What follows belongs to an exercise in optimizing a design on an open flow for a short achievable clock period and few clock cycles; a production flow would make more cautious choices.
At most, simulation tests tie the RTL to the original design; equivalence was not proved.
Some runs may be left out. An edit can pass the tests and still lose a function that they never use.
Function not checked in runs 2 to 6 and 8: the RTL went through the layout flow alone.
Power and IR drop assume default switching activity.

==> flow/design.v <==
module ALU(input [15:0] in_A,
		   input [15:0] in_B,
		   input add_sub,
		   output reg [15:0] adder_out);
	always@(*)
	begin
		if(add_sub == 0)  
		begin
			adder_out <= in_A + in_B;
		end
		else
		begin
			adder_out <= in_A - in_B;
		end
	end
endmodule
module HALT(input halt,
            output reg LE);
always @ ( * )
begin            
    if ( halt ) 
        LE=0;
    else 
        LE=1;
end
endmodule
module IR(input [15:0] mem_data,
          input clk,
          input rst,
		  input IRin,  
		  input hazard,
		  input branch,
		  output reg [3:0] opcode,
          output reg [3:0] dest_reg,
          output reg [3:0] src_reg1,
          output reg [3:0] src_reg2);
	always@(posedge clk)
    begin
        if(rst)
            opcode <= 4'b1100;
        else if(IRin)
        begin
            if ( hazard || branch ) begin
                src_reg2 <= mem_data[3:0];
                src_reg1 <= mem_data[7:4];
                dest_reg <= mem_data[11:8];
                opcode <= 4'b1100; end
            else begin
                src_reg2 <= mem_data[3:0];
                src_reg1 <= mem_data[7:4];
                dest_reg <= mem_data[11:8];
                opcode <= mem_data[15:12]; end
        end
    end
endmodule
module Lab6_DECODE(input [3:0] opcode,
			  output reg D,       
			  output reg WrX,
			  output reg MemWr,   
			  output reg MemRd,
			  output reg imm,     
			  output reg bz,      
			  output reg bnz,
			  output reg beq,
			  output reg bneq,
			  output reg bgt,
			  output reg blt,     
			  output reg jmp,     
			  output reg sub,     
			  output reg spc,
			  output reg halt);
always @ ( * )
begin
    D=0;
    WrX=0;
    MemWr=0;
    MemRd=0;
    imm=0;
    sub=0;
    halt=0;
    bz=0;
    bnz=0;
    beq=0;
    bneq=0;
    bgt=0;
    blt=0;
    jmp=0;
    spc=0;
    if ( opcode == 0 ) begin
        D=0;
        WrX=1;
        MemWr=0;
        MemRd=1;
        imm=0;
        sub=0;
        halt=0;
        bz=0;
        bnz=0;
        beq=0;
        bneq=0;
        bgt=0;
        blt=0; end
    if ( opcode == 1 ) begin
        D=0;
        WrX=0;
        MemWr=1;
        MemRd=1;
        imm=0;
        sub=0;
        halt=0;
        bz=0;
        bnz=0;
        beq=0;
        bneq=0;
        bgt=0;
        blt=0; end
    if ( opcode == 2 ) begin
        D=0;
        WrX=1;
        MemWr=0;
        MemRd=0;
        imm=0;
        sub=0;
        halt=0;
        bz=0;
        bnz=0; end
    if ( opcode == 3 ) begin
        D=0;
        WrX=1;
        MemWr=0;
        MemRd=0;
        imm=0;
        sub=1;
        halt=0;
        bz=0;
        bnz=0;
        beq=0;
        bneq=0;
        bgt=0;
        blt=0; end
    if ( opcode == 4 ) begin
        D=0;
        WrX=1;
        MemWr=0;
        MemRd=0;
        imm=1;
        sub=0;
        halt=0;
        bz=0;
        bnz=0;
        beq=0;
        bneq=0;
        bgt=0;
        blt=0; end
    if ( opcode == 5 ) begin
        D=0;
        WrX=1;
        MemWr=0;
        MemRd=0;
        imm=1;
        sub=1;
        halt=0;
        bz=0;
        bnz=0;
        beq=0;
        bneq=0;
        bgt=0;
        blt=0; end
    if ( opcode == 6 ) begin
        D=0;
        WrX=0;
        MemWr=0;
        MemRd=0;
        imm=0;
        sub=0;
        halt=0;
        bz=0;
        bnz=0;
        beq=0;
        bneq=0;
        bgt=0;
        blt=1; end
    if ( opcode == 7 ) begin
        D=0;
        WrX=0;
        MemWr=0;
        MemRd=0;
        imm=0;
        sub=0;
        halt=1;
        bz=0;
        bnz=0;
        beq=0;
        bneq=0;
        bgt=0;
        blt=1; end
    if ( opcode == 8 ) begin
        D=0;
        WrX=0;
        MemWr=0;
        MemRd=0;
        imm=0;
        sub=0;
        halt=0;
        bz=1;
        bnz=0;
        beq=0;
        bneq=0;
        bgt=0;
        blt=0; end
    if ( opcode == 9 ) begin
        D=0;
        WrX=0;
        MemWr=0;
        MemRd=0;
        imm=0;
        sub=0;
        halt=0;
        bz=0;
        bnz=1;
        beq=0;
        bneq=0;
        bgt=0;
        blt=0; end
    if ( opcode == 12 ) begin
        D=0;
        WrX=0;
        MemWr=0;
        MemRd=0;
        imm=0;
        sub=0;
        halt=0;
        bz=0;
        bnz=0;
        beq=0;
        bneq=0;
        bgt=0;
        blt=0; end
    if ( opcode == 13 ) begin
        D=0;
        WrX=0;
        MemWr=0;
        MemRd=0;
        imm=0;
        sub=0;
        halt=0;
        bz=0;
        bnz=0;
        beq=1;
        bneq=0;
        bgt=0;
        blt=0; end
    if ( opcode == 14 ) begin
        D=0;
        WrX=0;
        MemWr=0;
        MemRd=0;
        imm=0;
        sub=0;
        halt=0;
        bz=0;
        bnz=0;
        beq=0;
        bneq=1;
        bgt=0;
        blt=0; end
    if ( opcode == 15 ) begin
        D=0;
        WrX=0;
        MemWr=0;
        MemRd=0;
        imm=0;
        sub=0;
        halt=0;
        bz=0;
        bnz=0;
        beq=0;
        bneq=0;
        bgt=1;
        blt=0; end
end      
endmodule
module Lab6_PC(input clk,
               input rst,
               input hazard,
               input load_new_pc,
               input [7:0] new_pc,
               output reg [7:0] PC_out);
    reg [7:0] counter;
    always@(posedge clk)
    begin
    if ( rst ) begin
        PC_out <= 0;
        counter <= 1; end
    else if ( hazard ) begin
        PC_out <= counter - 2;
        counter <= counter - 1; end
    else if ( load_new_pc) begin
        PC_out <= new_pc;
        counter <= new_pc + 1; end
    else begin
        PC_out <= counter;
        counter <= counter + 1; end
    end
endmodule
module MDR(input [15:0] MD_in,
           input load_en,
           input clk,
           output reg [15:0] MD_out);
    always@(posedge clk)
    begin
        if(load_en)
			MD_out <= MD_in;
    end
endmodule
module RF(input clk,
          input [15:0] DataIn,
          input [3:0] raddr_0,
          input [3:0] raddr_1,
          input [3:0] waddr,
          input WrX,
          output [15:0] out_data_0,
          output [15:0] out_data_1);
   reg [15:0] datastorage [15:0]; 
    always@(posedge clk)
    begin
        if(WrX)  
            datastorage[waddr] <= DataIn;
    end
    assign out_data_0 = datastorage[raddr_0];
    assign out_data_1 = datastorage[raddr_1];
endmodule
module STAGING (input clk,
           input rst,
           input LD_EN,
           input WrX_in,
           output reg Wrx_out,
           input sub_in,
           output reg sub_out,
           input [3:0] op_in,
           output reg [3:0] op_out,
           input MemRd_in,
           output reg MemRd_out,
           input MemWr_in,
           output reg MemWr_out,
           input [3:0] dst_in,  
           output reg [3:0] dst_out,
           input hazard,
           input branch);
always @ (posedge clk)
  begin
    if (rst)
      begin
          op_out <= 4'b1100;
          MemRd_out <= 0;
          MemWr_out <= 0;
          Wrx_out <= 0;
      end
    else if (LD_EN)
      begin
      if ( hazard || branch ) begin
          op_out <= 4'b1100;
          MemRd_out <= 0;
          MemWr_out <= 0;
          Wrx_out <= 0; end
      else begin
          sub_out <= sub_in;
          op_out <= op_in;
          MemRd_out <= MemRd_in;
          MemWr_out <= MemWr_in;
          dst_out <= dst_in;
          Wrx_out <= WrX_in; end
      end
  end
endmodule
module SimpleReg1(input Ain,
                  input load_en,
                  input clk,
                  output reg Aout);
    always@(posedge clk)
    begin
        if(load_en)
			Aout <= Ain;
    end
endmodule
module WBMux(input [15:0] MDR_data,
			 input [15:0] G_data,
			 input load,
			 output reg [15:0] mux_output);
always @ ( * )
begin
    if ( load )
        mux_output <= MDR_data;
    else
        mux_output <= G_data;
end
endmodule
module WB_staging(input WrX_in,
                  input [3:0] dst_in,
                  input LD_EN,
                  input clk,
                  input rst,
                  output reg WrX_out,
                  output reg [3:0] dst_out );
    always@(posedge clk)
    begin
        if(rst)
            WrX_out <= 0;
        else if(LD_EN)
          begin
      			WrX_out <= WrX_in;
            dst_out <= dst_in;
          end
    end
endmodule
module branch_ct(input bz,
                 input bnz,
                 input beq,
                 input bneq,
                 input bgt,
                 input blt,
                 input jmp,
                 input [15:0] rf_0,
                 input [15:0] rf_1,
                 output reg load_new_pc);
always@( * ) 
begin
if ( bz && $signed(rf_0) == 0 )
    load_new_pc=1;
else if ( bnz && $signed(rf_0) != 0 )
    load_new_pc=1;
else if ( beq && $signed(rf_0) == $signed(rf_1) )
    load_new_pc=1;
else if ( bneq && $signed(rf_0) != $signed(rf_1) )
    load_new_pc=1;
else if ( bgt && $signed(rf_0) > $signed(rf_1) )
    load_new_pc=1;
else if ( blt && $signed(rf_0) < $signed(rf_1) )
    load_new_pc=1;
else
    load_new_pc=0;
end
endmodule
module branch_mux(input [1:0] forward_a,
                  input [1:0] forward_b,
                  input [15:0] rf_0,
                  input [15:0] rf_1,
                  input [15:0] adder_data,
                  input [15:0] wbmux_data,
                  output reg [15:0] mux_output_a,
                  output reg [15:0] mux_output_b);
always@( * )
begin
mux_output_a = rf_0;
mux_output_b = rf_1;
if ( forward_a == 1 )
    mux_output_a = adder_data;
if ( forward_a == 2 )
    mux_output_a = wbmux_data;
if (forward_b == 1 )
    mux_output_b = adder_data;
if ( forward_b == 2 )
    mux_output_b = wbmux_data;
end
endmodule
module branch_pc(input [7:0] pc_address,
                 input [3:0] offset,
                 output reg [7:0] adjusted_pc);
always@( * )
begin
    adjusted_pc = (pc_address-1) + { {4{offset[3]}}, offset};
end
endmodule
module forward_ct(input WrX_s,
                  input WrX_s2,
                  input imm,
                  input [3:0] dest_s,
                  input [3:0] src1_reg,
                  input [3:0] src2_reg,
                  input [3:0] dest_s2,
                  output reg [1:0] forward_a,
                  output reg [1:0] forward_b);
always@( * )
begin
forward_a=0;
forward_b=0;              
if ( WrX_s && (dest_s == src1_reg) )
    forward_a=1;
if ( WrX_s && (dest_s == src2_reg) && !imm )
    forward_b=1;
if ( WrX_s2 && (dest_s2 == src1_reg) && !(WrX_s && (dest_s == src1_reg)) )
    forward_a=2;
if ( WrX_s2 && (dest_s2 == src2_reg) && !(WrX_s && (dest_s == src2_reg)) && !imm )
    forward_b=2;
end
endmodule
module fwd_mux(input [15:0] rf_out,
               input [15:0] adder_data,
               input [15:0] wbmux_data,
               input [1:0] fwd,
               output reg [15:0] fwd_mux_out);
always@( * )
begin
fwd_mux_out <= rf_out;
if ( fwd == 1 )
    fwd_mux_out <= adder_data;
if ( fwd == 2 )
    fwd_mux_out <= wbmux_data;
end
endmodule
module hazard_ct(input MemRd_s,
                 input [3:0] dest_s,
                 input [3:0] src1_reg,
                 input [3:0] src2_reg,
                 output reg hazard);
always@( * )
begin
if ( MemRd_s && ((dest_s == src1_reg) || (dest_s == src2_reg)) )
    hazard=1;
else
    hazard=0;
end
endmodule
module immediate_mux(input [15:0] RF,
                    input [3:0] imm,
                    input RF_imm,
                    output [15:0] B);
    assign B = RF_imm ? { {12{imm[3]}}, imm} : RF;              
endmodule
module rf_mux(input beq,
              input bneq,
              input bgt,
              input blt,
              input [3:0] src2_reg,
              input [3:0] dst_reg,
              output reg [3:0] mux_out);
always@( * )
begin
    if ( beq || bneq || bgt || blt )
        mux_out = dst_reg;
    else
        mux_out  = src2_reg;
end
endmodule
module simple_reg(input [15:0] Ain,
                  input load_en,
                  input clk,
                  output reg [15:0] Aout);
    always@(posedge clk)
    begin
        if(load_en)
			Aout <= Ain;
    end
endmodule
module cpu4(input clk,
            input rst,
            output [7:0] imem_addr,
            input [15:0] imem_data,
            output [7:0] dmem_addr,
            output [15:0] dmem_wdata,
            output dmem_we,
            output dmem_re,
            input [15:0] dmem_rdata,
            output rf_we,
            output [3:0] rf_waddr,
            output [15:0] rf_wdata,
            output halted);
	wire const1 = 1'b1;
	wire [7:0] pc;	
	wire [3:0] opcode, dst, src1, offset;
	wire D, WrX, MemWr, MemRd, imm, bz, bnz, beq, bneq, bgt, blt, jmp, sub, spc, halt;
	wire [15:0] rf_0, rf_1;
	wire branch;
	wire WrX_s2;
	wire [3:0] dst_s2;
	wire [15:0] wbdata;
	wire hzd;
	wire [7:0] new_pc;
    Lab6_PC pcm(.clk(clk),
                .rst(rst),
                .hazard(hzd),
                .load_new_pc(branch),
                .new_pc(new_pc),
		        .PC_out(pc));
    branch_pc BPC(.pc_address(pc),
                  .offset(offset),
                  .adjusted_pc(new_pc));
	wire [15:0] instruction = imem_data;
	assign imem_addr = pc;
    wire ir_le;
    HALT h(.halt(halt),
           .LE(ir_le));
	IR ir(.mem_data(instruction),
		  .clk(clk),
		  .rst(rst),
		  .IRin(ir_le),
		  .hazard(hzd),
		  .branch(branch),
		  .opcode(opcode),
          .dest_reg(dst),
          .src_reg1(src1),
          .src_reg2(offset));
	Lab6_DECODE decoder(.opcode(opcode),
						.D(D),       
						.WrX(WrX),
						.MemWr(MemWr),   
						.MemRd(MemRd),
						.imm(imm),     
						.bz(bz),      
						.bnz(bnz),
						.beq(beq),
						.bneq(bneq),
						.bgt(bgt),
						.blt(blt),     
						.jmp(jmp),     
						.sub(sub),     
						.spc(spc),
						.halt(halt));
    wire [3:0] rf_1_in;                     
    rf_mux rfMUX(.beq(beq),
                 .bneq(bneq),
                 .bgt(bgt),
                 .blt(blt),
                 .src2_reg(offset),
                 .dst_reg(dst),
                 .mux_out(rf_1_in));	
	wire WrX_s, MemRd_s;
	wire [1:0] fwd_a, fwd_b;
	wire [3:0] dst_s;				
    forward_ct FWD(.WrX_s(WrX_s),
                   .WrX_s2(WrX_s2),
                   .imm(imm),
                   .dest_s(dst_s),
                   .dest_s2(dst_s2),
                   .src1_reg(src1),
                   .src2_reg(rf_1_in),
                   .forward_a(fwd_a),
                   .forward_b(fwd_b));
    hazard_ct HZD(.MemRd_s(MemRd_s),
                  .dest_s(dst_s),
                  .src1_reg(src1),
                  .src2_reg(rf_1_in),
                  .hazard(hzd));
    wire [15:0] rf_0_branch, rf_1_branch;              
    branch_ct BRANCH(.bz(bz),
                     .bnz(bnz),
                     .beq(beq),
                     .bneq(bneq),
                     .bgt(bgt),
                     .blt(blt),
                     .jmp(jmp),
                     .rf_0(rf_0_branch),
                     .rf_1(rf_1_branch),
                     .load_new_pc(branch));
    wire [15:0] aluResult;                 
    branch_mux BRNCH_MUX(.forward_a(fwd_a),
                         .forward_b(fwd_b),
                         .rf_0(rf_0),
                         .rf_1(rf_1),
                         .adder_data(aluResult),
                         .wbmux_data(wbdata),
                         .mux_output_a(rf_0_branch),
                         .mux_output_b(rf_1_branch));
	RF rf(.clk(clk),
          .DataIn(wbdata),
          .raddr_0(src1),
          .raddr_1(rf_1_in),
          .waddr(dst_s2),
          .WrX(WrX_s2),
          .out_data_0(rf_0),
          .out_data_1(rf_1));
	wire [15:0] B_in;
	immediate_mux im(.RF(rf_1),
                     .imm(offset),
                     .RF_imm(imm),
                     .B(B_in));
    wire [15:0] fwd_a_data, fwd_b_data;                
    fwd_mux fwd_A(.rf_out(rf_0),
                  .adder_data(aluResult),
                  .wbmux_data(wbdata),
                  .fwd(fwd_a),
                  .fwd_mux_out(fwd_a_data));
    fwd_mux fwd_B(.rf_out(B_in),
                  .adder_data(aluResult),
                  .wbmux_data(wbdata),
                  .fwd(fwd_b),
                  .fwd_mux_out(fwd_b_data));
	wire [15:0] A_out;
	simple_reg A(.Ain(fwd_a_data),
                 .load_en(const1),
                 .clk(clk),
                 .Aout(A_out));
	wire [15:0] B_out;	
	simple_reg B(.Ain(fwd_b_data),
                 .load_en(const1),
                 .clk(clk),
                 .Aout(B_out));
	wire sub_s, MemWr_s;
	wire [3:0] opcode_s;
	STAGING stg(.clk(clk),
				.rst(rst),
				.LD_EN(const1),
				.WrX_in(WrX),
				.Wrx_out(WrX_s),
				.sub_in(sub),
				.sub_out(sub_s),
				.op_in(opcode),
				.op_out(opcode_s),
				.MemRd_in(MemRd),
				.MemRd_out(MemRd_s),
				.MemWr_in(MemWr),
				.MemWr_out(MemWr_s),
				.dst_in(dst),
				.dst_out(dst_s),
				.hazard(hzd),
				.branch(branch));
	ALU alu(.in_A(A_out),
		    .in_B(B_out),
		    .add_sub(sub_s),
		    .adder_out(aluResult));
	wire [15:0] G;
	simple_reg Gr(.Ain(aluResult),
                 .load_en(const1),
                 .clk(clk),
                 .Aout(G));
	assign dmem_addr = A_out[7:0];
	assign dmem_wdata = B_out;
	assign dmem_we = MemWr_s;
	assign dmem_re = MemRd_s;
	wire MemRd_s2;					
	SimpleReg1 memrdstage(.Ain(MemRd_s),
						 .load_en(const1),
						 .clk(clk),
						 .Aout(MemRd_s2));
	wire [15:0] memdata;
	MDR mdr(.MD_in(dmem_rdata),
            .load_en(const1),
            .clk(clk),
            .MD_out(memdata));
	WB_staging wbs(.clk(clk),
				   .rst(rst),
				   .LD_EN(const1),
				   .WrX_in(WrX_s),
				   .WrX_out(WrX_s2),
				   .dst_in(dst_s),
				   .dst_out(dst_s2));
	WBMux wbm(.MDR_data(memdata),
			  .G_data(G),
			  .load(MemRd_s2),
			  .mux_output(wbdata));
	assign rf_we = WrX_s2;
	assign rf_waddr = dst_s2;
	assign rf_wdata = wbdata;
	assign halted = halt && !WrX_s && !MemWr_s && !WrX_s2;
endmodule
==> flow/run.sh <==
#!/bin/bash
# synth_recipe.tcl (not shown) runs the flow's synth.tcl, then flattens the netlist and writes it again
# the make line also repeats each setting of config.mk as NAME=value (left out here)
make -C /OpenROAD-flow-scripts/flow DESIGN_CONFIG=/design/flow/config.mk WORK_HOME=/design/flow/orfs CLKGATE_MAP_FILE= SYNTH_SCRIPT=/design/flow/synth_recipe.tcl finish
==> flow/config.mk <==
export PLATFORM = sky130hd
export DESIGN_NAME = cpu4
export DESIGN_NICKNAME = cpu4
export VERILOG_FILES = /design/flow/design.v
export SDC_FILE = /design/flow/constraint.sdc
export NUM_CORES = 4
export LEC_CHECK = 0
export CAP_MARGIN = 20
export CORE_MARGIN = 2
export CORE_UTILIZATION = 40
export SLEW_MARGIN = 20
==> flow/constraint.sdc <==
create_clock -name core_clock -period 8.0 [get_ports {clk}]
set_input_delay 1.6000 -clock core_clock [delete_from_list [all_inputs] [get_ports {clk}]]
set_output_delay 1.6000 -clock core_clock [all_outputs]
set_load 0.01 [all_outputs]
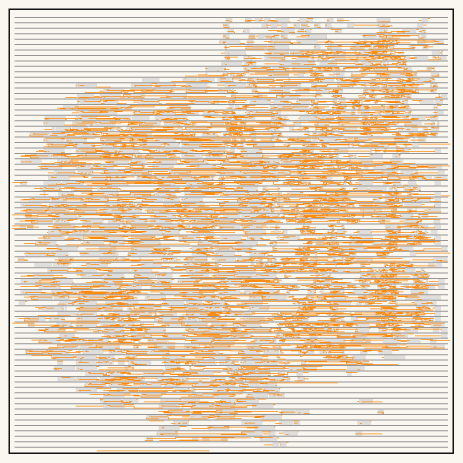
(run_1/m1.png)
(2 px per um) Supply wires on this layer in grey.
1497 nets have wire on it. The wires run mostly horizontal. The layer carries 22.9 mm of wire. The longest straight run is 82.3 um.

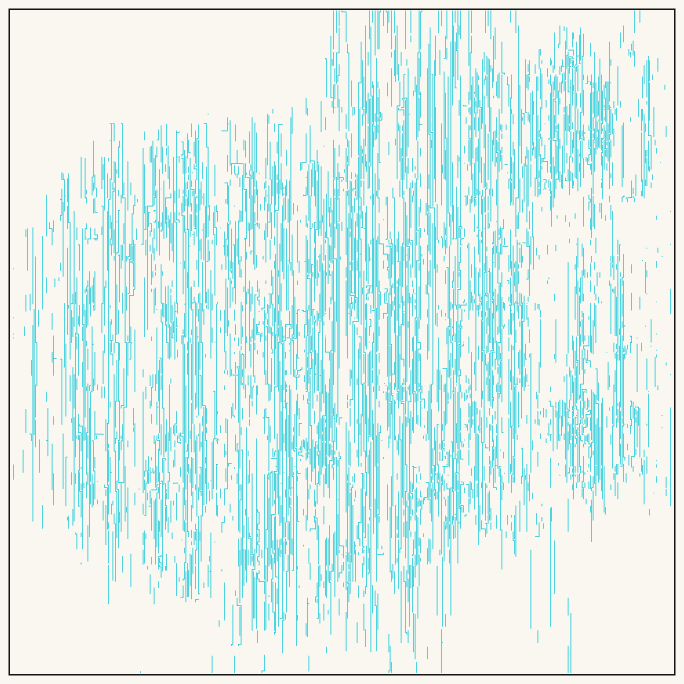
(run_1/m2.png)
(3 px per um)
1379 nets have wire on it. The layer holds 48% of the routed length.
drt total wl: 54400 um
met2 usage: 35.75%

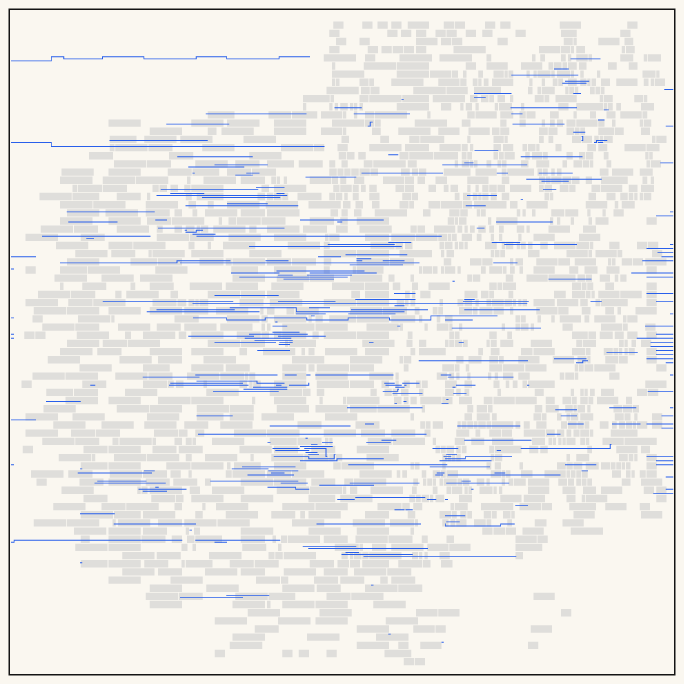
(run_1/m3.png)
(3 px per um)
The layer holds 7.6% of the routed length. The layer carries 4150 um of wire.
Vias: 12740
GR Layer Usage met3: 4.276%

==> results.tsv, run 1 <==
stage	metric	value	unit
yosys	mapped cell area	18890	um^2
route	Post-DRT Antenna Nets	0	
layout	design area	21940	um^2
layout	ANT cells	0	
clock_tree	worst skew pair latency	0.59	ns
die	Die Span Y	221.3	um
layout	flip-flop and latch area	10180	um^2
sta	Slew Viols, Final	0	
sta	Tcrit/Tclk final	88.42	%
yosys	synthesized flop and latch total	370	
global_routing	number of global-route vias before repair	12820	
layout	Largest register FFs	256	
layout	Layout area overhead	16.14	%
route	met3 routed WL	4150	um
run	maxcap violations	0	
place	DP HPWL	36010	um
layout	nets	1591	
yosys	Synth Flop Type	edfxtp_1	
sta	Fmax	0.1414	GHz
worst_setup_path	FF-to-FF Start	ir.opcode[1]	
route	Avg Vias per Cell	5.940	
place	post-placement cell count	2069	
yosys	sequential area share after synthesis	53.90	%
yosys	Netlist cell types	64	
clock_tree	CTS Sinks	370	
layout	Finished Core Util	47.12	%
yosys	Post-synth ARST share	0	%
clock_tree	Post-CTS Hold Buffers	0	
sta	RSZ-0062 raised after global routing	no	
yosys	dominant cell type by area after synthesis	edfxtp_1	
global_routing	GRT Total Usage	22.09	%
die	Initial Util	40.57	%
worst_setup_path	CP required	8.48	ns
clock_tree	TritonCTS clock tree	yes	
route	drt first pass iters	7	
sta	final hold vios	0	
sta	Sum Neg Setup Slack	0	ns
worst_hold_path	Hold Path Class	flop to flop	
die	Chip Width	221.3	um
die	Core Box Area	46560	um^2
layout	Biggest register	rf.datastorage	
outcome	status	timing/DRC/antenna clean	
pwr	Cell Pwr Density	307.9	nW/um^2
global_routing	initial antenna violation count	0	
worst_setup_path	WP data arrival	7.55	ns
yosys	synthesized instance count	1422	
clock_tree	clk slew on worst S/H paths	0.06	ns
global_routing	largest net degree at the start of global routing	66	
die	die area	48970	um^2
clock_tree	clk root buf	clkbuf_16	
place	pre-CTS WS	0.9941	ns
worst_setup_path	Critical Path Source	ir.opcode[1]	
route	residual DRC count	0	
die	# IOs	90	
yosys	area share of the largest cell type after synthesis	44.04	%
worst_setup_path	Worst Setup Path Type	flop to flop	
sta	Worst Max-Slew Pin Slew	1.159	ns
clock_tree	H-tree levels	2	
global_routing	global route overflow	0	
yosys	Post-synth EDFFs	277	
layout	fraction of layout cells with a size suffix above 1	19.06	%
route	highest routed layer	met4	
Testbench counts for the RTL of run 1, summed over its fixed seeds: cycles 19,177.
## run 1: worst max-delay path: stages (launching register included)
cell       delay (ns)
dfxtp_1          0.40
a21o_1           0.19
nand2_1          0.37
mux2i_4          0.54
xnor2_1          0.11
nor4_1           0.31
buf_4            0.19
nand3_1          0.60
mux2_2           0.52
a21oi_1          0.18
ha_1             0.27
a2111oi_0        0.43
a2111oi_0        0.14
a21oi_1          0.19
mux2i_1          0.37
nor2_1           0.12
or2_2            0.30
o21a_1           0.34
o21ai_1          0.25
o21ai_0          0.13
ha_1             0.27
and3_1           0.21
nand3_1          0.09
xor2_1           0.15
o211ai_1         0.11
o311a_1          0.15
## run 1: power by group
part           switching (mW)  total, mW  internal (mW)
Sequential              0.140       2.56           2.41
Combinational            1.40       2.30          0.891
Clock                   0.818       1.90           1.08
Total                    2.36       6.75           4.39
## run 1: routing by layer
layer	up-vias	track usage, %
li1	5680	-
met1	6455	30.16
met2	527	35.75
met3	74	4.276
met4	0	6.798
met5	-	0
## run 1: area by class of cell
type | instances | share of cell area (%)
clock buffer | 50 | 4.974
clock inverter | 25 | 1.186
inverter | 67 | 1.146
multi-input combinational | 894 | 37.19
sequential | 370 | 46.43
tap | 607 | 3.462
timing repair buffer | 131 | 5.613
## run 1: Yosys cell counts, drive strengths merged (3+ instances only)
library cell	number
and4	3
o22ai	3
o311a	4
mux4	130
mux2	21
a2111oi	6
o211ai	12
nor2	74
dfxtp	93
mux2i	31
a211oi	24
o21ai	32
o211a	5
ha	49
inv	66
and2	21
o21bai	4
o21a	6
a22oi	19
nor4	11
or4	3
xnor2	48
and3	13
nor2b	7
nand2	102
nand3	32
nand3b	4
a21oi	92
xor2	20
a31oi	22
nor3	22
buf	32
nand2b	7
nand4	11
edfxtp	277
a221oi	6
clkbuf	59
a21o	21
o31ai	4
or2	5
## run 1: stage by stage
step,power [mW],hold WS [ns]
floorplan,4.034,0.4021
global placement,4.840,0.4213
detailed placement,4.851,0.4177
CTS,6.773,0.4257
global route,7.092,0.4280
finish,6.753,0.4176
## run 1: cell usage in the layout, fill, tap and decap left out, types with 13 or more instances in the layout
master,n
a211oi_1,24
clkdlybuf4s50_1,89
mux2i_1,27
a22oi_1,19
nor2_1,62
a31oi_1,22
and2_1,21
a21o_1,21
a21oi_1,92
buf_4,40
xor2_1,20
ha_1,49
inv_1,66
xnor2_1,48
and3_1,13
o21ai_0,29
edfxtp_1,277
mux4_2,130
nand2_1,102
nand3_1,32
clkbuf_16,42
dfxtp_1,91
mux2_2,21
nor3_1,17
## run 1: final timing paths
kind / endpoint / cells after the start / slack [ns]
max: pcm.counter[6] / 25 / 0.93
min: memrdstage.Aout / 0 / 0.42
max reg2reg: pcm.counter[6] / 25 / 0.93
min reg2reg: memrdstage.Aout / 0 / 0.42
## run 1: kinds of logic after synthesis
family / after synthesis / synth area share, %
AOI/OAI and AO/OA: 277 / 9.678
xor gates and xnor gates: 68 / 3.153
adders and majority gates: 51 / 3.458
buffers and inverters: 158 / 3.498
DFF: 370 / 53.90
muxes: 182 / 18.40
and+or+nand+nor: 316 / 7.923
==> run 2: a larger rewrite; changed files in full <==
==> flow/design.v <==
module cpu4(input clk,
            input rst,
            output [7:0] imem_addr,
            input [15:0] imem_data,
            output [7:0] dmem_addr,
            output [15:0] dmem_wdata,
            output dmem_we,
            output dmem_re,
            input [15:0] dmem_rdata,
            output rf_we,
            output [3:0] rf_waddr,
            output [15:0] rf_wdata,
            output halted);
    reg [7:0]  pc;
    reg        halted_r;
    reg        e_valid;       
    reg        e_wr;          
    reg        e_ld;          
    reg        e_st;          
    reg        e_sub;         
    reg        e_br;          
    reg        e_pred;        
    reg [5:0]  e_bt;          
    reg [3:0]  e_dst;
    reg [15:0] e_a, e_b;
    reg [7:0]  e_redir;       
    reg        e_re_r, e_we_r;
    reg        w_we;
    reg [3:0]  w_addr;
    reg [15:0] w_data;
    reg [15:0] rf [0:15];
    wire [15:0] sum  = e_a + e_b;
    wire [15:0] diff = e_a - e_b;
    wire [15:0] alu  = e_sub ? diff : sum;
    wire [15:0] e_res = e_ld ? dmem_rdata : alu;
    wire eq   = (e_a == e_b);
    wire zero = (e_a == 16'd0);
    wire lt   = $signed(e_a) < $signed(e_b);
    wire gt   = $signed(e_a) > $signed(e_b);
    wire taken = (e_bt[0] & zero) | (e_bt[1] & ~zero) | (e_bt[2] & eq) |
                 (e_bt[3] & ~eq) | (e_bt[4] & lt) | (e_bt[5] & gt);
    wire mispredict = e_valid & e_br & (taken ^ e_pred);
    wire e_fwd = e_valid & e_wr;
    wire [3:0] op = imem_data[15:12];
    wire [3:0] rd = imem_data[11:8];
    wire [3:0] ra = imem_data[7:4];
    wire [3:0] rb = imem_data[3:0];
    wire f_ld   = (op == 4'd0);
    wire f_st   = (op == 4'd1);
    wire f_rr   = (op == 4'd2) | (op == 4'd3);
    wire f_ri   = (op == 4'd4) | (op == 4'd5);
    wire f_sub  = (op == 4'd3) | (op == 4'd5);
    wire f_halt = (op == 4'd7);
    wire f_bz   = (op == 4'd8);
    wire f_bnz  = (op == 4'd9);
    wire f_beq  = (op == 4'd13);
    wire f_bneq = (op == 4'd14);
    wire f_blt  = (op == 4'd6);
    wire f_bgt  = (op == 4'd15);
    wire f_cmp  = f_beq | f_bneq | f_blt | f_bgt;    
    wire f_br   = f_bz | f_bnz | f_cmp;
    wire f_wr   = f_ld | f_rr | f_ri;
    wire same = (ra == rd);
    wire back = rb[3];
    wire f_pred = f_bnz | (f_beq & (same | back)) | (f_bneq & ~same) |
                  ((f_blt | f_bgt) & ~same & back);
    wire [15:0] rf_a = rf[ra];
    wire [15:0] rf_b = rf[rb];
    wire [15:0] rf_d = rf[rd];
    wire fa = e_fwd & (e_dst == ra);
    wire fb = e_fwd & (e_dst == rb);
    wire fd = e_fwd & (e_dst == rd);
    wire [15:0] opa = fa ? e_res : rf_a;
    wire [15:0] opb = f_ri ? {{12{rb[3]}}, rb} :
                      f_cmp ? (fd ? e_res : rf_d) :
                      (fb ? e_res : rf_b);
    wire [7:0] pc_inc = pc + 8'd1;
    wire [7:0] pc_tgt = pc + {{4{rb[3]}}, rb};
    wire [7:0] pc_pred = f_pred ? pc_tgt : pc_inc;
    wire [7:0] f_redir = f_pred ? pc_inc : pc_tgt;
    wire f_go = ~mispredict & ~f_halt & ~halted_r;
    always @(posedge clk) begin
        if (rst) begin
            pc <= 8'd0;
            halted_r <= 1'b0;
            e_valid <= 1'b0;
            e_re_r <= 1'b0;
            e_we_r <= 1'b0;
            w_we <= 1'b0;
        end else begin
            if (mispredict)
                pc <= e_redir;
            else if (!f_halt && !halted_r)
                pc <= pc_pred;
            if (f_halt && !mispredict && !e_fwd)
                halted_r <= 1'b1;
            e_valid <= f_go;
            e_re_r <= f_go & f_ld;
            e_we_r <= f_go & f_st;
            w_we <= e_fwd;
        end
        e_wr <= f_wr;
        e_ld <= f_ld;
        e_st <= f_st;
        e_sub <= f_sub;
        e_br <= f_br;
        e_pred <= f_pred;
        e_bt <= {f_bgt, f_blt, f_bneq, f_beq, f_bnz, f_bz};
        e_dst <= rd;
        e_a <= opa;
        e_b <= opb;
        e_redir <= f_redir;
        w_addr <= e_dst;
        w_data <= e_res;
        if (e_fwd)
            rf[e_dst] <= e_res;
    end
    assign imem_addr = pc;
    assign dmem_addr = e_a[7:0];
    assign dmem_wdata = e_b;
    assign dmem_we = e_we_r;
    assign dmem_re = e_re_r;
    assign rf_we = w_we;
    assign rf_waddr = w_addr;
    assign rf_wdata = w_data;
    assign halted = halted_r;
endmodule
==> flow/config.mk <==
export PLATFORM = sky130hd
export DESIGN_NAME = cpu4
export DESIGN_NICKNAME = cpu4
export VERILOG_FILES = /design/flow/design.v
export SDC_FILE = /design/flow/constraint.sdc
export NUM_CORES = 4
export LEC_CHECK = 0
export ABC_CLOCK_PERIOD_IN_PS = 2000
export CAP_MARGIN = 20
export CORE_MARGIN = 2
export CORE_UTILIZATION = 40
export SETUP_SLACK_MARGIN = 5
export SLEW_MARGIN = 20
==> results.tsv, run 2 <==
stage	metric	value	unit	change
outcome	status	timing/DRC/antenna clean		unchanged
route	residual DRC count	0		unchanged
die	Initial Util	40.42	%	was 40.57%
global_routing	largest net degree at the start of global routing	67		was 66
die	placement row count	79		unchanged
layout	commonest cells after routing, fill and taps aside	edfxtp_1 (256), mux4_2 (220), buf_4 (102)		was edfxtp_1 (277), mux4_2 (130), nand2_1 (102)
sta	final setup margin	3.581	ns	was 0.9266 ns
sta	Sum Neg Setup Slack	0	ns	unchanged
clock_tree	clk slew on worst S/H paths	0.06	ns	about the same
yosys	Syn Area/Cell	14.23	um^2	was 13.28 um^2
die	Die Span Y	220.7	um	was 221.3 um
global_routing	first-pass GRT wire length	94500	um	was 81610 um
worst_setup_path	crit end category	flop		unchanged
layout	commonest non-fill, non-tap cell in the layout	edfxtp_1		unchanged
pwr	Seq pwr share	36.2	%	was 37.8%
sta	Slew Viols, Final	0		unchanged
sta	Tcrit/Tclk final	55.24	%	was 88.42%
clock_tree	worst skew pair latency	0.57	ns	was 0.59 ns
yosys	synthesized flop and latch total	332		was 370
place	# port buffers	89		unchanged
run	maxcap violations	0		unchanged
pwr	leakage	8.908	nW	was 7.753 nW
clock_tree	Post-CTS Hold Buffers	0		unchanged
clock_tree	H-tree levels	2		unchanged
global_routing	global route overflow	0		unchanged
worst_setup_path	CP startpoint kind	flop		unchanged
layout	Fillers	3669		was 4132
yosys	Netlist cell types	75		was 64
yosys	Synthesis Warnings	1		was 19
sta	post-layout min period	4.419	ns	was 7.073 ns
layout	nets	1631		was 1591
layout	Biggest register	rf		was rf.datastorage
clock_tree	TritonCTS clock tree	yes		unchanged
layout	Largest register FFs	256		unchanged
global_routing	initial antenna violation count	0		unchanged
layout	fraction of layout cells with a size suffix above 1	44.48	%	was 19.06%
route	drt first pass iters	6		was 7
die	Core Box Area	46460	um^2	was 46560 um^2
pwr	Gate power share	31.6	%	was 34.0%
sta	Worst Max-Slew Pin Slew	1.118	ns	was 1.159 ns
layout	Layout area overhead	33.82	%	was 16.14%
sta	Fmax	0.2263	GHz	was 0.1414 GHz
clock_tree	clk buf depth	3		unchanged
place	DP HPWL	37000	um	was 36010 um
yosys	Post-synth ARST share	0	%	unchanged
yosys	Synth Net Count	1396		was 1507
die	Chip Width	220.7	um	was 221.3 um
yosys	XOR/XNOR share of the synthesized area	1.446	%	was 3.153%
yosys	dominant cell type by area after synthesis	edfxtp_1		unchanged
worst_setup_path	CP required	8.32	ns	was 8.48 ns
worst_setup_path	WP data arrival	4.74	ns	was 7.55 ns
pwr	Switching Fraction	29.91	%	was 34.99%
yosys	commonest cells in the netlist	edfxtp_1 (256), mux4_2 (220), nor2_1 (81), nand2_1 (80), dfxtp_1 (76)		was edfxtp_1 (277), mux4_2 (130), nand2_1 (102), dfxtp_1 (93), a21oi_1 (92)
worst_setup_path	Worst Setup Path Type	flop to flop		unchanged
place	GP Congestion	0.9478		was 0.8966
route	DR iter-0 viols	1888		was 1486
clock_tree	clk root buf	clkbuf_16		unchanged
route	Avg Vias per Cell	6.502		was 5.940
yosys	mux cell area share after synthesis	28.60	%	was 18.40%
yosys	Post-synth EDFFs	256		was 277
place	pre-CTS WS	2.367	ns	was 0.9941 ns
yosys	post-synthesis adder-cell area fraction	2.918	%	was 3.458%
global_routing	GRT Total Usage	27.20	%	was 22.09%
yosys	sequential area share after synthesis	49.04	%	was 53.90%
yosys	compound-gate portion of the synthesized area	8.002	%	was 9.678%
sta	final setup fails	0		unchanged
pwr	peak supply drop	0.2058	mV	was 0.2348 mV
yosys	Synth Flop Type	edfxtp_1		unchanged
worst_setup_path	Critical Path Fanout Max	9		was 18
clock_tree	Inserted Clock Buffers	38		was 42
yosys	most numerous cell in the Yosys netlist	edfxtp_1		unchanged
global_routing	number of global-route vias before repair	14120		was 12820
sta	Clock Skews	0.01986	ns	was 0.02037 ns
layout	largest registers	rf (256), e_b (16), w_data (16)		
pwr	Clock Power Share	32.2	%	was 28.2%
sta	final hold vios	0		unchanged
sta	Slew headroom	25.07	%	was 22.42%
die	die area	48700	um^2	was 48970 um^2
yosys	synthesized instance count	1320		was 1422
yosys	Synth Area in Simple Gates	6.796	%	was 7.923%
yosys	area share of the largest cell type after synthesis	40.94	%	was 44.04%
route	Avg WL per Cell	30.38	um	was 25.37 um
worst_hold_path	Hold Path Class	flop to flop		unchanged
sta	RSZ-0062 raised after global routing	yes		was no
yosys	synth top area cells	edfxtp_1 (41%), mux4_2 (26%), dfxtp_1 (8.1%), ha_1 (2.6%), mux2i_1 (2.0%)		was edfxtp_1 (44%), mux4_2 (16%), dfxtp_1 (9.9%), ha_1 (3.2%), a21oi_1 (2.4%)
yosys	largest family of logic cells by synthesized area	multiplexers		unchanged
die	# IOs	90		unchanged
yosys	mapped cell area	18780	um^2	was 18890 um^2
route	drt total wl	66630	um	was 54400 um
clock_tree	CTS Sinks	332		was 370
route	Post-DRT Antenna Nets	0		unchanged
route	Vias	14260		was 12740
[run 2: cell count changes after synthesis, moves of 13 or more]
cell / delta
mux4_2: +90
a21oi_1: -38
o21ai_0: +36
xnor2_1: -29
nand2_1: -22
edfxtp_1: -21
a211oi_1: -18
mux2_2: -18
dfxtp_1: -17
nand3_1: -16
a21o_1: -15
and2_1: -14
buf_1: +14
a31oi_1: -13
[run 2: power groups by stage]
stage | clock (mW) | sequential, mW | combinational (mW)
after global routing | 2.06 | 2.23 | 2.04
after global placement | 0 | 2.27 | 1.21
after detailed placement | 0 | 2.27 | 1.22
after floorplan | 0 | 2.25 | 0.782
final | 1.98 | 2.22 | 1.94
after CTS | 2.00 | 2.22 | 1.74
[run 2: timing repair]
item,CTS,global route
setup buffers,108,34
gates resized for setup,385,78
endpoints found under the setup margin,365,316
pin swaps,46,51
cloned,27,5
endpoints found under the hold margin,0,0
[run 2: cells by family after synthesis]
logic type	after synthesis
XOR/XNOR	31
buffers and inverters	155
AO/OA/AOI/OAI	229
AND/OR/NAND/NOR	270
adder cells (fa/ha/maj)	42
multiplexers	261
flip-flops	332
[run 2: worst paths after layout]
check | startpoint | to | slack (ns) | depth (start not counted)
min reg2reg | e_redir[4] | pc[4] | 0.43 | 2
min | e_redir[4] | pc[4] | 0.43 | 2
max | flop | rf[13][12] | 3.58 | 23
max reg2reg | flop | rf[13][12] | 3.58 | 23
[run 2: worst max-delay path, stage by stage, from the launching register on]
cell and delay, ns:
dfxtp_4 0.38, buf_12 0.14, buf_12 0.13, buf_16 0.14, buf_6 0.12, mux2i_2 0.14, a221o_1 0.34, a21oi_4 0.19
buf_6 0.13, buf_6 0.09, buf_6 0.10, ha_4 0.14, inv_2 0.04, fa_2 0.35, o21ba_4 0.22, o21ai_4 0.16
a21oi_2 0.10, o21ai_2 0.19, a311oi_2 0.15, nor3_1 0.22, o21ai_1 0.12, xnor2_2 0.29, o21ai_4 0.15, buf_12 0.16
[run 2: routing by layer]
layer / up-vias / wire length, um / share of wire, % / GRT usage [%]
met5: - / 0 / 0 / 0
met1: 7288 / 24250 / 36 / 35.23
met3: 224 / 8012 / 12 / 6.887
li1: 5831 / - / - / -
met4: 0 / 4017 / 6.0 / 13.91
met2: 915 / 30350 / 46 / 42.51
[run 2: through the flow]
| stage | hold WS (ns) | instance area (um^2) | instances | total power, mW | utilization, % |
|---|---|---|---|---|---|
| floorplan | 0.3290 | 19300 | 1320 | 3.035 | - |
| global route | 0.4641 | 25130 | 2192 | 6.332 | 54.09 |
| detailed placement | 0.4387 | 20500 | 1948 | 3.485 | 44.12 |
| global placement | 0.4284 | 20500 | 1948 | 3.473 | 44.12 |
| CTS | 0.4387 | 24410 | 2153 | 5.961 | 52.55 |
| finish | 0.4349 | 25130 | 2193 | 6.140 | 54.09 |
[run 2: layout make-up]
type                            count  area [um^2]  area share, %
Antenna cell                        1        2.502       0.009958
Clock buffer                       52         1127          4.486
Clock inverter                     18        292.8          1.165
Inverter                           62        296.5          1.180
Multi-Input combinational cell    846        10330          41.12
Sequential cell                   332         9249          36.81
Tap cell                          607        759.5          3.022
Timing Repair Buffer              270         3029          12.05
Timing Repair inverter              5        38.79         0.1544
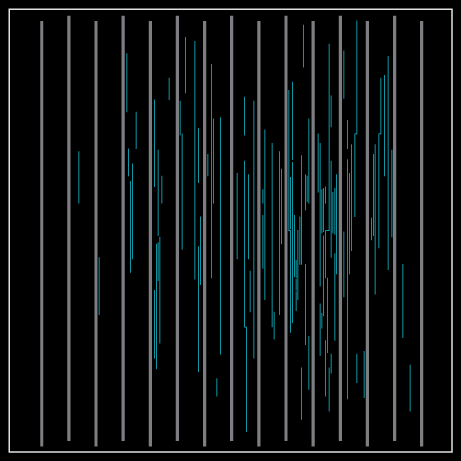
(run_2/m4.png)
(2 px per um) Supply wires on this layer in grey.
The layer holds 6.0% of the routed length. The longest straight run is 129 um. 67 nets have wire on it. The wires run mostly vertical.

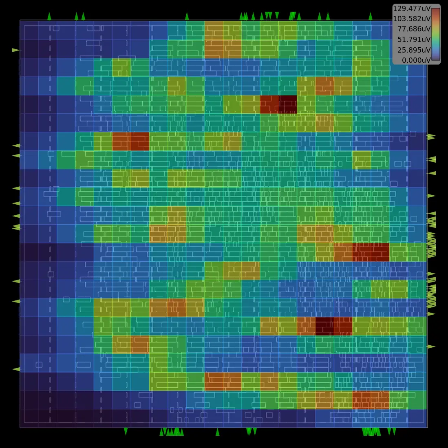
(run_2/ir_map.png)
Psw: 1.836 mW
Cell Pwr Density: 244.3 nW/um^2
total power: 6.140 mW
P_int: 4.304 mW

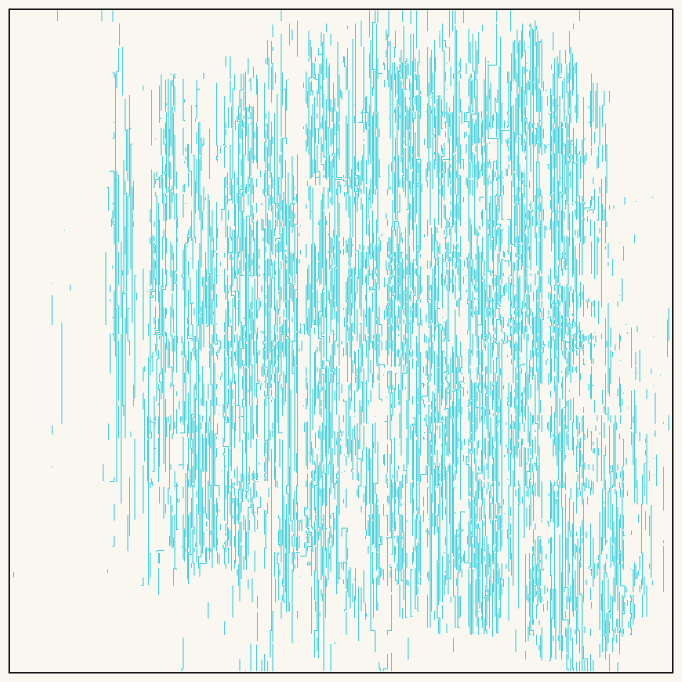
(run_2/m2.png)
(3 px per um)
The wires run mostly vertical. 1481 nets have wire on it. The layer carries 30.3 mm of wire.

==> inputs of run 3 (changes only) <==
--- a/flow/config.mk
+++ b/flow/config.mk
@@ -6,8 +6,6 @@
 export NUM_CORES = 4
 export LEC_CHECK = 0
-export ABC_CLOCK_PERIOD_IN_PS = 2000
 export CAP_MARGIN = 20
 export CORE_MARGIN = 2
 export CORE_UTILIZATION = 40
-export SETUP_SLACK_MARGIN = 5
 export SLEW_MARGIN = 20
==> results.tsv, run 3 <==
stage	metric	value	unit	change
outcome	status	timing/DRC/antenna clean		unchanged
layout	ANT cells	0		was 1
layout	commonest cells after routing, fill and taps aside	edfxtp_1 (256), mux4_2 (220), clkdlybuf4s50_1 (83)		was edfxtp_1 (256), mux4_2 (220), buf_4 (102)
worst_setup_path	Critical Path Fanout Max	27		was 9
sta	Sum Neg Setup Slack	0	ns	unchanged
clock_tree	worst skew pair latency	0.57	ns	about the same
yosys	synth top area cells	edfxtp_1 (41%), mux4_2 (26%), dfxtp_1 (8.1%), ha_1 (2.6%), mux2i_1 (2.0%)		unchanged
global_routing	global route overflow	0		unchanged
sta	RSZ-0062 raised after global routing	no		was yes
route	Post-DRT Antenna Nets	0		unchanged
route	DR iter-0 viols	1729		was 1888
clock_tree	H-tree levels	2		unchanged
worst_setup_path	crit end category	flop		unchanged
sta	Tcrit/Tclk final	76.59	%	was 55.24%
yosys	area share of the largest cell type after synthesis	40.94	%	unchanged
global_routing	GRT Total Usage	24.13	%	was 27.20%
layout	Largest register FFs	256		unchanged
clock_tree	TritonCTS clock tree	yes		unchanged
layout	fraction of layout cells with a size suffix above 1	24.52	%	was 44.48%
die	Initial Util	40.42	%	unchanged
worst_setup_path	CP startpoint kind	flop		unchanged
pwr	leakage	7.358	nW	was 8.908 nW
layout	Layout area overhead	15.18	%	was 33.82%
die	Chip Width	220.7	um	unchanged
layout	Biggest register	rf		unchanged
route	residual DRC count	0		unchanged
clock_tree	Inserted Clock Buffers	38		unchanged
clock_tree	Post-CTS Setup Repair Bufs	0		was 108
yosys	Post-synth ARST share	0	%	unchanged
sta	post-layout min period	6.127	ns	was 4.419 ns
worst_setup_path	Worst Setup Path Type	flop to flop		unchanged
worst_setup_path	WP data arrival	6.57	ns	was 4.74 ns
yosys	synthesized instance count	1320		unchanged
yosys	Synth Net Count	1396		unchanged
yosys	Post-synth EDFFs	256		unchanged
die	Core Box Area	46460	um^2	unchanged
yosys	Synthesis Warnings	1		unchanged
place	DP HPWL	36540	um	was 37000 um
global_routing	largest net degree at the start of global routing	69		was 67
route	M1 WL	23090	um	was 24250 um
worst_setup_path	CP required	8.45	ns	was 8.32 ns
clock_tree	post-CTS sizing	0		was 385
sta	Clock Skews	0.02045	ns	was 0.01986 ns
global_routing	initial antenna violation count	0		unchanged
yosys	mapped cell area	18780	um^2	unchanged
die	# IOs	90		unchanged
clock_tree	clk slew on worst S/H paths	0.06	ns	about the same
die	placement row count	79		unchanged
sta	final hold vios	0		unchanged
clock_tree	Post-CTS Hold Buffers	0		unchanged
route	highest routed layer	met4		unchanged
yosys	Synth Flop Type	edfxtp_1		unchanged
yosys	Syn Area/Cell	14.23	um^2	unchanged
yosys	dominant cell type by area after synthesis	edfxtp_1		unchanged
clock_tree	clk root buf	clkbuf_16		unchanged
route	Avg WL per Cell	28.73	um	was 30.38 um
sta	Fmax	0.1632	GHz	was 0.2263 GHz
die	die area	48700	um^2	unchanged
yosys	sequential area share after synthesis	49.04	%	unchanged
sta	Slew Viols, Final	0		unchanged
layout	Fillers	4031		was 3669
yosys	Netlist cell types	75		unchanged
yosys	synthesized flop and latch total	332		unchanged
sta	Worst Max-Slew Pin Slew	1.148	ns	was 1.118 ns
place	GP Congestion	0.8991		was 0.9478
clock_tree	CTS Sinks	332		unchanged
route	DR WL met2	27580	um	was 30350 um
sta	hold_ws	0.4483	ns	was 0.4349 ns
clock_tree	clk buf depth	3		unchanged
worst_hold_path	Hold Path Class	flop to flop		unchanged
layout	commonest non-fill, non-tap cell in the layout	edfxtp_1		unchanged
route	met3 routed WL	5420	um	was 8012 um
die	Die Span Y	220.7	um	unchanged
yosys	commonest cells in the netlist	edfxtp_1 (256), mux4_2 (220), nor2_1 (81), nand2_1 (80), dfxtp_1 (76)		unchanged
place	# port buffers	89		unchanged
route	drt first pass iters	5		was 6
sta	Slew headroom	23.48	%	was 25.07%
layout	largest registers	rf (256), e_b (16), w_data (16)		unchanged
global_routing	first-pass GRT wire length	84260	um	was 94500 um
yosys	most numerous cell in the Yosys netlist	edfxtp_1		unchanged
pwr	peak supply drop	0.1643	mV	was 0.2058 mV
layout	nets	1457		was 1631
route	Avg Vias per Cell	6.365		was 6.502
run	maxcap violations	0		unchanged
global_routing	number of global-route vias before repair	12460		was 14120
sta	final setup fails	0		unchanged
[run 3: cell counts after synthesis]
Identical to the previous run, type by type.
[run 3: through the flow]
stage,power [mW],setup WS [ns],area [um^2],instances,util [%]
3_5_place_dp,3.464,1.981,20350,1948,43.80
2_1_floorplan,2.972,2.917,18780,1320,-
4_1_cts,5.255,1.912,21620,2018,46.54
3_3_place_gp,3.446,1.995,20340,1948,43.78
5_1_grt,5.434,1.577,21630,2018,46.56
6_report,5.230,1.873,21630,2018,46.56
[run 3: layer usage]
layer	vias up	global-route usage, %
met5	-	0
met4	0	9.044
met3	121	4.976
met2	692	38.70
met1	6592	32.49
li1	5440	-
[run 3: final timing paths]
path	to	depth (start not counted)	startpoint	slack (ns)
worst max-delay path	pc[7]	15	flop	1.87
worst max register to register	pc[7]	15	flop	1.87
worst min register to register	pc[4]	2	e_redir[4]	0.45
worst min-delay path	pc[4]	2	e_redir[4]	0.45
[run 3: logic make-up after synthesis]
group | Yosys count | synth area share (%)
buffers and inverters | 155 | 3.198
DFF | 332 | 49.04
muxes | 261 | 28.60
and+or+nand+nor | 270 | 6.796
adders and majority gates | 42 | 2.918
xor gates and xnor gates | 31 | 1.446
AOI/OAI and AO/OA | 229 | 8.003
[run 3: worst max-delay path, cell delays in order, from the launching register on]
cell	delay (ns)
dfxtp_2	0.53
buf_4	0.47
nor2b_1	0.69
a22oi_1	0.25
a32oi_1	0.25
o21ai_0	0.35
ha_1	0.61
a21oi_1	0.12
o21ai_0	0.27
a211oi_1	0.12
o311a_1	0.36
a21oi_1	0.18
nor2b_1	0.09
o41a_1	0.46
nor3_2	0.82
mux2_2	0.42
[run 3: report_power, final]
part / leakage, nW / internal [mW] / total (mW) / switching, mW
Sequential: 2.94 / 2.15 / 2.23 / 0.0786
Combinational: 3.79 / 0.480 / 1.21 / 0.730
Clock: 0.627 / 1.08 / 1.79 / 0.711
Total: 7.36 / 3.71 / 5.23 / 1.52
[run 3: layout make-up]
class	instances	area, um^2	share of cell area (%)
multi-input combinational	833	9092	42.04
clock inverter	12	135.1	0.6248
clock buffer	58	1140	5.270
inverter	62	232.7	1.076
timing repair buffer	114	1054	4.871
tap	607	759.5	3.512
sequential	332	9215	42.61
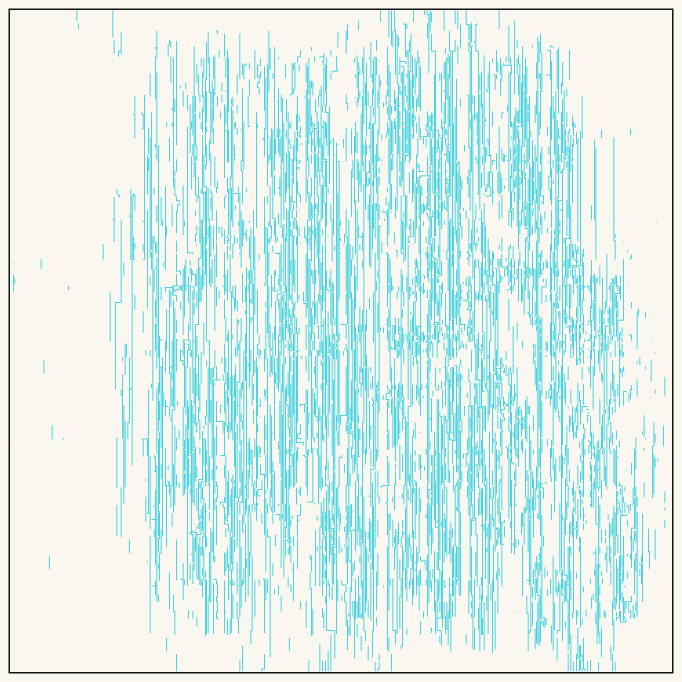
(run_3/m2.png)
(3 px per um)
1277 nets have wire on it. The layer holds 48% of the routed length. The longest straight run is 147 um.
met2 usage: 38.70%
Vias: 12850

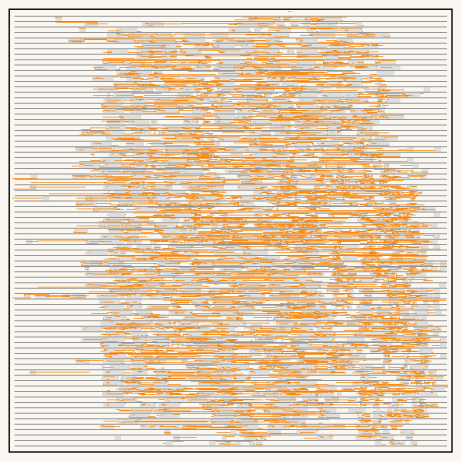
(run_3/m1.png)
(2 px per um) Supply wires on this layer in grey.
The layer carries 23.1 mm of wire. The wires run mostly horizontal. 1358 nets have wire on it.
drt total wl: 57980 um
met1 usage: 32.49%

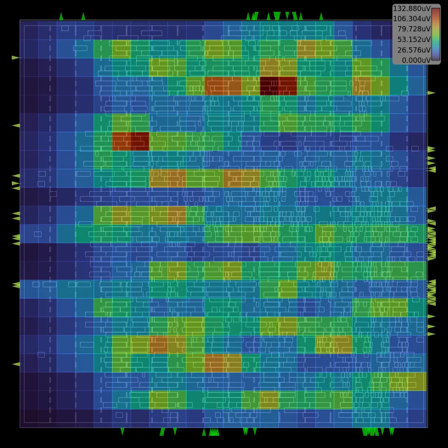
(run_3/ir_map.png)
Cell Pwr Density: 241.8 nW/um^2
total power: 5.230 mW

==> inputs of run 4 (changes only) <==
--- a/flow/design.v
+++ b/flow/design.v
@@ -12,25 +12,26 @@
             output [15:0] rf_wdata,
             output halted);
-    reg [7:0]  pc;
+    reg [7:0]  pc;            
     reg        halted_r;
     reg        e_valid;       
     reg        e_wr;          
     reg        e_ld;          
-    reg        e_st;          
-    reg        e_sub;         
     reg        e_br;          
     reg        e_pred;        
     reg [5:0]  e_bt;          
     reg [3:0]  e_dst;
-    reg [15:0] e_a, e_b;
+    reg [15:0] e_a;           
+    reg [15:0] e_b;           
+    reg        e_cin;         
     reg [7:0]  e_redir;       
     reg        e_re_r, e_we_r;
+    reg [7:0]  e_daddr;       
+    reg [15:0] e_wdata;       
     reg        w_we;
     reg [3:0]  w_addr;
     reg [15:0] w_data;
-    reg [15:0] rf [0:15];
-    wire [15:0] sum  = e_a + e_b;
-    wire [15:0] diff = e_a - e_b;
-    wire [15:0] alu  = e_sub ? diff : sum;
+    wire [255:0] rfv;
+    wire [16:0] sum17 = {e_a, 1'b1} + {e_b, e_cin};
+    wire [15:0] alu   = sum17[16:1];
     wire [15:0] e_res = e_ld ? dmem_rdata : alu;
     wire eq   = (e_a == e_b);
@@ -42,4 +43,14 @@
     wire mispredict = e_valid & e_br & (taken ^ e_pred);
     wire e_fwd = e_valid & e_wr;
+    genvar gi;
+    generate
+        for (gi = 0; gi < 16; gi = gi + 1) begin : R
+            reg [15:0] q;
+            always @(posedge clk)
+                if (e_fwd && e_dst == gi)
+                    q <= e_res;
+            assign rfv[gi*16 +: 16] = q;
+        end
+    endgenerate
     wire [3:0] op = imem_data[15:12];
     wire [3:0] rd = imem_data[11:8];
@@ -65,16 +76,30 @@
     wire f_pred = f_bnz | (f_beq & (same | back)) | (f_bneq & ~same) |
                   ((f_blt | f_bgt) & ~same & back);
-    wire [15:0] rf_a = rf[ra];
-    wire [15:0] rf_b = rf[rb];
-    wire [15:0] rf_d = rf[rd];
+    wire [15:0] rf_a = rfv[ra*16 +: 16];
+    wire [15:0] rf_b = rfv[rb*16 +: 16];
+    wire [15:0] rf_d = rfv[rd*16 +: 16];
     wire fa = e_fwd & (e_dst == ra);
     wire fb = e_fwd & (e_dst == rb);
     wire fd = e_fwd & (e_dst == rd);
     wire [15:0] opa = fa ? e_res : rf_a;
+    wire [15:0] opr = fb ? e_res : rf_b;
     wire [15:0] opb = f_ri ? {{12{rb[3]}}, rb} :
-                      f_cmp ? (fd ? e_res : rf_d) :
-                      (fb ? e_res : rf_b);
-    wire [7:0] pc_inc = pc + 8'd1;
-    wire [7:0] pc_tgt = pc + {{4{rb[3]}}, rb};
+                      f_cmp ? (fd ? e_res : rf_d) : opr;
+    wire [3:0] hi   = pc[7:4];
+    wire [3:0] hi_p = hi + 4'd1;
+    wire [3:0] hi_m = hi - 4'd1;
+    wire [127:0] tgv;
+    generate
+        for (gi = 0; gi < 16; gi = gi + 1) begin : T
+            localparam integer SK = (gi >= 8) ? gi - 16 : gi;
+            localparam [4:0] C1 = SK;
+            wire [4:0] l1 = {1'b0, pc[3:0]} + C1;
+            wire [3:0] h1 = l1[4] ? ((SK < 0) ? hi_m : hi_p) : hi;
+            assign tgv[gi*8 +: 8] = {h1, l1[3:0]};    
+        end
+    endgenerate
+    wire [4:0] l3 = {1'b0, pc[3:0]} + 5'd1;
+    wire [7:0] pc_inc = {l3[4] ? hi_p : hi, l3[3:0]};
+    wire [7:0] pc_tgt = tgv[rb*8 +: 8];
     wire [7:0] pc_pred = f_pred ? pc_tgt : pc_inc;
     wire [7:0] f_redir = f_pred ? pc_inc : pc_tgt;
@@ -89,8 +114,9 @@
             w_we <= 1'b0;
         end else begin
-            if (mispredict)
+            if (mispredict) begin
                 pc <= e_redir;
-            else if (!f_halt && !halted_r)
+            end else if (!f_halt && !halted_r) begin
                 pc <= pc_pred;
+            end
             if (f_halt && !mispredict && !e_fwd)
                 halted_r <= 1'b1;
@@ -102,6 +128,4 @@
         e_wr <= f_wr;
         e_ld <= f_ld;
-        e_st <= f_st;
-        e_sub <= f_sub;
         e_br <= f_br;
         e_pred <= f_pred;
@@ -109,14 +133,17 @@
         e_dst <= rd;
         e_a <= opa;
-        e_b <= opb;
+        e_b <= f_sub ? ~opb : opb;
+        e_cin <= f_sub;
         e_redir <= f_redir;
+        if (f_ld | f_st)
+            e_daddr <= opa[7:0];
+        if (f_st)
+            e_wdata <= opr;
         w_addr <= e_dst;
         w_data <= e_res;
-        if (e_fwd)
-            rf[e_dst] <= e_res;
     end
     assign imem_addr = pc;
-    assign dmem_addr = e_a[7:0];
-    assign dmem_wdata = e_b;
+    assign dmem_addr = e_daddr;
+    assign dmem_wdata = e_wdata;
     assign dmem_we = e_we_r;
     assign dmem_re = e_re_r;
--- a/flow/config.mk
+++ b/flow/config.mk
@@ -9,3 +9,4 @@
 export CORE_MARGIN = 2
 export CORE_UTILIZATION = 40
+export SETUP_SLACK_MARGIN = 5
 export SLEW_MARGIN = 20
==> results.tsv, run 4 <==
stage	metric	value	unit	change
clock_tree	TritonCTS clock tree	yes		unchanged
layout	Layout Cells excl Fill	2276		was 2018
clock_tree	worst skew pair latency	0.58	ns	was 0.57 ns
route	Avg WL per Cell	30.61	um	was 28.73 um
yosys	Synth Flop Type	edfxtp_1		unchanged
layout	Largest register FFs	256		unchanged
yosys	mapped cell area	20290	um^2	was 18780 um^2
clock_tree	clk buf depth	3		unchanged
worst_hold_path	hold path start	e_redir[5]		was e_redir[4]
route	Avg Vias per Cell	6.358		was 6.365
die	Die Span Y	229.2	um	was 220.7 um
worst_setup_path	Critical Path Fanout Max	4		was 27
route	residual DRC count	0		unchanged
worst_setup_path	FF-to-FF Start	e_b[2]		
sta	Clock Skews	0.02801	ns	was 0.02045 ns
yosys	Post-synth EDFFs	280		was 256
global_routing	first-pass GRT wire length	99330	um	was 84260 um
global_routing	largest net degree at the start of global routing	30		was 69
die	Initial Util	40.45	%	was 40.42%
yosys	Synthesis Warnings	1		unchanged
pwr	leakage	9.254	nW	was 7.358 nW
layout	commonest cells after routing, fill and taps aside	edfxtp_1 (280), mux4_2 (236), buf_4 (85)		was edfxtp_1 (256), mux4_2 (220), clkdlybuf4s50_1 (83)
sta	Fmax	0.3027	GHz	was 0.1632 GHz
route	drt first pass iters	5		unchanged
run	maxcap violations	0		unchanged
sta	final hold vios	0		unchanged
worst_setup_path	CP required	8.45	ns	about the same
layout	Layout area overhead	28.39	%	was 15.18%
route	DR iter-0 viols	1674		was 1729
layout	commonest non-fill, non-tap cell in the layout	edfxtp_1		unchanged
clock_tree	Post-CTS Hold Buffers	0		unchanged
yosys	Syn Area/Cell	14.75	um^2	was 14.23 um^2
die	die area	52550	um^2	was 48700 um^2
worst_hold_path	Hold Path Class	flop to flop		unchanged
global_routing	number of global-route vias before repair	14240		was 12460
sta	final setup fails	0		unchanged
pwr	peak supply drop	0.1321	mV	was 0.1643 mV
yosys	Post-synth ARST share	0	%	unchanged
sta	post-layout min period	3.303	ns	was 6.127 ns
sta	Sum Neg Setup Slack	0	ns	unchanged
clock_tree	clk slew on worst S/H paths	0.06	ns	about the same
outcome	status	timing/DRC/antenna clean		unchanged
die	# IOs	90		unchanged
die	Chip Width	229.2	um	was 220.7 um
place	# port buffers	89		unchanged
sta	Worst Max-Slew Pin Slew	1.085	ns	was 1.148 ns
place	post-placement cell count	2073		was 1948
die	placement row count	82		was 79
sta	Slew Viols, Final	0		unchanged
clock_tree	clk root buf	clkbuf_16		unchanged
worst_setup_path	crit end category	flop		unchanged
route	Post-DRT Antenna Nets	0		unchanged
sta	Tcrit/Tclk final	41.29	%	was 76.59%
global_routing	global route overflow	0		unchanged
die	Core Box Area	50170	um^2	was 46460 um^2
global_routing	initial antenna violation count	3		was 0
yosys	Synth Net Count	1456		was 1396
place	GP Congestion	0.9126		was 0.8991
layout	fraction of layout cells with a size suffix above 1	40.26	%	was 24.52%
yosys	Netlist cell types	73		was 75
yosys	synthesized flop and latch total	368		was 332
worst_setup_path	Critical Path Source	imem_data[10]		
yosys	synthesized instance count	1376		was 1320
layout	Fillers	4114		was 4031
worst_setup_path	Worst Setup Path Type	primary input to flop		was flop to flop
sta	RSZ-0062 raised after global routing	yes		was no
yosys	sequential area share after synthesis	50.11	%	was 49.04%
clock_tree	H-tree levels	2		unchanged
worst_setup_path	CP startpoint kind	primary input		was flop
layout	Biggest register	R.q		was rf
layout	Finished Core Util	51.93	%	was 46.56%
layout	nets	1648		was 1457
yosys	area share of the largest cell type after synthesis	41.43	%	was 40.94%
place	DP HPWL	38050	um	was 36540 um
yosys	synth top area cells	edfxtp_1 (41%), mux4_2 (26%), dfxtp_1 (8.7%), ha_1 (2.8%), nand2_1 (1.7%)		was edfxtp_1 (41%), mux4_2 (26%), dfxtp_1 (8.1%), ha_1 (2.6%), mux2i_1 (2.0%)
yosys	most numerous cell in the Yosys netlist	edfxtp_1		unchanged
clock_tree	Inserted Clock Buffers	42		was 38
clock_tree	CTS Sinks	368		was 332
sta	Slew headroom	27.24	%	was 23.48%
yosys	commonest cells in the netlist	edfxtp_1 (280), mux4_2 (236), nand2_1 (92), dfxtp_1 (88), nor2_1 (73)		was edfxtp_1 (256), mux4_2 (220), nor2_1 (81), nand2_1 (80), dfxtp_1 (76)
yosys	dominant cell type by area after synthesis	edfxtp_1		unchanged
worst_setup_path	WP data arrival	3.75	ns	was 6.57 ns
global_routing	GRT Total Usage	26.16	%	was 24.13%
run 4: cell count changes after synthesis, moves of 12 or more:
cell,change
dfxtp_1,+12
nor3_1,-12
inv_1,-17
buf_2,+14
xnor2_1,+20
mux2_2,+22
o21ai_0,-20
nand2_1,+12
mux4_2,+16
edfxtp_1,+24
mux2i_1,-15
run 4: metal layers:
metal  global-route usage (%)  share of wire (%)  up-vias
met5                        0              0.016        -
met4                    11.40                4.7        2
met3                    7.072                 11      184
met2                    41.94                 47      910
met1                    33.46                 37     7412
li1                         -                  -     5963
run 4: cell type report:
type	instances	area [um^2]	area share, %
tap	672	840.8	3.227
inverter	44	183.9	0.7059
multi-input combinational	868	10370	39.81
clock buffer	51	1106	4.245
clock inverter	27	265.3	1.018
antenna	2	5.005	0.01921
timing repair buffer	244	3075	11.80
sequential	368	10200	39.17
run 4: kinds of logic (layout without fill, tap and decap cells):
logic type / count (synthesis) / in the layout / share of synthesized area (%)
adder cells (fa/ha/maj): 46 / 46 / 2.873
other: 0 / 2 / 0
AO/OA/AOI/OAI: 196 / 200 / 6.425
multiplexers: 284 / 285 / 28.74
flip-flops: 368 / 368 / 50.11
AND/OR/NAND/NOR: 283 / 286 / 6.745
XOR/XNOR: 51 / 51 / 2.238
buffers and inverters: 148 / 366 / 2.867
run 4: worst paths after layout:
| check | cells past startpoint | to | slack [ns] |
|---|---|---|---|
| max | 12 | pc[3] | 4.70 |
| min | 2 | pc[5] | 0.46 |
| max reg2reg | 12 | e_b[8] | 4.92 |
| min reg2reg | 2 | pc[5] | 0.46 |
run 4: repair_timing:
action / CTS / global route
pin swaps: 39 / 51
buffers inserted: 60 / 26
cloned: 32 / 5
resized for setup: 267 / 95
endpoints found under the setup margin: 243 / 65
run 4: power breakdown:
| group | switching [mW] | leakage (nW) | internal [mW] |
|---|---|---|---|
| sequential | 0.0763 | 3.27 | 2.39 |
| combinational | 0.990 | 5.32 | 0.699 |
| clock | 0.812 | 0.669 | 1.12 |
| total | 1.88 | 9.25 | 4.21 |
run 4: stage by stage:
stage,hold slack (ns),worst slack [ns],area (um^2)
after floorplan,0.3290,4.393,20730
after global placement,0.4442,3.050,22040
after detailed placement,0.4546,3.064,22070
after CTS,0.4705,4.760,25380
after global routing,0.5099,4.654,26050
final,0.4642,4.697,26060
run 4: worst max-delay path, stage by stage:
cell	delay (ns)
buf_6	0.12
buf_12	0.14
xor2_4	0.15
or4_4	0.55
a22o_4	0.29
a21o_4	0.24
clkinv_4	0.08
buf_12	0.10
mux2i_1	0.19
a21oi_1	0.09
mux2i_1	0.15
nor2_1	0.04
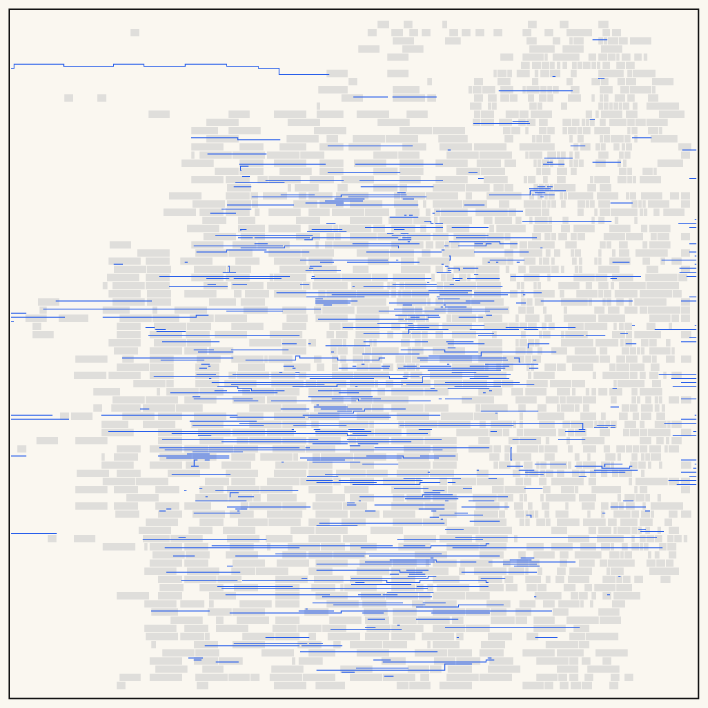
(run_4/m3.png)
(3 px per um)
The wires run mostly horizontal. 255 nets have wire on it. The longest straight run is 114 um. The layer holds 11% of the routed length.

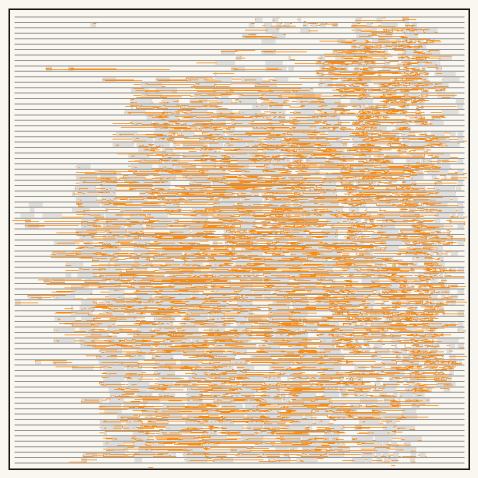
(run_4/m1.png)
(2 px per um) Supply wires on this layer in grey.
The wires run mostly horizontal. The layer carries 25.8 mm of wire. The longest straight run is 63.0 um. 1535 nets have wire on it.
Vias: 14470
met1 usage: 33.46%
drt total wl: 69670 um

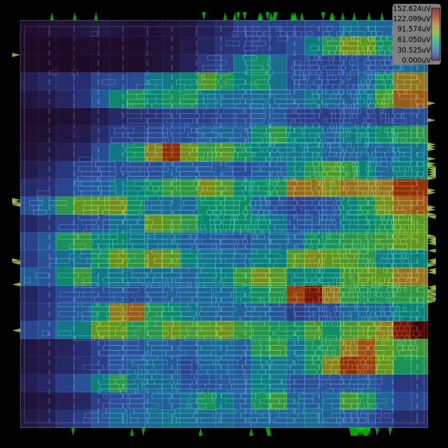
(run_4/ir_map.png)
Cell Pwr Density: 233.9 nW/um^2
P_int: 4.215 mW
Psw: 1.879 mW
total power: 6.093 mW

==> inputs of run 5 (changes only) <==
--- a/flow/design.v
+++ b/flow/design.v
@@ -13,4 +13,5 @@
             output halted);
     reg [7:0]  pc;            
+    reg [7:0]  pc1;           
     reg        halted_r;
     reg        e_valid;       
@@ -25,4 +26,5 @@
     reg        e_cin;         
     reg [7:0]  e_redir;       
+    reg [7:0]  e_redir1;      
     reg        e_re_r, e_we_r;
     reg [7:0]  e_daddr;       
@@ -86,26 +88,25 @@
     wire [15:0] opb = f_ri ? {{12{rb[3]}}, rb} :
                       f_cmp ? (fd ? e_res : rf_d) : opr;
-    wire [3:0] hi   = pc[7:4];
-    wire [3:0] hi_p = hi + 4'd1;
-    wire [3:0] hi_m = hi - 4'd1;
-    wire [127:0] tgv;
+    wire [127:0] tgv, tgv1;
     generate
         for (gi = 0; gi < 16; gi = gi + 1) begin : T
-            localparam integer SK = (gi >= 8) ? gi - 16 : gi;
-            localparam [4:0] C1 = SK;
-            wire [4:0] l1 = {1'b0, pc[3:0]} + C1;
-            wire [3:0] h1 = l1[4] ? ((SK < 0) ? hi_m : hi_p) : hi;
-            assign tgv[gi*8 +: 8] = {h1, l1[3:0]};    
+            wire [7:0] k = gi;
+            wire [7:0] sk = {{4{k[3]}}, k[3:0]};
+            assign tgv[gi*8 +: 8]  = pc1 + sk - 8'd1;
+            assign tgv1[gi*8 +: 8] = pc1 + sk;
         end
     endgenerate
-    wire [4:0] l3 = {1'b0, pc[3:0]} + 5'd1;
-    wire [7:0] pc_inc = {l3[4] ? hi_p : hi, l3[3:0]};
-    wire [7:0] pc_tgt = tgv[rb*8 +: 8];
-    wire [7:0] pc_pred = f_pred ? pc_tgt : pc_inc;
-    wire [7:0] f_redir = f_pred ? pc_inc : pc_tgt;
+    wire [7:0] pc_tgt  = tgv[rb*8 +: 8];
+    wire [7:0] pc_tgt1 = tgv1[rb*8 +: 8];
+    wire [7:0] pc2 = pc1 + 8'd1;
+    wire [7:0] pc_pred  = f_pred ? pc_tgt  : pc1;
+    wire [7:0] pc_pred1 = f_pred ? pc_tgt1 : pc2;
+    wire [7:0] f_redir  = f_pred ? pc1 : pc_tgt;
+    wire [7:0] f_redir1 = f_pred ? pc2 : pc_tgt1;
     wire f_go = ~mispredict & ~f_halt & ~halted_r;
     always @(posedge clk) begin
         if (rst) begin
             pc <= 8'd0;
+            pc1 <= 8'd1;
             halted_r <= 1'b0;
             e_valid <= 1'b0;
@@ -116,6 +117,8 @@
             if (mispredict) begin
                 pc <= e_redir;
+                pc1 <= e_redir1;
             end else if (!f_halt && !halted_r) begin
                 pc <= pc_pred;
+                pc1 <= pc_pred1;
             end
             if (f_halt && !mispredict && !e_fwd)
@@ -136,4 +139,5 @@
         e_cin <= f_sub;
         e_redir <= f_redir;
+        e_redir1 <= f_redir1;
         if (f_ld | f_st)
             e_daddr <= opa[7:0];
==> flow/flow/run.sh (new file) <==
#!/bin/bash
# Standard ORFS layout; timing repair aims for a tighter setup margin.
set -o pipefail
bash standard.sh finish SETUP_SLACK_MARGIN=5.2 > standard.log 2>&1
==> flow/standard.sh (new file) <==
#!/bin/bash
# synth_recipe.tcl (not shown) runs the flow's synth.tcl, then flattens the netlist and writes it again
# the make line also repeats each setting of config.mk as NAME=value (left out here)
make -C /OpenROAD-flow-scripts/flow DESIGN_CONFIG=/design/flow/config.mk WORK_HOME=/design/flow/orfs CLKGATE_MAP_FILE= SYNTH_SCRIPT=/design/flow/synth_recipe.tcl "${@:-finish}"
removed: flow/run.sh
==> results.tsv, run 5 <==
stage	metric	value	unit	change
global_routing	GRT Total Usage	28.84	%	was 26.16%
sta	RSZ-0062 raised after global routing	yes		unchanged
pwr	peak supply drop	0.1796	mV	was 0.1321 mV
place	# port buffers	89		unchanged
sta	Fmax	0.2957	GHz	was 0.3027 GHz
worst_setup_path	crit end category	flop		unchanged
clock_tree	clk buf depth	3		unchanged
place	DP HPWL	49560	um	was 38050 um
route	Avg WL per Cell	30.91	um	was 30.61 um
sta	Clock Skews	0.08758	ns	was 0.02801 ns
worst_hold_path	Min-Delay Path Depth	2		unchanged
clock_tree	TritonCTS clock tree	yes		unchanged
yosys	Post-synth ARST share	0	%	unchanged
pwr	Switching Fraction	35.18	%	was 30.83%
outcome	status	timing/DRC/antenna clean		unchanged
die	Die Span Y	250.9	um	was 229.2 um
global_routing	global route overflow	0		unchanged
route	residual DRC count	0		unchanged
pwr	P_int	5.303	mW	was 4.215 mW
route	drt first pass iters	6		was 5
sta	post-layout min period	3.382	ns	was 3.303 ns
layout	Fillers	4691		was 4114
worst_setup_path	Worst Setup Path Type	flop to flop		was primary input to flop
layout	fraction of layout cells with a size suffix above 1	43.24	%	was 40.26%
yosys	commonest cells in the netlist	edfxtp_1 (280), mux4_2 (246), nand2_1 (148), xnor2_1 (128), nor2_1 (127)		was edfxtp_1 (280), mux4_2 (236), nand2_1 (92), dfxtp_1 (88), nor2_1 (73)
yosys	Post-synth EDFFs	280		unchanged
route	Avg Vias per Cell	6.627		was 6.358
sta	final hold vios	0		unchanged
die	placement row count	90		was 82
clock_tree	CTS Sinks	384		was 368
pwr	Gate power share	41.6	%	was 27.7%
layout	design area	32900	um^2	was 26060 um^2
worst_setup_path	CP startpoint kind	flop		was primary input
yosys	Synth Flop Type	edfxtp_1		unchanged
route	Post-DRT Antenna Nets	0		unchanged
die	# IOs	90		unchanged
pwr	Clock Power Share	26.5	%	was 31.7%
global_routing	largest net degree at the start of global routing	47		was 30
pwr	Seq pwr share	31.8	%	was 40.5%
layout	Largest register FFs	256		unchanged
die	die area	62940	um^2	was 52550 um^2
place	DP Area	26180	um^2	was 22070 um^2
clock_tree	clk slew on worst S/H paths	0.06	ns	about the same
layout	commonest cells after routing, fill and taps aside	edfxtp_1 (280), mux4_2 (246), buf_4 (166)		was edfxtp_1 (280), mux4_2 (236), buf_4 (85)
yosys	dominant cell type by area after synthesis	edfxtp_1		unchanged
place	GP Congestion	0.9183		was 0.9126
yosys	sequential area share after synthesis	43.03	%	was 50.11%
layout	Biggest register	R.q		unchanged
route	M1 WL	34710	um	was 25780 um
yosys	synthesized flop and latch total	384		was 368
yosys	Synth Net Count	2028		was 1456
clock_tree	clk root buf	clkbuf_16		unchanged
sta	Sum Neg Setup Slack	0	ns	unchanged
run	maxcap violations	0		unchanged
sta	Tcrit/Tclk final	42.27	%	was 41.29%
route	DR WL met2	41720	um	was 32860 um
layout	commonest non-fill, non-tap cell in the layout	edfxtp_1		unchanged
route	highest routed layer	met5		unchanged
die	Initial Util	40.39	%	was 40.45%
sta	Slew Viols, Final	0		unchanged
clock_tree	H-tree levels	2		unchanged
global_routing	first-pass GRT wire length	133400	um	was 99330 um
route	met3 routed WL	12940	um	was 7737 um
global_routing	initial antenna violation count	3		unchanged
layout	Layout area overhead	34.93	%	was 28.39%
pwr	leakage	11.90	nW	was 9.254 nW
worst_setup_path	WP data arrival	3.83	ns	was 3.75 ns
layout	nets	2319		was 1648
layout	ANT cells	0		was 2
worst_setup_path	Critical Path Fanout Max	9		was 4
yosys	synthesized instance count	1938		was 1376
yosys	synth top area cells	edfxtp_1 (34%), mux4_2 (23%), dfxtp_1 (8.5%), xnor2_1 (4.6%), ha_1 (2.8%)		was edfxtp_1 (41%), mux4_2 (26%), dfxtp_1 (8.7%), ha_1 (2.8%), nand2_1 (1.7%)
worst_setup_path	path depth of the worst reg2reg path	16		was 12
yosys	Syn Area/Cell	12.58	um^2	was 14.75 um^2
yosys	Netlist cell types	93		was 73
yosys	Synthesis Warnings	1		unchanged
global_routing	number of global-route vias before repair	19450		was 14240
clock_tree	Inserted Clock Buffers	42		unchanged
worst_setup_path	CP required	8.45	ns	about the same
sta	final setup fails	0		unchanged
die	Chip Width	250.9	um	was 229.2 um
die	Core Box Area	60360	um^2	was 50170 um^2
worst_hold_path	Hold Path Class	flop to flop		unchanged
sta	final setup margin	4.618	ns	was 4.697 ns
yosys	area share of the largest cell type after synthesis	34.49	%	was 41.43%
place	pre-CTS WS	2.249	ns	was 3.064 ns
sta	Worst Max-Slew Pin Slew	0.8703	ns	was 1.085 ns
## run 5: cell types whose count changed in the layout (fill, tap and decap cells not counted), moves of 13 or more
cell / change
buf_4: +81
xnor2_1: +81
nand2_1: +55
dlygate4sd2_1: -46
nor2_1: +44
xor2_1: +35
buf_6: +33
a21oi_1: +25
nand3_1: +21
mux2_4: +20
buf_12: +17
ha_4: +17
buf_2: +13
clkdlybuf4s15_1: +13
## run 5: cell families (layout without fill, tap and decap cells)
family / Yosys count / count (layout) / share of synthesized area [%]
fa+ha+maj: 57 / 57 / 2.946
simple gates: 489 / 490 / 9.776
compound gates: 314 / 317 / 8.914
flops: 384 / 384 / 43.03
xor+xnor: 180 / 180 / 6.466
mux: 300 / 305 / 25.13
buf+inv: 214 / 529 / 3.741
## run 5: power by group through the flow
stage / sequential [mW] / combinational [mW] / clock [mW]
global placement: 2.63 / 2.33 / 0
CTS: 2.60 / 3.09 / 2.17
global route: 2.62 / 3.56 / 2.26
floorplan: 2.64 / 1.57 / 0
detailed placement: 2.63 / 2.35 / 0
finish: 2.60 / 3.41 / 2.17
## run 5: metal layers
| layer | GRT usage, % | vias to the layer above |
|---|---|---|
| met5 | 0 | - |
| met4 | 11.48 | 4 |
| met3 | 8.035 | 293 |
| met2 | 43.88 | 1555 |
| met1 | 39.19 | 10160 |
| li1 | - | 8164 |
## run 5: repair_timing
action                                  in CTS  in global routing
gates cloned                                48                  9
setup buffers                              162                 44
gates resized for setup                    560                122
pin swaps                                   94                 40
endpoints found under the setup margin     274                195
hold buffers                                 0                  0
## run 5: path summary, 6_finish.rpt
| kind | start | to | slack [ns] |
|---|---|---|---|
| min reg2reg | e_redir[6] | pc[6] | 0.45 |
| max reg2reg | pc1[3] | pc[6] | 4.62 |
| max | pc1[3] | pc[6] | 4.62 |
| min | e_redir[6] | pc[6] | 0.45 |
## run 5: per-stage QoR
stage	instances	util (%)	power [mW]	hold slack, ns
2_1_floorplan	1938	-	4.206	0.3290
3_3_place_gp	2704	43.37	4.954	0.4250
6_report	3044	54.50	8.182	0.4482
3_5_place_dp	2704	43.37	4.982	0.4382
4_1_cts	2991	53.02	7.861	0.4462
5_1_grt	3044	54.50	8.436	0.4613
## run 5: area by class of cell
type	instances	area (um^2)	area share, %
clock buffer	45	1082	3.290
sequential	384	10530	32.01
timing repair buffer	398	4945	15.03
tap	782	978.4	2.974
timing repair inverter	1	16.27	0.04944
multi-input combinational	1349	14630	44.47
inverter	53	254.0	0.7721
clock inverter	32	460.4	1.400
## run 5: worst max-delay path: stages, from the launching register on
cell and delay (ns):
dfxtp_4 0.35, buf_12 0.14, clkinvlp_4 0.08, buf_8 0.12, buf_12 0.11, buf_4 0.18
ha_4 0.23, nand2_1 0.10, xnor2_1 0.15, o21a_1 0.23, or3b_2 0.51, xnor2_1 0.14
o22ai_1 0.16, o21ai_1 0.10, a21oi_2 0.35, a221o_1 0.22, a21oi_1 0.06
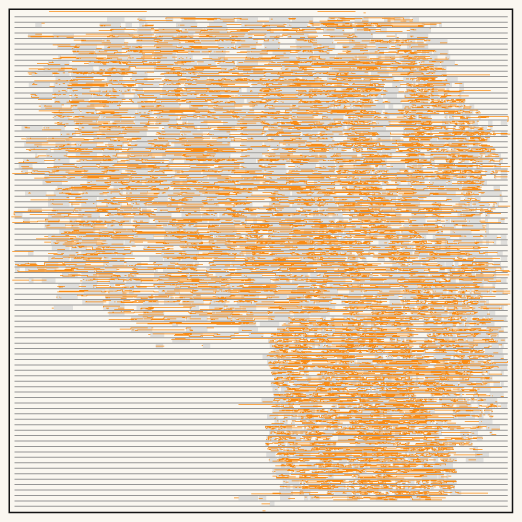
(run_5/m1.png)
(2 px per um) Supply wires on this layer in grey.
The wires run mostly horizontal. The longest straight run is 57.5 um. The layer holds 37% of the routed length.
met1 usage: 39.19%
Vias: 20170
drt total wl: 94090 um

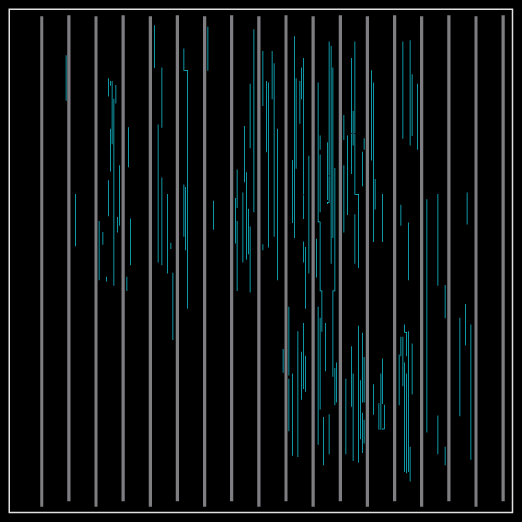
(run_5/m4.png)
(2 px per um) Supply wires on this layer in grey.
The longest straight run is 119 um. The layer holds 5.0% of the routed length. 103 nets have wire on it.

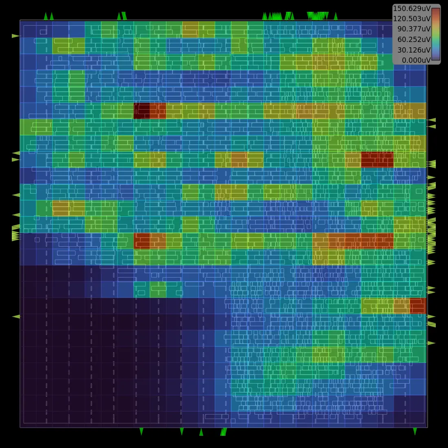
(run_5/ir_map.png)
Cell Pwr Density: 248.7 nW/um^2
total power: 8.182 mW
Psw: 2.879 mW

==> inputs of run 6 (changes only) <==
==> flow/flow/run.sh (replaced) <==
#!/bin/bash
# Standard ORFS layout; timing repair aims for a tighter setup margin.
set -o pipefail
bash standard.sh finish SETUP_SLACK_MARGIN=5.5 > standard.log 2>&1
==> results.tsv, run 6 <==
stage	metric	value	unit	change
die	Chip Width	250.9	um	unchanged
place	GP Congestion	0.9304		was 0.9183
route	Avg WL per Cell	31.47	um	was 30.91 um
sta	Slew headroom	27.38	%	was 41.66%
pwr	peak supply drop	0.1898	mV	was 0.1796 mV
sta	RSZ-0062 raised after global routing	yes		unchanged
yosys	mapped cell area	24380	um^2	unchanged
route	Avg Vias per Cell	6.623		was 6.627
layout	Largest register FFs	256		unchanged
worst_hold_path	hold path start	e_redir[6]		unchanged
layout	design area	33560	um^2	was 32900 um^2
worst_setup_path	Max stage delay on crit path	0.55	ns	was 0.51 ns
layout	commonest cells after routing, fill and taps aside	edfxtp_1 (280), mux4_2 (246), buf_4 (158)		was edfxtp_1 (280), mux4_2 (246), buf_4 (166)
global_routing	number of global-route vias before repair	19690		was 19450
global_routing	first-pass GRT wire length	135300	um	was 133400 um
yosys	synth top area cells	edfxtp_1 (34%), mux4_2 (23%), dfxtp_1 (8.5%), xnor2_1 (4.6%), ha_1 (2.8%)		unchanged
yosys	Synth Flop Type	edfxtp_1		unchanged
layout	Layout area overhead	37.65	%	was 34.93%
sta	Clock Skews	0.03745	ns	was 0.08758 ns
yosys	dominant cell type by area after synthesis	edfxtp_1		unchanged
worst_setup_path	WP data arrival	3.77	ns	was 3.83 ns
clock_tree	CTS Sinks	384		unchanged
yosys	Netlist cell types	93		unchanged
worst_setup_path	CP startpoint kind	flop		unchanged
worst_setup_path	slowest CP cell	or4_4		was or3b_2
layout	Finished Core Util	55.60	%	was 54.50%
global_routing	GRT Total Usage	29.32	%	was 28.84%
yosys	most numerous cell in the Yosys netlist	edfxtp_1		unchanged
die	placement row count	90		unchanged
yosys	Post-synth ARST share	0	%	unchanged
layout	commonest non-fill, non-tap cell in the layout	edfxtp_1		unchanged
route	drt first pass iters	6		unchanged
layout	Biggest register	R.q		unchanged
pwr	leakage	12.07	nW	was 11.90 nW
worst_setup_path	Critical Path Source	pc1[2]		was pc1[3]
sta	Worst Max-Slew Pin Slew	1.088	ns	was 0.8703 ns
clock_tree	clk buf depth	3		unchanged
die	Initial Util	40.39	%	unchanged
clock_tree	TritonCTS clock tree	yes		unchanged
yosys	sequential area share after synthesis	43.03	%	unchanged
place	DP HPWL	50140	um	was 49560 um
route	DR iter-0 viols	2956		was 2689
die	die area	62940	um^2	unchanged
yosys	area share of the largest cell type after synthesis	34.49	%	unchanged
outcome	status	timing/DRC/antenna clean		unchanged
global_routing	initial antenna violation count	2		was 3
yosys	synthesized instance count	1938		unchanged
sta	Tcrit/Tclk final	41.45	%	was 42.27%
global_routing	global route overflow	0		unchanged
worst_setup_path	crit path cell chain	buf_12, inv_8, ha_4, inv_2, or3_4, o21a_1, or4_4, nor2_2, nor3_2, o211ai_1, a32oi_2, a221oi_2, a211oi_1		was buf_12, clkinvlp_4, buf_8, buf_12, buf_4, ha_4, nand2_1, xnor2_1, o21a_1, or3b_2, xnor2_1, o22ai_1, o21ai_1, a21oi_2, a221o_1, a21oi_1
sta	Sum Neg Setup Slack	0	ns	unchanged
die	Die Span Y	250.9	um	unchanged
layout	fraction of layout cells with a size suffix above 1	48.09	%	was 43.24%
yosys	synthesized flop and latch total	384		unchanged
worst_hold_path	Hold Path Class	flop to flop		unchanged
route	residual DRC count	0		unchanged
sta	final setup fails	0		unchanged
yosys	commonest cells in the netlist	edfxtp_1 (280), mux4_2 (246), nand2_1 (148), xnor2_1 (128), nor2_1 (127)		unchanged
sta	Fmax	0.3015	GHz	was 0.2957 GHz
layout	Fillers	4630		was 4691
worst_setup_path	CP required	8.45	ns	about the same
worst_setup_path	FF-to-FF Start	pc1[2]		was pc1[3]
clock_tree	clk slew on worst S/H paths	0.06	ns	about the same
yosys	Synth Net Count	2028		unchanged
place	# port buffers	89		unchanged
run	maxcap violations	0		unchanged
worst_setup_path	crit end category	flop		unchanged
clock_tree	clk root buf	clkbuf_16		unchanged
sta	post-layout min period	3.316	ns	was 3.382 ns
clock_tree	worst skew pair latency	0.62	ns	about the same
sta	final hold vios	0		unchanged
route	Post-DRT Antenna Nets	0		unchanged
## run 6: worst max-delay path: cells and delay by family (launching register included)
kind                     cells  cell delay [ns]
flip-flops                   1             0.35
buffers and inverters        3             0.35
adder cells (fa/ha/maj)      1             0.22
AO/OA/AOI/OAI                5             1.15
AND/OR/NAND/NOR              4             1.08
## run 6: logic make-up (layout without fill, tap and decap cells)
kind of cell    after synthesis  in the layout  share of synthesized area (%)
compound gates              314            322                          8.914
xor+xnor                    180            180                          6.466
fa+ha+maj                    57             57                          2.946
buf+inv                     214            539                          3.741
flops                       384            384                          43.03
mux                         300            304                          25.13
other cells                   0              1                              0
simple gates                489            491                          9.776
## run 6: power by group
| part | total, mW | internal [mW] | leakage (nW) | switching [mW] |
|---|---|---|---|---|
| Combinational | 3.71 | 1.67 | 8.00 | 2.04 |
| Clock | 1.93 | 1.08 | 0.668 | 0.851 |
| Sequential | 2.62 | 2.53 | 3.40 | 0.0941 |
| Total | 8.26 | 5.28 | 12.1 | 2.98 |
## run 6: final timing paths
| check | end | slack [ns] | depth (start not counted) |
|---|---|---|---|
| setup reg to reg | pc[7] | 4.68 | 13 |
| setup / recovery | pc[7] | 4.68 | 13 |
| hold reg to reg | pc[6] | 0.46 | 2 |
| hold / removal | pc[6] | 0.46 | 2 |
## run 6: timing repair
action,CTS,global route
endpoints found under the setup margin,360,300
pin swaps,105,85
buffers inserted,157,52
resized for setup,719,190
hold buffers,0,0
cloned,60,11
## run 6: layer usage
layer | wire length [um] | track usage, % | up-vias
met4 | 4685 | 12.99 | 2
li1 | - | - | 8187
met5 | 128 | 0 | -
met3 | 13660 | 9.609 | 308
met1 | 35160 | 39.18 | 10140
met2 | 42650 | 43.66 | 1631
## run 6: stage by stage
stage          hold WS, ns  setup slack, ns  instances
6_report            0.4648            4.684       3060
5_1_grt             0.4807            4.608       3059
4_1_cts             0.4403            4.773       2996
3_5_place_dp        0.4397            2.448       2699
3_3_place_gp        0.4410            2.472       2699
2_1_floorplan       0.3290            4.426       1938
## run 6: area by class of cell
cell class | count | area (um^2) | area share [%]
Timing Repair inverter | 5 | 90.09 | 0.2684
Clock inverter | 23 | 177.7 | 0.5294
Sequential cell | 384 | 10560 | 31.48
Multi-Input combinational cell | 1354 | 15120 | 45.06
Tap cell | 782 | 978.4 | 2.916
Clock buffer | 57 | 1180 | 3.516
Antenna cell | 1 | 2.502 | 0.007457
Inverter | 53 | 291.5 | 0.8687
Timing Repair Buffer | 401 | 5155 | 15.36
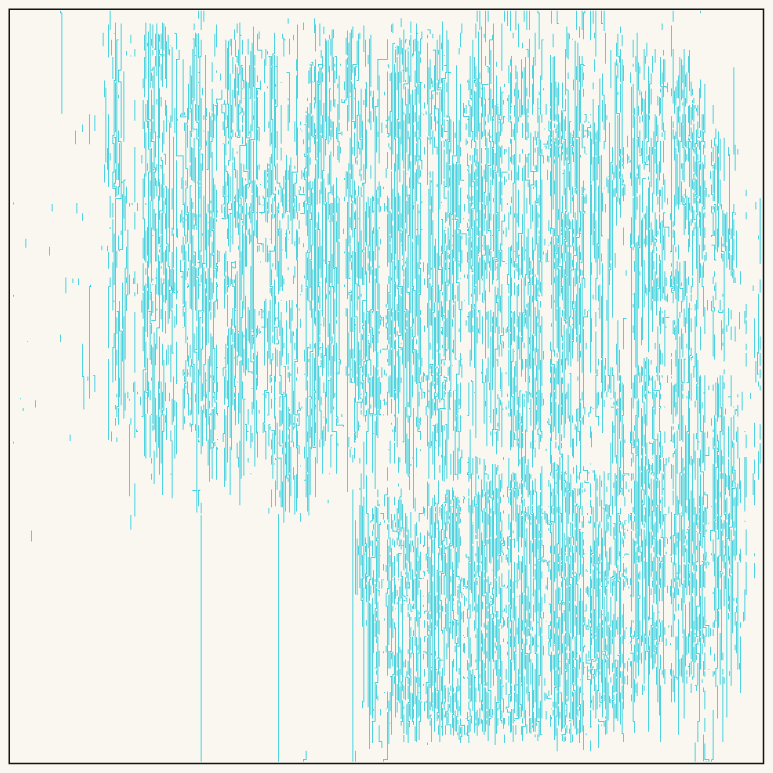
(run_6/m2.png)
(3 px per um)
The layer holds 44% of the routed length. The wires run mostly vertical. The longest straight run is 90.6 um. 2085 nets have wire on it.
met2 usage: 43.66%
Vias: 20270
drt total wl: 96280 um

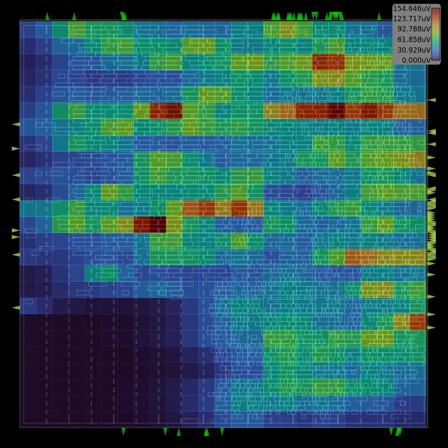
(run_6/ir_map.png)
Psw: 2.984 mW
P_int: 5.280 mW
Cell Pwr Density: 246.2 nW/um^2
total power: 8.264 mW

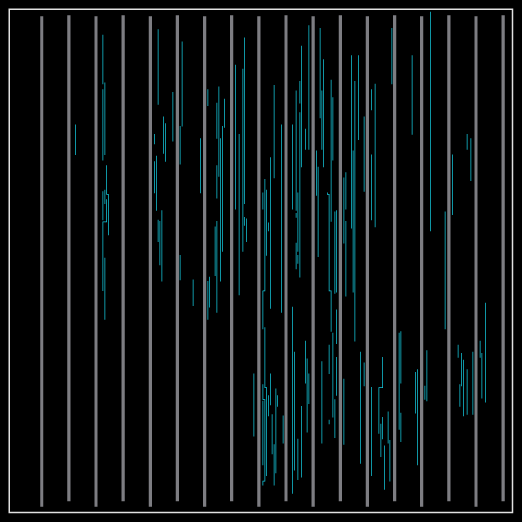
(run_6/m4.png)
(2 px per um) Supply wires on this layer in grey.
102 nets have wire on it. The layer carries 4690 um of wire. The wires run mostly vertical. The layer holds 4.9% of the routed length.

==> inputs of run 7 (changes only) <==
--- a/flow/design.v
+++ b/flow/design.v
@@ -88,15 +88,7 @@
     wire [15:0] opb = f_ri ? {{12{rb[3]}}, rb} :
                       f_cmp ? (fd ? e_res : rf_d) : opr;
-    wire [127:0] tgv, tgv1;
-    generate
-        for (gi = 0; gi < 16; gi = gi + 1) begin : T
-            wire [7:0] k = gi;
-            wire [7:0] sk = {{4{k[3]}}, k[3:0]};
-            assign tgv[gi*8 +: 8]  = pc1 + sk - 8'd1;
-            assign tgv1[gi*8 +: 8] = pc1 + sk;
-        end
-    endgenerate
-    wire [7:0] pc_tgt  = tgv[rb*8 +: 8];
-    wire [7:0] pc_tgt1 = tgv1[rb*8 +: 8];
+    wire [7:0] sx = {{4{rb[3]}}, rb};
+    wire [7:0] pc_tgt  = pc1 + sx - 8'd1;
+    wire [7:0] pc_tgt1 = pc1 + sx;
     wire [7:0] pc2 = pc1 + 8'd1;
     wire [7:0] pc_pred  = f_pred ? pc_tgt  : pc1;
==> flow/run.sh (new file) <==
#!/bin/bash
# synth_recipe.tcl (not shown) runs the flow's synth.tcl, then flattens the netlist and writes it again
# the make line also repeats each setting of config.mk as NAME=value (left out here)
make -C /OpenROAD-flow-scripts/flow DESIGN_CONFIG=/design/flow/config.mk WORK_HOME=/design/flow/orfs CLKGATE_MAP_FILE= SYNTH_SCRIPT=/design/flow/synth_recipe.tcl finish
removed: flow/flow/run.sh
removed: flow/standard.sh
==> results.tsv, run 7 <==
stage	metric	value	unit	change
clock_tree	clk slew on worst S/H paths	0.06	ns	about the same
yosys	most numerous cell in the Yosys netlist	edfxtp_1		unchanged
die	placement row count	82		was 90
worst_setup_path	Critical Path Fanout Max	4		was 11
route	Avg Vias per Cell	6.193		was 6.623
worst_setup_path	crit end category	flop		unchanged
yosys	Netlist cell types	65		was 93
layout	Biggest register	R.q		unchanged
global_routing	number of global-route vias before repair	13820		was 19690
worst_setup_path	CP required	8.51	ns	was 8.45 ns
clock_tree	Post-CTS Hold Buffers	0		unchanged
outcome	status	timing/DRC/antenna clean		unchanged
worst_hold_path	Hold Path Class	flop to flop		unchanged
route	Avg WL per Cell	29.30	um	was 31.47 um
global_routing	first-pass GRT wire length	94040	um	was 135300 um
sta	final hold vios	0		unchanged
worst_setup_path	path depth of the worst reg2reg path	11		was 13
route	DR iter-0 viols	1423		was 2956
global_routing	GRT Total Usage	24.42	%	was 29.32%
worst_setup_path	reg2reg end	e_we_r		was pc[7]
route	Post-DRT Antenna Nets	0		unchanged
place	DP HPWL	36390	um	was 50140 um
sta	post-layout min period	3.274	ns	was 3.316 ns
global_routing	largest net degree at the start of global routing	33		was 66
route	drt first pass iters	5		was 6
place	# port buffers	89		unchanged
worst_hold_path	hold path start	e_redir[0]		was e_redir[6]
clock_tree	clk buf depth	3		unchanged
yosys	dominant cell type by area after synthesis	edfxtp_1		unchanged
sta	final setup margin	4.726	ns	was 4.684 ns
yosys	sequential area share after synthesis	51.15	%	was 43.03%
yosys	commonest cells in the netlist	edfxtp_1 (280), mux4_2 (237), dfxtp_1 (104), nor2_1 (88), nand2_1 (86)		was edfxtp_1 (280), mux4_2 (246), nand2_1 (148), xnor2_1 (128), nor2_1 (127)
yosys	mapped cell area	20510	um^2	was 24380 um^2
route	residual DRC count	0		unchanged
pwr	leakage	9.216	nW	was 12.07 nW
clock_tree	TritonCTS clock tree	yes		unchanged
die	Die Span Y	230.4	um	was 250.9 um
layout	commonest non-fill, non-tap cell in the layout	edfxtp_1		unchanged
yosys	Synthesis Warnings	1		unchanged
layout	ANT cells	0		was 1
die	Initial Util	40.71	%	was 40.39%
layout	fraction of layout cells with a size suffix above 1	40.68	%	was 48.09%
sta	Slew Viols, Final	0		unchanged
clock_tree	clk root buf	clkbuf_16		unchanged
worst_setup_path	CP startpoint kind	primary input		was flop
sta	Slew headroom	35.16	%	was 27.38%
yosys	Post-synth EDFFs	280		unchanged
yosys	synthesized instance count	1378		was 1938
pwr	peak supply drop	0.1500	mV	was 0.1898 mV
sta	RSZ-0062 raised after global routing	yes		unchanged
sta	Worst Max-Slew Pin Slew	0.9704	ns	was 1.088 ns
worst_setup_path	FF-to-FF Start	e_a[6]		was pc1[2]
worst_setup_path	WP data arrival	3.78	ns	was 3.77 ns
global_routing	initial antenna violation count	0		was 2
place	GP Congestion	0.8804		was 0.9304
yosys	Synth Net Count	1454		was 2028
sta	final setup fails	0		unchanged
die	# IOs	90		unchanged
run	maxcap violations	0		unchanged
worst_hold_path	Min-Delay Path Depth	2		unchanged
clock_tree	worst skew pair latency	0.59	ns	was 0.62 ns
yosys	Post-synth ARST share	0	%	unchanged
die	Chip Width	230.4	um	was 250.9 um
layout	commonest cells after routing, fill and taps aside	edfxtp_1 (280), mux4_2 (237), dfxtp_1 (93)		was edfxtp_1 (280), mux4_2 (246), buf_4 (158)
die	die area	53100	um^2	was 62940 um^2
layout	Layout area overhead	28.04	%	was 37.65%
yosys	area share of the largest cell type after synthesis	41.00	%	was 34.49%
worst_setup_path	r2r setup slk	4.78	ns	was 4.68 ns
clock_tree	CTS Sinks	384		unchanged
clock_tree	Inserted Clock Buffers	42		was 43
yosys	synth top area cells	edfxtp_1 (41%), mux4_2 (26%), dfxtp_1 (10%), ha_1 (2.4%), nor2_1 (1.6%)		was edfxtp_1 (34%), mux4_2 (23%), dfxtp_1 (8.5%), xnor2_1 (4.6%), ha_1 (2.8%)
layout	Largest register FFs	256		unchanged
sta	Tcrit/Tclk final	40.92	%	was 41.45%
sta	Fmax	0.3054	GHz	was 0.3015 GHz
yosys	Syn Area/Cell	14.88	um^2	was 12.58 um^2
place	pre-CTS WS	3.044	ns	was 2.448 ns
yosys	Synth Flop Type	edfxtp_1		unchanged
Testbench counts for the RTL of run 7, summed over its fixed seeds: cycles 16,154.
[run 7: cell type report]
cell class              instances  area (um^2)
clock buffers                  53         1134
clock inverters                24        255.2
fillers                      4103        24120
inverters                      46        205.2
multi-input cells             853        10450
flip-flops and latches        384        10510
well taps                     672        840.8
repair buffers                227         2851
repair inverters                1        16.27
[run 7: how the worst max path moves through the flow]
stage | from | to | slack, ns | cells past startpoint
2_1_floorplan | imem_data[8] | e_b[10] | 4.45 | 9
3_3_place_gp | imem_data[0] | e_b[5] | 3.05 | 8
3_5_place_dp | imem_data[0] | e_b[5] | 3.04 | 8
4_1_cts | imem_data[0] | pc[7] | 4.72 | 12
5_1_grt | imem_data[0] | pc[7] | 4.61 | 12
6_report | imem_data[0] | pc[7] | 4.73 | 12
[run 7: logic make-up after synthesis]
group	Yosys count	synth area share, %
DFF	384	51.15
muxes	289	28.72
and+or+nand+nor	286	6.491
AOI/OAI and AO/OA	183	5.985
buffers and inverters	142	2.800
xor gates and xnor gates	52	2.221
adders and majority gates	42	2.635
[run 7: where the power goes]
group          internal, mW  switching, mW  total (mW)
combinational         0.726           1.00        1.73
clock                  1.14          0.834        1.98
sequential             2.50         0.0944        2.60
[run 7: repair_timing]
item,in CTS,in global routing
endpoints found under the setup margin,249,82
cloned,25,5
gates resized for setup,269,82
setup buffers,49,23
pin swaps,34,37
[run 7: per-layer routing]
metal | up-vias | part of all wire, % | wire [um] | track usage [%]
li1 | 5875 | - | - | -
met1 | 7223 | 38 | 25340 | 31.51
met2 | 750 | 48 | 32090 | 40.52
met3 | 149 | 8.4 | 5585 | 4.484
met4 | 0 | 4.8 | 3203 | 10.60
met5 | - | 0 | 0 | 0
[run 7: critical path, stage by stage]
cell and delay [ns]:
buf_16 0.12, ha_4 0.16, fa_2 0.39, a211oi_4 0.38
o21ba_4 0.21, o221ai_4 0.11, nor3_2 0.21, xor2_1 0.22
mux2i_1 0.11, o21ai_1 0.12, mux2i_1 0.08, nor2_1 0.07
[run 7: per-stage QoR]
step / instances / area (um^2) / utilization (%) / power [mW]
final: 2260 / 26260 / 52.13 / 6.304
after global routing: 2260 / 26260 / 52.13 / 6.545
after CTS: 2232 / 25690 / 51.00 / 6.209
after detailed placement: 2081 / 22390 / 44.44 / 4.040
after global placement: 2080 / 22360 / 44.39 / 4.019
after floorplan: 1378 / 21170 / - / 3.525
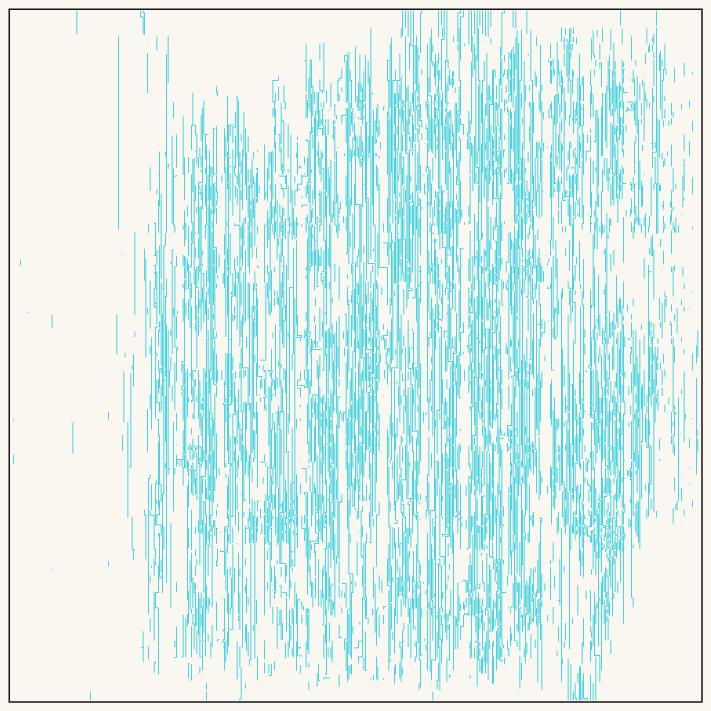
(run_7/m2.png)
(3 px per um)
The longest straight run is 86.0 um. 1437 nets have wire on it. The layer holds 48% of the routed length.
Vias: 14000
met2 usage: 40.52%
drt total wl: 66210 um

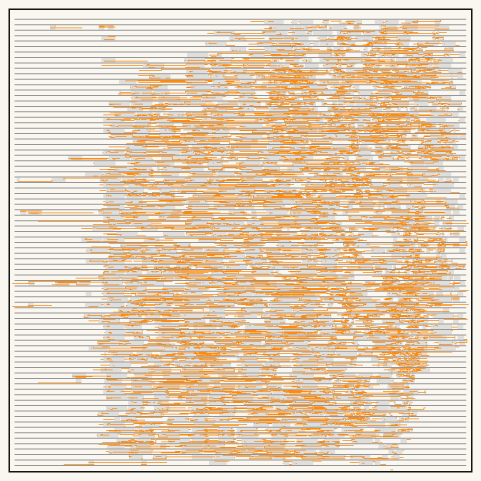
(run_7/m1.png)
(2 px per um) Supply wires on this layer in grey.
The layer carries 25.3 mm of wire. The wires run mostly horizontal. The layer holds 38% of the routed length. The longest straight run is 56.1 um.

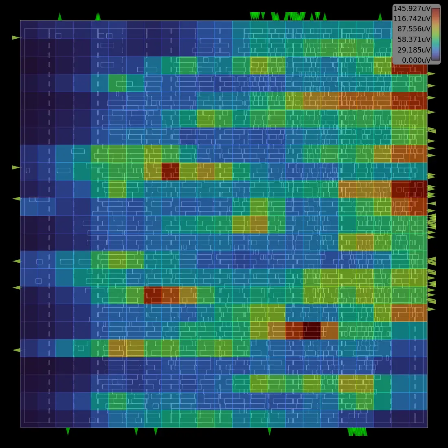
(run_7/ir_map.png)
total power: 6.304 mW
Cell Pwr Density: 240.1 nW/um^2
P_int: 4.373 mW
Psw: 1.931 mW

==> run 8: too many edits to list; what changed since run 7 <==
flow/design.v: 150 -> 193 lines; modules unchanged: 0
  cpu4: edited, 150 -> 193 lines
==> flow/flow/run.sh (new file) <==
#!/bin/bash
# Standard ORFS layout; timing repair aims for a tighter setup margin.
set -o pipefail
bash standard.sh finish SETUP_SLACK_MARGIN=5.5 > standard.log 2>&1
==> flow/standard.sh (new file) <==
#!/bin/bash
# synth_recipe.tcl (not shown) runs the flow's synth.tcl, then flattens the netlist and writes it again
# the make line also repeats each setting of config.mk as NAME=value (left out here)
make -C /OpenROAD-flow-scripts/flow DESIGN_CONFIG=/design/flow/config.mk WORK_HOME=/design/flow/orfs CLKGATE_MAP_FILE= SYNTH_SCRIPT=/design/flow/synth_recipe.tcl "${@:-finish}"
removed: flow/run.sh
==> results.tsv, run 8 <==
stage	metric	value	unit	change
yosys	Syn Area/Cell	14.42	um^2	was 14.88 um^2
worst_setup_path	r2r setup slk	4.17	ns	was 4.78 ns
pwr	Clock Power Share	29.0	%	was 31.4%
route	residual DRC count	0		unchanged
worst_setup_path	Worst setup endpoint	pc[4]		was pc[7]
clock_tree	worst skew pair latency	0.61	ns	was 0.59 ns
worst_setup_path	CP startpoint kind	flop		was primary input
global_routing	largest net degree at the start of global routing	27		was 33
pwr	Seq pwr share	37.2	%	was 41.2%
yosys	synth top area cells	edfxtp_1 (40%), mux4_2 (24%), dfxtp_1 (11%), ha_1 (3.2%), mux2i_1 (2.5%)		was edfxtp_1 (41%), mux4_2 (26%), dfxtp_1 (10%), ha_1 (2.4%), nor2_1 (1.6%)
sta	final hold vios	0		unchanged
sta	Slew headroom	38.22	%	was 35.16%
place	pre-CTS WS	2.688	ns	was 3.044 ns
pwr	leakage	11.64	nW	was 9.216 nW
die	Die Span Y	245.5	um	was 230.4 um
yosys	Post-synth ARST share	0	%	unchanged
layout	design area	32260	um^2	was 26260 um^2
sta	final setup margin	4.168	ns	was 4.726 ns
layout	Fillers	4356		was 4103
sta	Sum Neg Setup Slack	0	ns	unchanged
outcome	status	timing/DRC/antenna clean		unchanged
clock_tree	clk root buf	clkbuf_16		unchanged
layout	Biggest register	R.q		unchanged
worst_setup_path	CP required	8.50	ns	was 8.51 ns
yosys	most numerous cell in the Yosys netlist	edfxtp_1		unchanged
yosys	Post-synth EDFFs	312		was 280
yosys	mapped cell area	23330	um^2	was 20510 um^2
route	DR iter-0 viols	2029		was 1423
worst_setup_path	slowest CP cell	edfxtp_1		was fa_2
clock_tree	Inserted Clock Buffers	50		was 42
pwr	Gate power share	33.8	%	was 27.4%
worst_setup_path	Worst Setup Path Type	flop to flop		was primary input to flop
clock_tree	clk buf depth	3		unchanged
place	DP HPWL	42610	um	was 36390 um
clock_tree	CTS Sinks	443		was 384
yosys	synthesized instance count	1618		was 1378
worst_setup_path	crit end category	flop		unchanged
route	drt first pass iters	5		unchanged
worst_setup_path	Critical Path Source	w_fwd[15]		was imem_data[0]
sta	Slew Viols, Final	0		unchanged
layout	commonest cells after routing, fill and taps aside	edfxtp_1 (312), mux4_2 (245), dfxtp_1 (102), buf_4 (102), buf_6 (84)		was edfxtp_1 (280), mux4_2 (237), dfxtp_1 (93)
route	Post-DRT Antenna Nets	0		unchanged
run	maxcap violations	0		unchanged
sta	RSZ-0062 raised after global routing	yes		unchanged
global_routing	first-pass GRT wire length	115100	um	was 94040 um
yosys	dominant cell type by area after synthesis	edfxtp_1		unchanged
worst_hold_path	Min-Delay Path Depth	2		unchanged
sta	post-layout min period	3.832	ns	was 3.274 ns
worst_setup_path	worst path bufs/invs	5		was 1
layout	nets	2025		was 1631
die	# IOs	90		unchanged
yosys	commonest cells in the netlist	edfxtp_1 (312), mux4_2 (245), dfxtp_1 (131), nor2_1 (98), nand2_1 (86)		was edfxtp_1 (280), mux4_2 (237), dfxtp_1 (104), nor2_1 (88), nand2_1 (86)
global_routing	initial antenna violation count	3		was 0
sta	Tcrit/Tclk final	47.90	%	was 40.92%
layout	commonest non-fill, non-tap cell in the layout	edfxtp_1		unchanged
worst_setup_path	FF-to-FF Start	w_fwd[15]		was e_a[6]
place	GP Congestion	0.8759		was 0.8804
worst_setup_path	Critical Path Fanout Max	6		was 4
global_routing	number of global-route vias before repair	16650		was 13820
sta	Clock Skews	0.03860	ns	was 0.02491 ns
yosys	synthesized flop and latch total	443		was 384
layout	fraction of layout cells with a size suffix above 1	48.56	%	was 40.68%
clock_tree	H-tree levels	2		unchanged
route	Avg Vias per Cell	6.289		was 6.193
pwr	peak supply drop	0.2047	mV	was 0.1500 mV
worst_setup_path	reg2reg end	pc[4]		was e_we_r
layout	Layout area overhead	38.26	%	was 28.04%
worst_setup_path	path depth of the worst reg2reg path	17		was 11
die	die area	60280	um^2	was 53100 um^2
sta	Worst Max-Slew Pin Slew	0.9245	ns	was 0.9704 ns
yosys	Synth Net Count	1712		was 1454
clock_tree	TritonCTS clock tree	yes		unchanged
die	Core Box Area	57700	um^2	was 50380 um^2
worst_setup_path	Max stage delay on crit path	0.40	ns	was 0.39 ns
worst_setup_path	Crit path depth	17		was 12
die	placement row count	88		was 82
route	Avg WL per Cell	30.89	um	was 29.30 um
global_routing	GRT Total Usage	26.56	%	was 24.42%
yosys	Netlist cell types	69		was 65
sta	Fmax	0.2610	GHz	was 0.3054 GHz
clock_tree	Post-CTS Hold Buffers	0		unchanged
clock_tree	clk slew on worst S/H paths	0.06	ns	about the same
layout	Largest register FFs	256		unchanged
place	# port buffers	89		unchanged
worst_setup_path	CP top delay family	compound AO/OA/AOI/OAI gates		unchanged
yosys	sequential area share after synthesis	51.39	%	was 51.15%
worst_hold_path	Hold Path Class	flop to flop		unchanged
worst_setup_path	WP data arrival	4.33	ns	was 3.78 ns
die	Chip Width	245.5	um	was 230.4 um
worst_setup_path	crit path cell chain	mux2_4, a2111oi_4, ha_4, buf_6, xor2_4, nor4_2, nand4_1, buf_6, buf_4, a311oi_4, a211oi_4, buf_12, buf_4, or2_4, xnor2_2, o21ai_1, a22o_1		was buf_16, ha_4, fa_2, a211oi_4, o21ba_4, o221ai_4, nor3_2, xor2_1, mux2i_1, o21ai_1, mux2i_1, nor2_1
yosys	area share of the largest cell type after synthesis	40.15	%	was 41.00%
place	DP Area	25230	um^2	was 22390 um^2
yosys	Synth Flop Type	edfxtp_1		unchanged
die	Initial Util	40.44	%	was 40.71%
sta	final setup fails	0		unchanged
global_routing	global route overflow	0		unchanged
yosys	Synthesis Warnings	1		unchanged
pwr	Switching Fraction	31.15	%	was 30.63%
[run 8: cell count changes after synthesis, sizes merged, moves of 19 or more]
cell / change
edfxtp: +32
dfxtp: +27
clkbuf: +21
a21oi: +19
xnor2: +20
mux2i: +30
ha: +19
nand3: +19
[run 8: kinds of logic (layout without fill, tap and decap cells)]
family / count (synthesis) / after routing / share of synthesized area [%]
fa+ha+maj: 60 / 60 / 3.250
compound gates: 218 / 223 / 5.936
simple gates: 318 / 322 / 6.435
mux: 328 / 330 / 27.34
xor+xnor: 73 / 73 / 2.740
flops: 443 / 443 / 51.39
buf+inv: 178 / 522 / 2.912
other cells: 0 / 2 / 0
[run 8: repair_timing]
action / 4_1_cts / 5_1_grt
pin swaps: 82 / 92
hold endpoints to repair: 0 / 0
gates cloned: 46 / 19
endpoints found under the setup margin: 644 / 538
resized for setup: 638 / 173
setup buffers: 128 / 74
[run 8: power groups by stage]
stage                     clock [mW]  sequential, mW  combinational (mW)
after floorplan                    0            2.96               0.985
after global placement             0            3.00                1.47
after detailed placement           0            3.00                1.49
after CTS                       2.32            2.95                2.12
after global routing            2.41            2.97                2.79
final                           2.30            2.96                2.69
[run 8: routing by layer]
layer | global-route usage (%) | routed length (um) | vias up
met1 | 35.02 | 31380 | 8770
met5 | 0 | 13 | -
met3 | 5.861 | 9555 | 273
met4 | 11.32 | 4212 | 2
li1 | - | - | 7057
met2 | 42.41 | 39460 | 1129
[run 8: layout make-up]
class	instances	area, um^2	share of cell area (%)
repair inverters	5	46.29	0.1435
well taps	765	957.2	2.967
flip-flops and latches	443	12050	37.34
clock buffers	71	1453	4.503
diodes	2	5.005	0.01551
clock inverters	23	186.4	0.5779
inverters	59	261.5	0.8105
repair buffers	364	4907	15.21
multi-input cells	1008	12400	38.43
[run 8: worst min path at each step]
stage | start | end
finish | e_redir1[3] | pc1[3]
detailed placement | e_redir1[3] | pc1[3]
global route | e_redir[4] | pc[4]
floorplan | e_dst[0] | w_addr[0]
global placement | e_redir1[3] | pc1[3]
CTS | e_redir1[3] | pc1[3]
[run 8: stage by stage]
stage / hold slack, ns / utilization (%) / power [mW] / std cells
floorplan: 0.3290 / - / 3.946 / 1618
global placement: 0.4115 / 43.72 / 4.470 / 2377
detailed placement: 0.4239 / 43.72 / 4.488 / 2377
CTS: 0.4305 / 52.72 / 7.399 / 2645
global route: 0.4641 / 55.91 / 8.176 / 2738
finish: 0.4300 / 55.92 / 7.957 / 2740
[run 8: worst min-delay path: stages (launching register included)]
cell	delay (ns)
dfxtp_1	0.30
nand2_1	0.04
o21ai_1	0.05
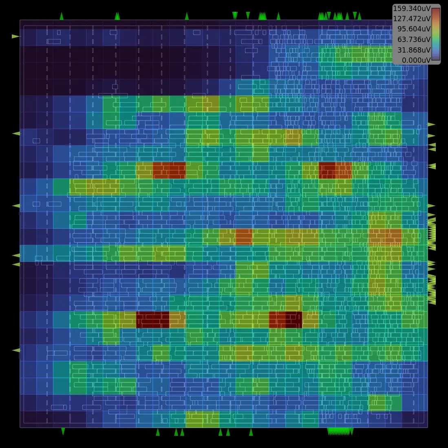
(run_8/ir_map.png)
Psw: 2.479 mW
P_int: 5.478 mW
total power: 7.957 mW
Cell Pwr Density: 246.6 nW/um^2

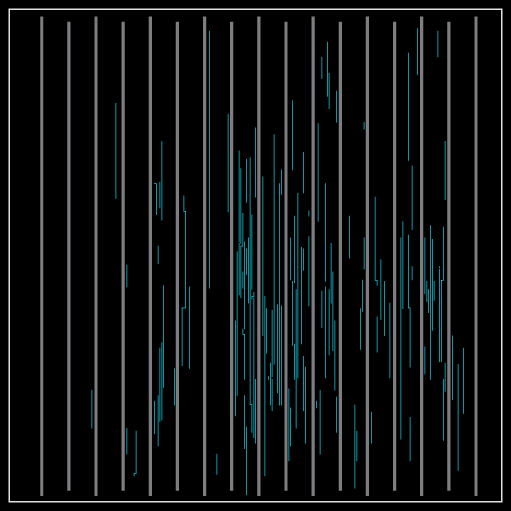
(run_8/m4.png)
(2 px per um) Supply wires on this layer in grey.
The layer holds 5.0% of the routed length. The longest straight run is 129 um. The wires run mostly vertical.
Vias: 17230
drt total wl: 84630 um

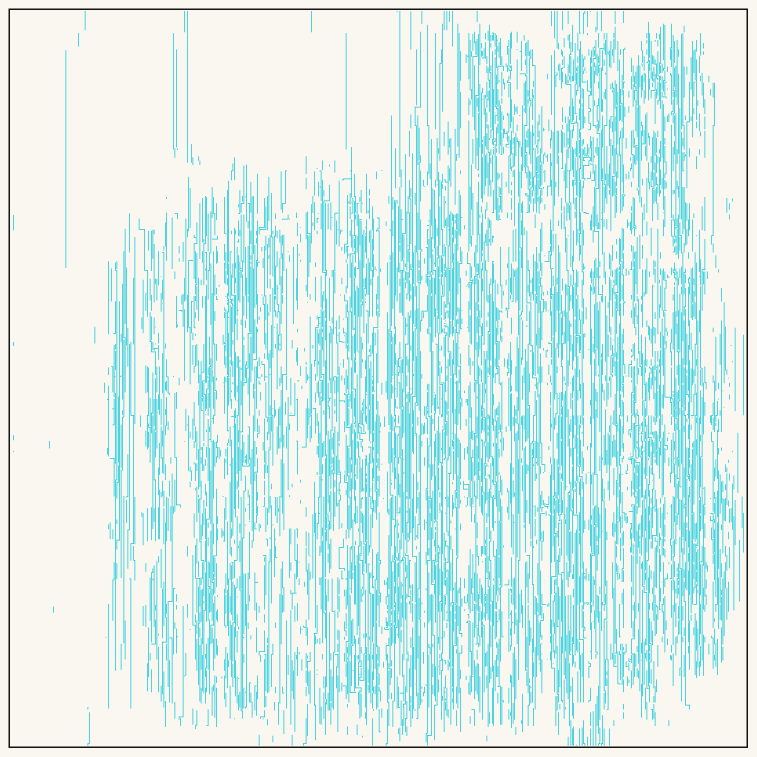
(run_8/m2.png)
(3 px per um)
1808 nets have wire on it. The wires run mostly vertical.


==> notes/layouts.md <==
Pictures saved along the way, in no particular order.

Met1 routing.
(2 px per um) Supply wires on this layer in grey.
image #1
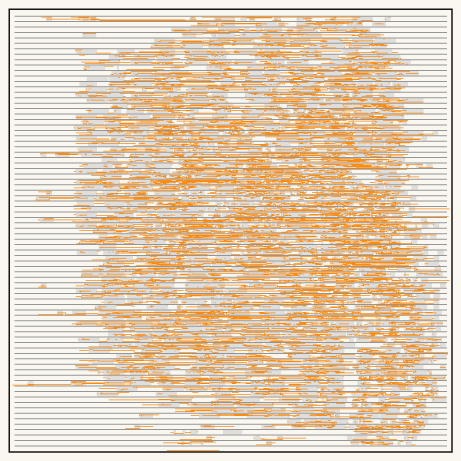
image #2
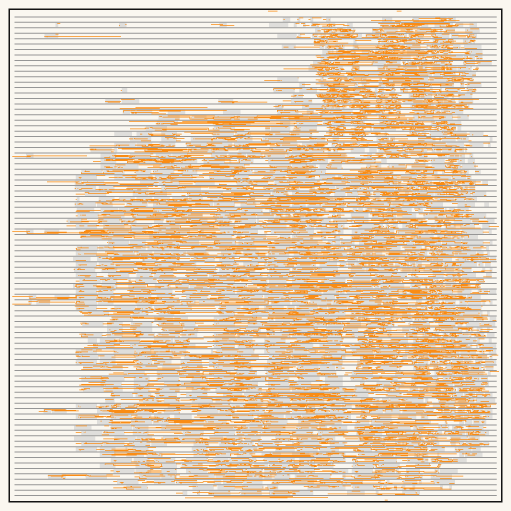
image #3
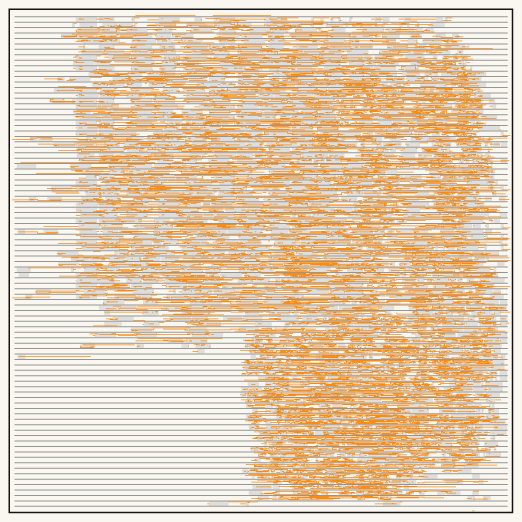
Of these, smallest die: image #1
- image #2 = run 8
- image #1 = run 2
- image #3 = run 6

Key to image #3:
The layer carries 35.2 mm of wire. 2176 nets have wire on it. The longest straight run is 67.2 um.


==> layout pictures side by side <==
Metal 4.
(2 px per um) Supply wires on this layer in grey.
panel A
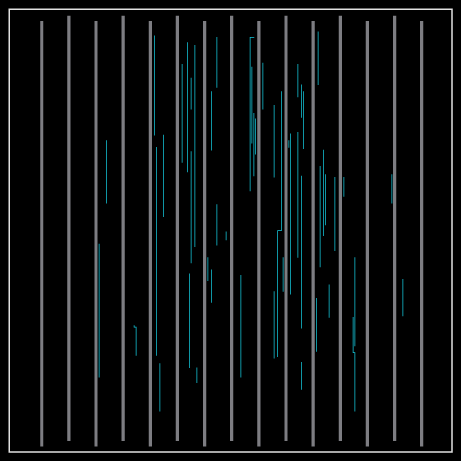
panel B
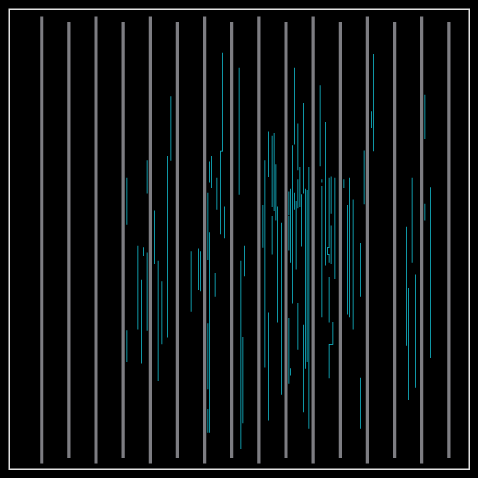
panel C
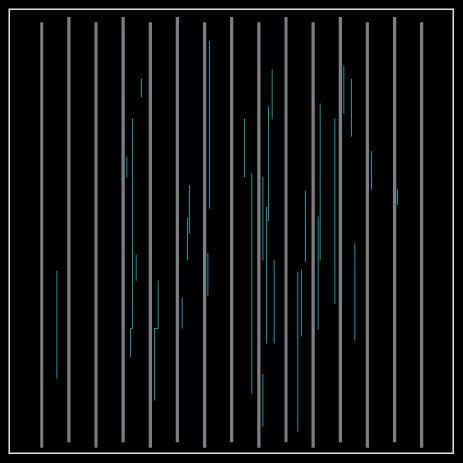
run 3 -> panel A
run 1 -> panel C
run 4 -> panel B

Key to panel A:
The longest straight run is 104 um. 32 nets have wire on it.

-- re-timing with driven ports --
The flow's constraints put no driver on any port. The routed layouts listed below were extracted and timed again, unchanged, in two steps. Step 1, drivers: a clkbuf_16 drives clk and a buf_2 each remaining input, both assumed. Step 2, shift: input delay + t, output delay - t, t = (earliest + latest rising clock arrival at the registers) / 2. This alone moves slack from input paths to output paths. a / b / c = ideal ports / drivers / drivers and shift; a / b = the first two.
run | t, ns | setup slack, ns | worst hold slack (ns)
run 1 | 0.634 | 0.927 / 0.927 / 0.927 | 0.418 / 0.418 / 0.418
run 2 | 0.621 | 3.581 / 3.581 / 3.581 | 0.435 / 0.435 / 0.435
run 3 | 0.614 | 1.873 / 1.873 / 1.873 | 0.448 / 0.448 / 0.448
run 4 | 0.622 | 4.697 / 4.446 / 3.824 | 0.464 / 0.464 / 0.464
run 5 | 0.634 | 4.618 / 4.319 / 3.685 | 0.448 / 0.448 / 0.448
run 6 | 0.661 | 4.684 / 4.420 / 3.759 | 0.465 / 0.465 / 0.465
run 7 | 0.635 | 4.726 / 4.612 / 3.977 | 0.443 / 0.443 / 0.443
run 8 | 0.659 | 4.168 / 4.168 / 3.509 | 0.430 / 0.430 / 0.430
After both steps every run listed still meets setup and hold. The setup slack of run 5, which loses most, moves by -0.299 ns with the drivers and by -0.933 ns with both steps.
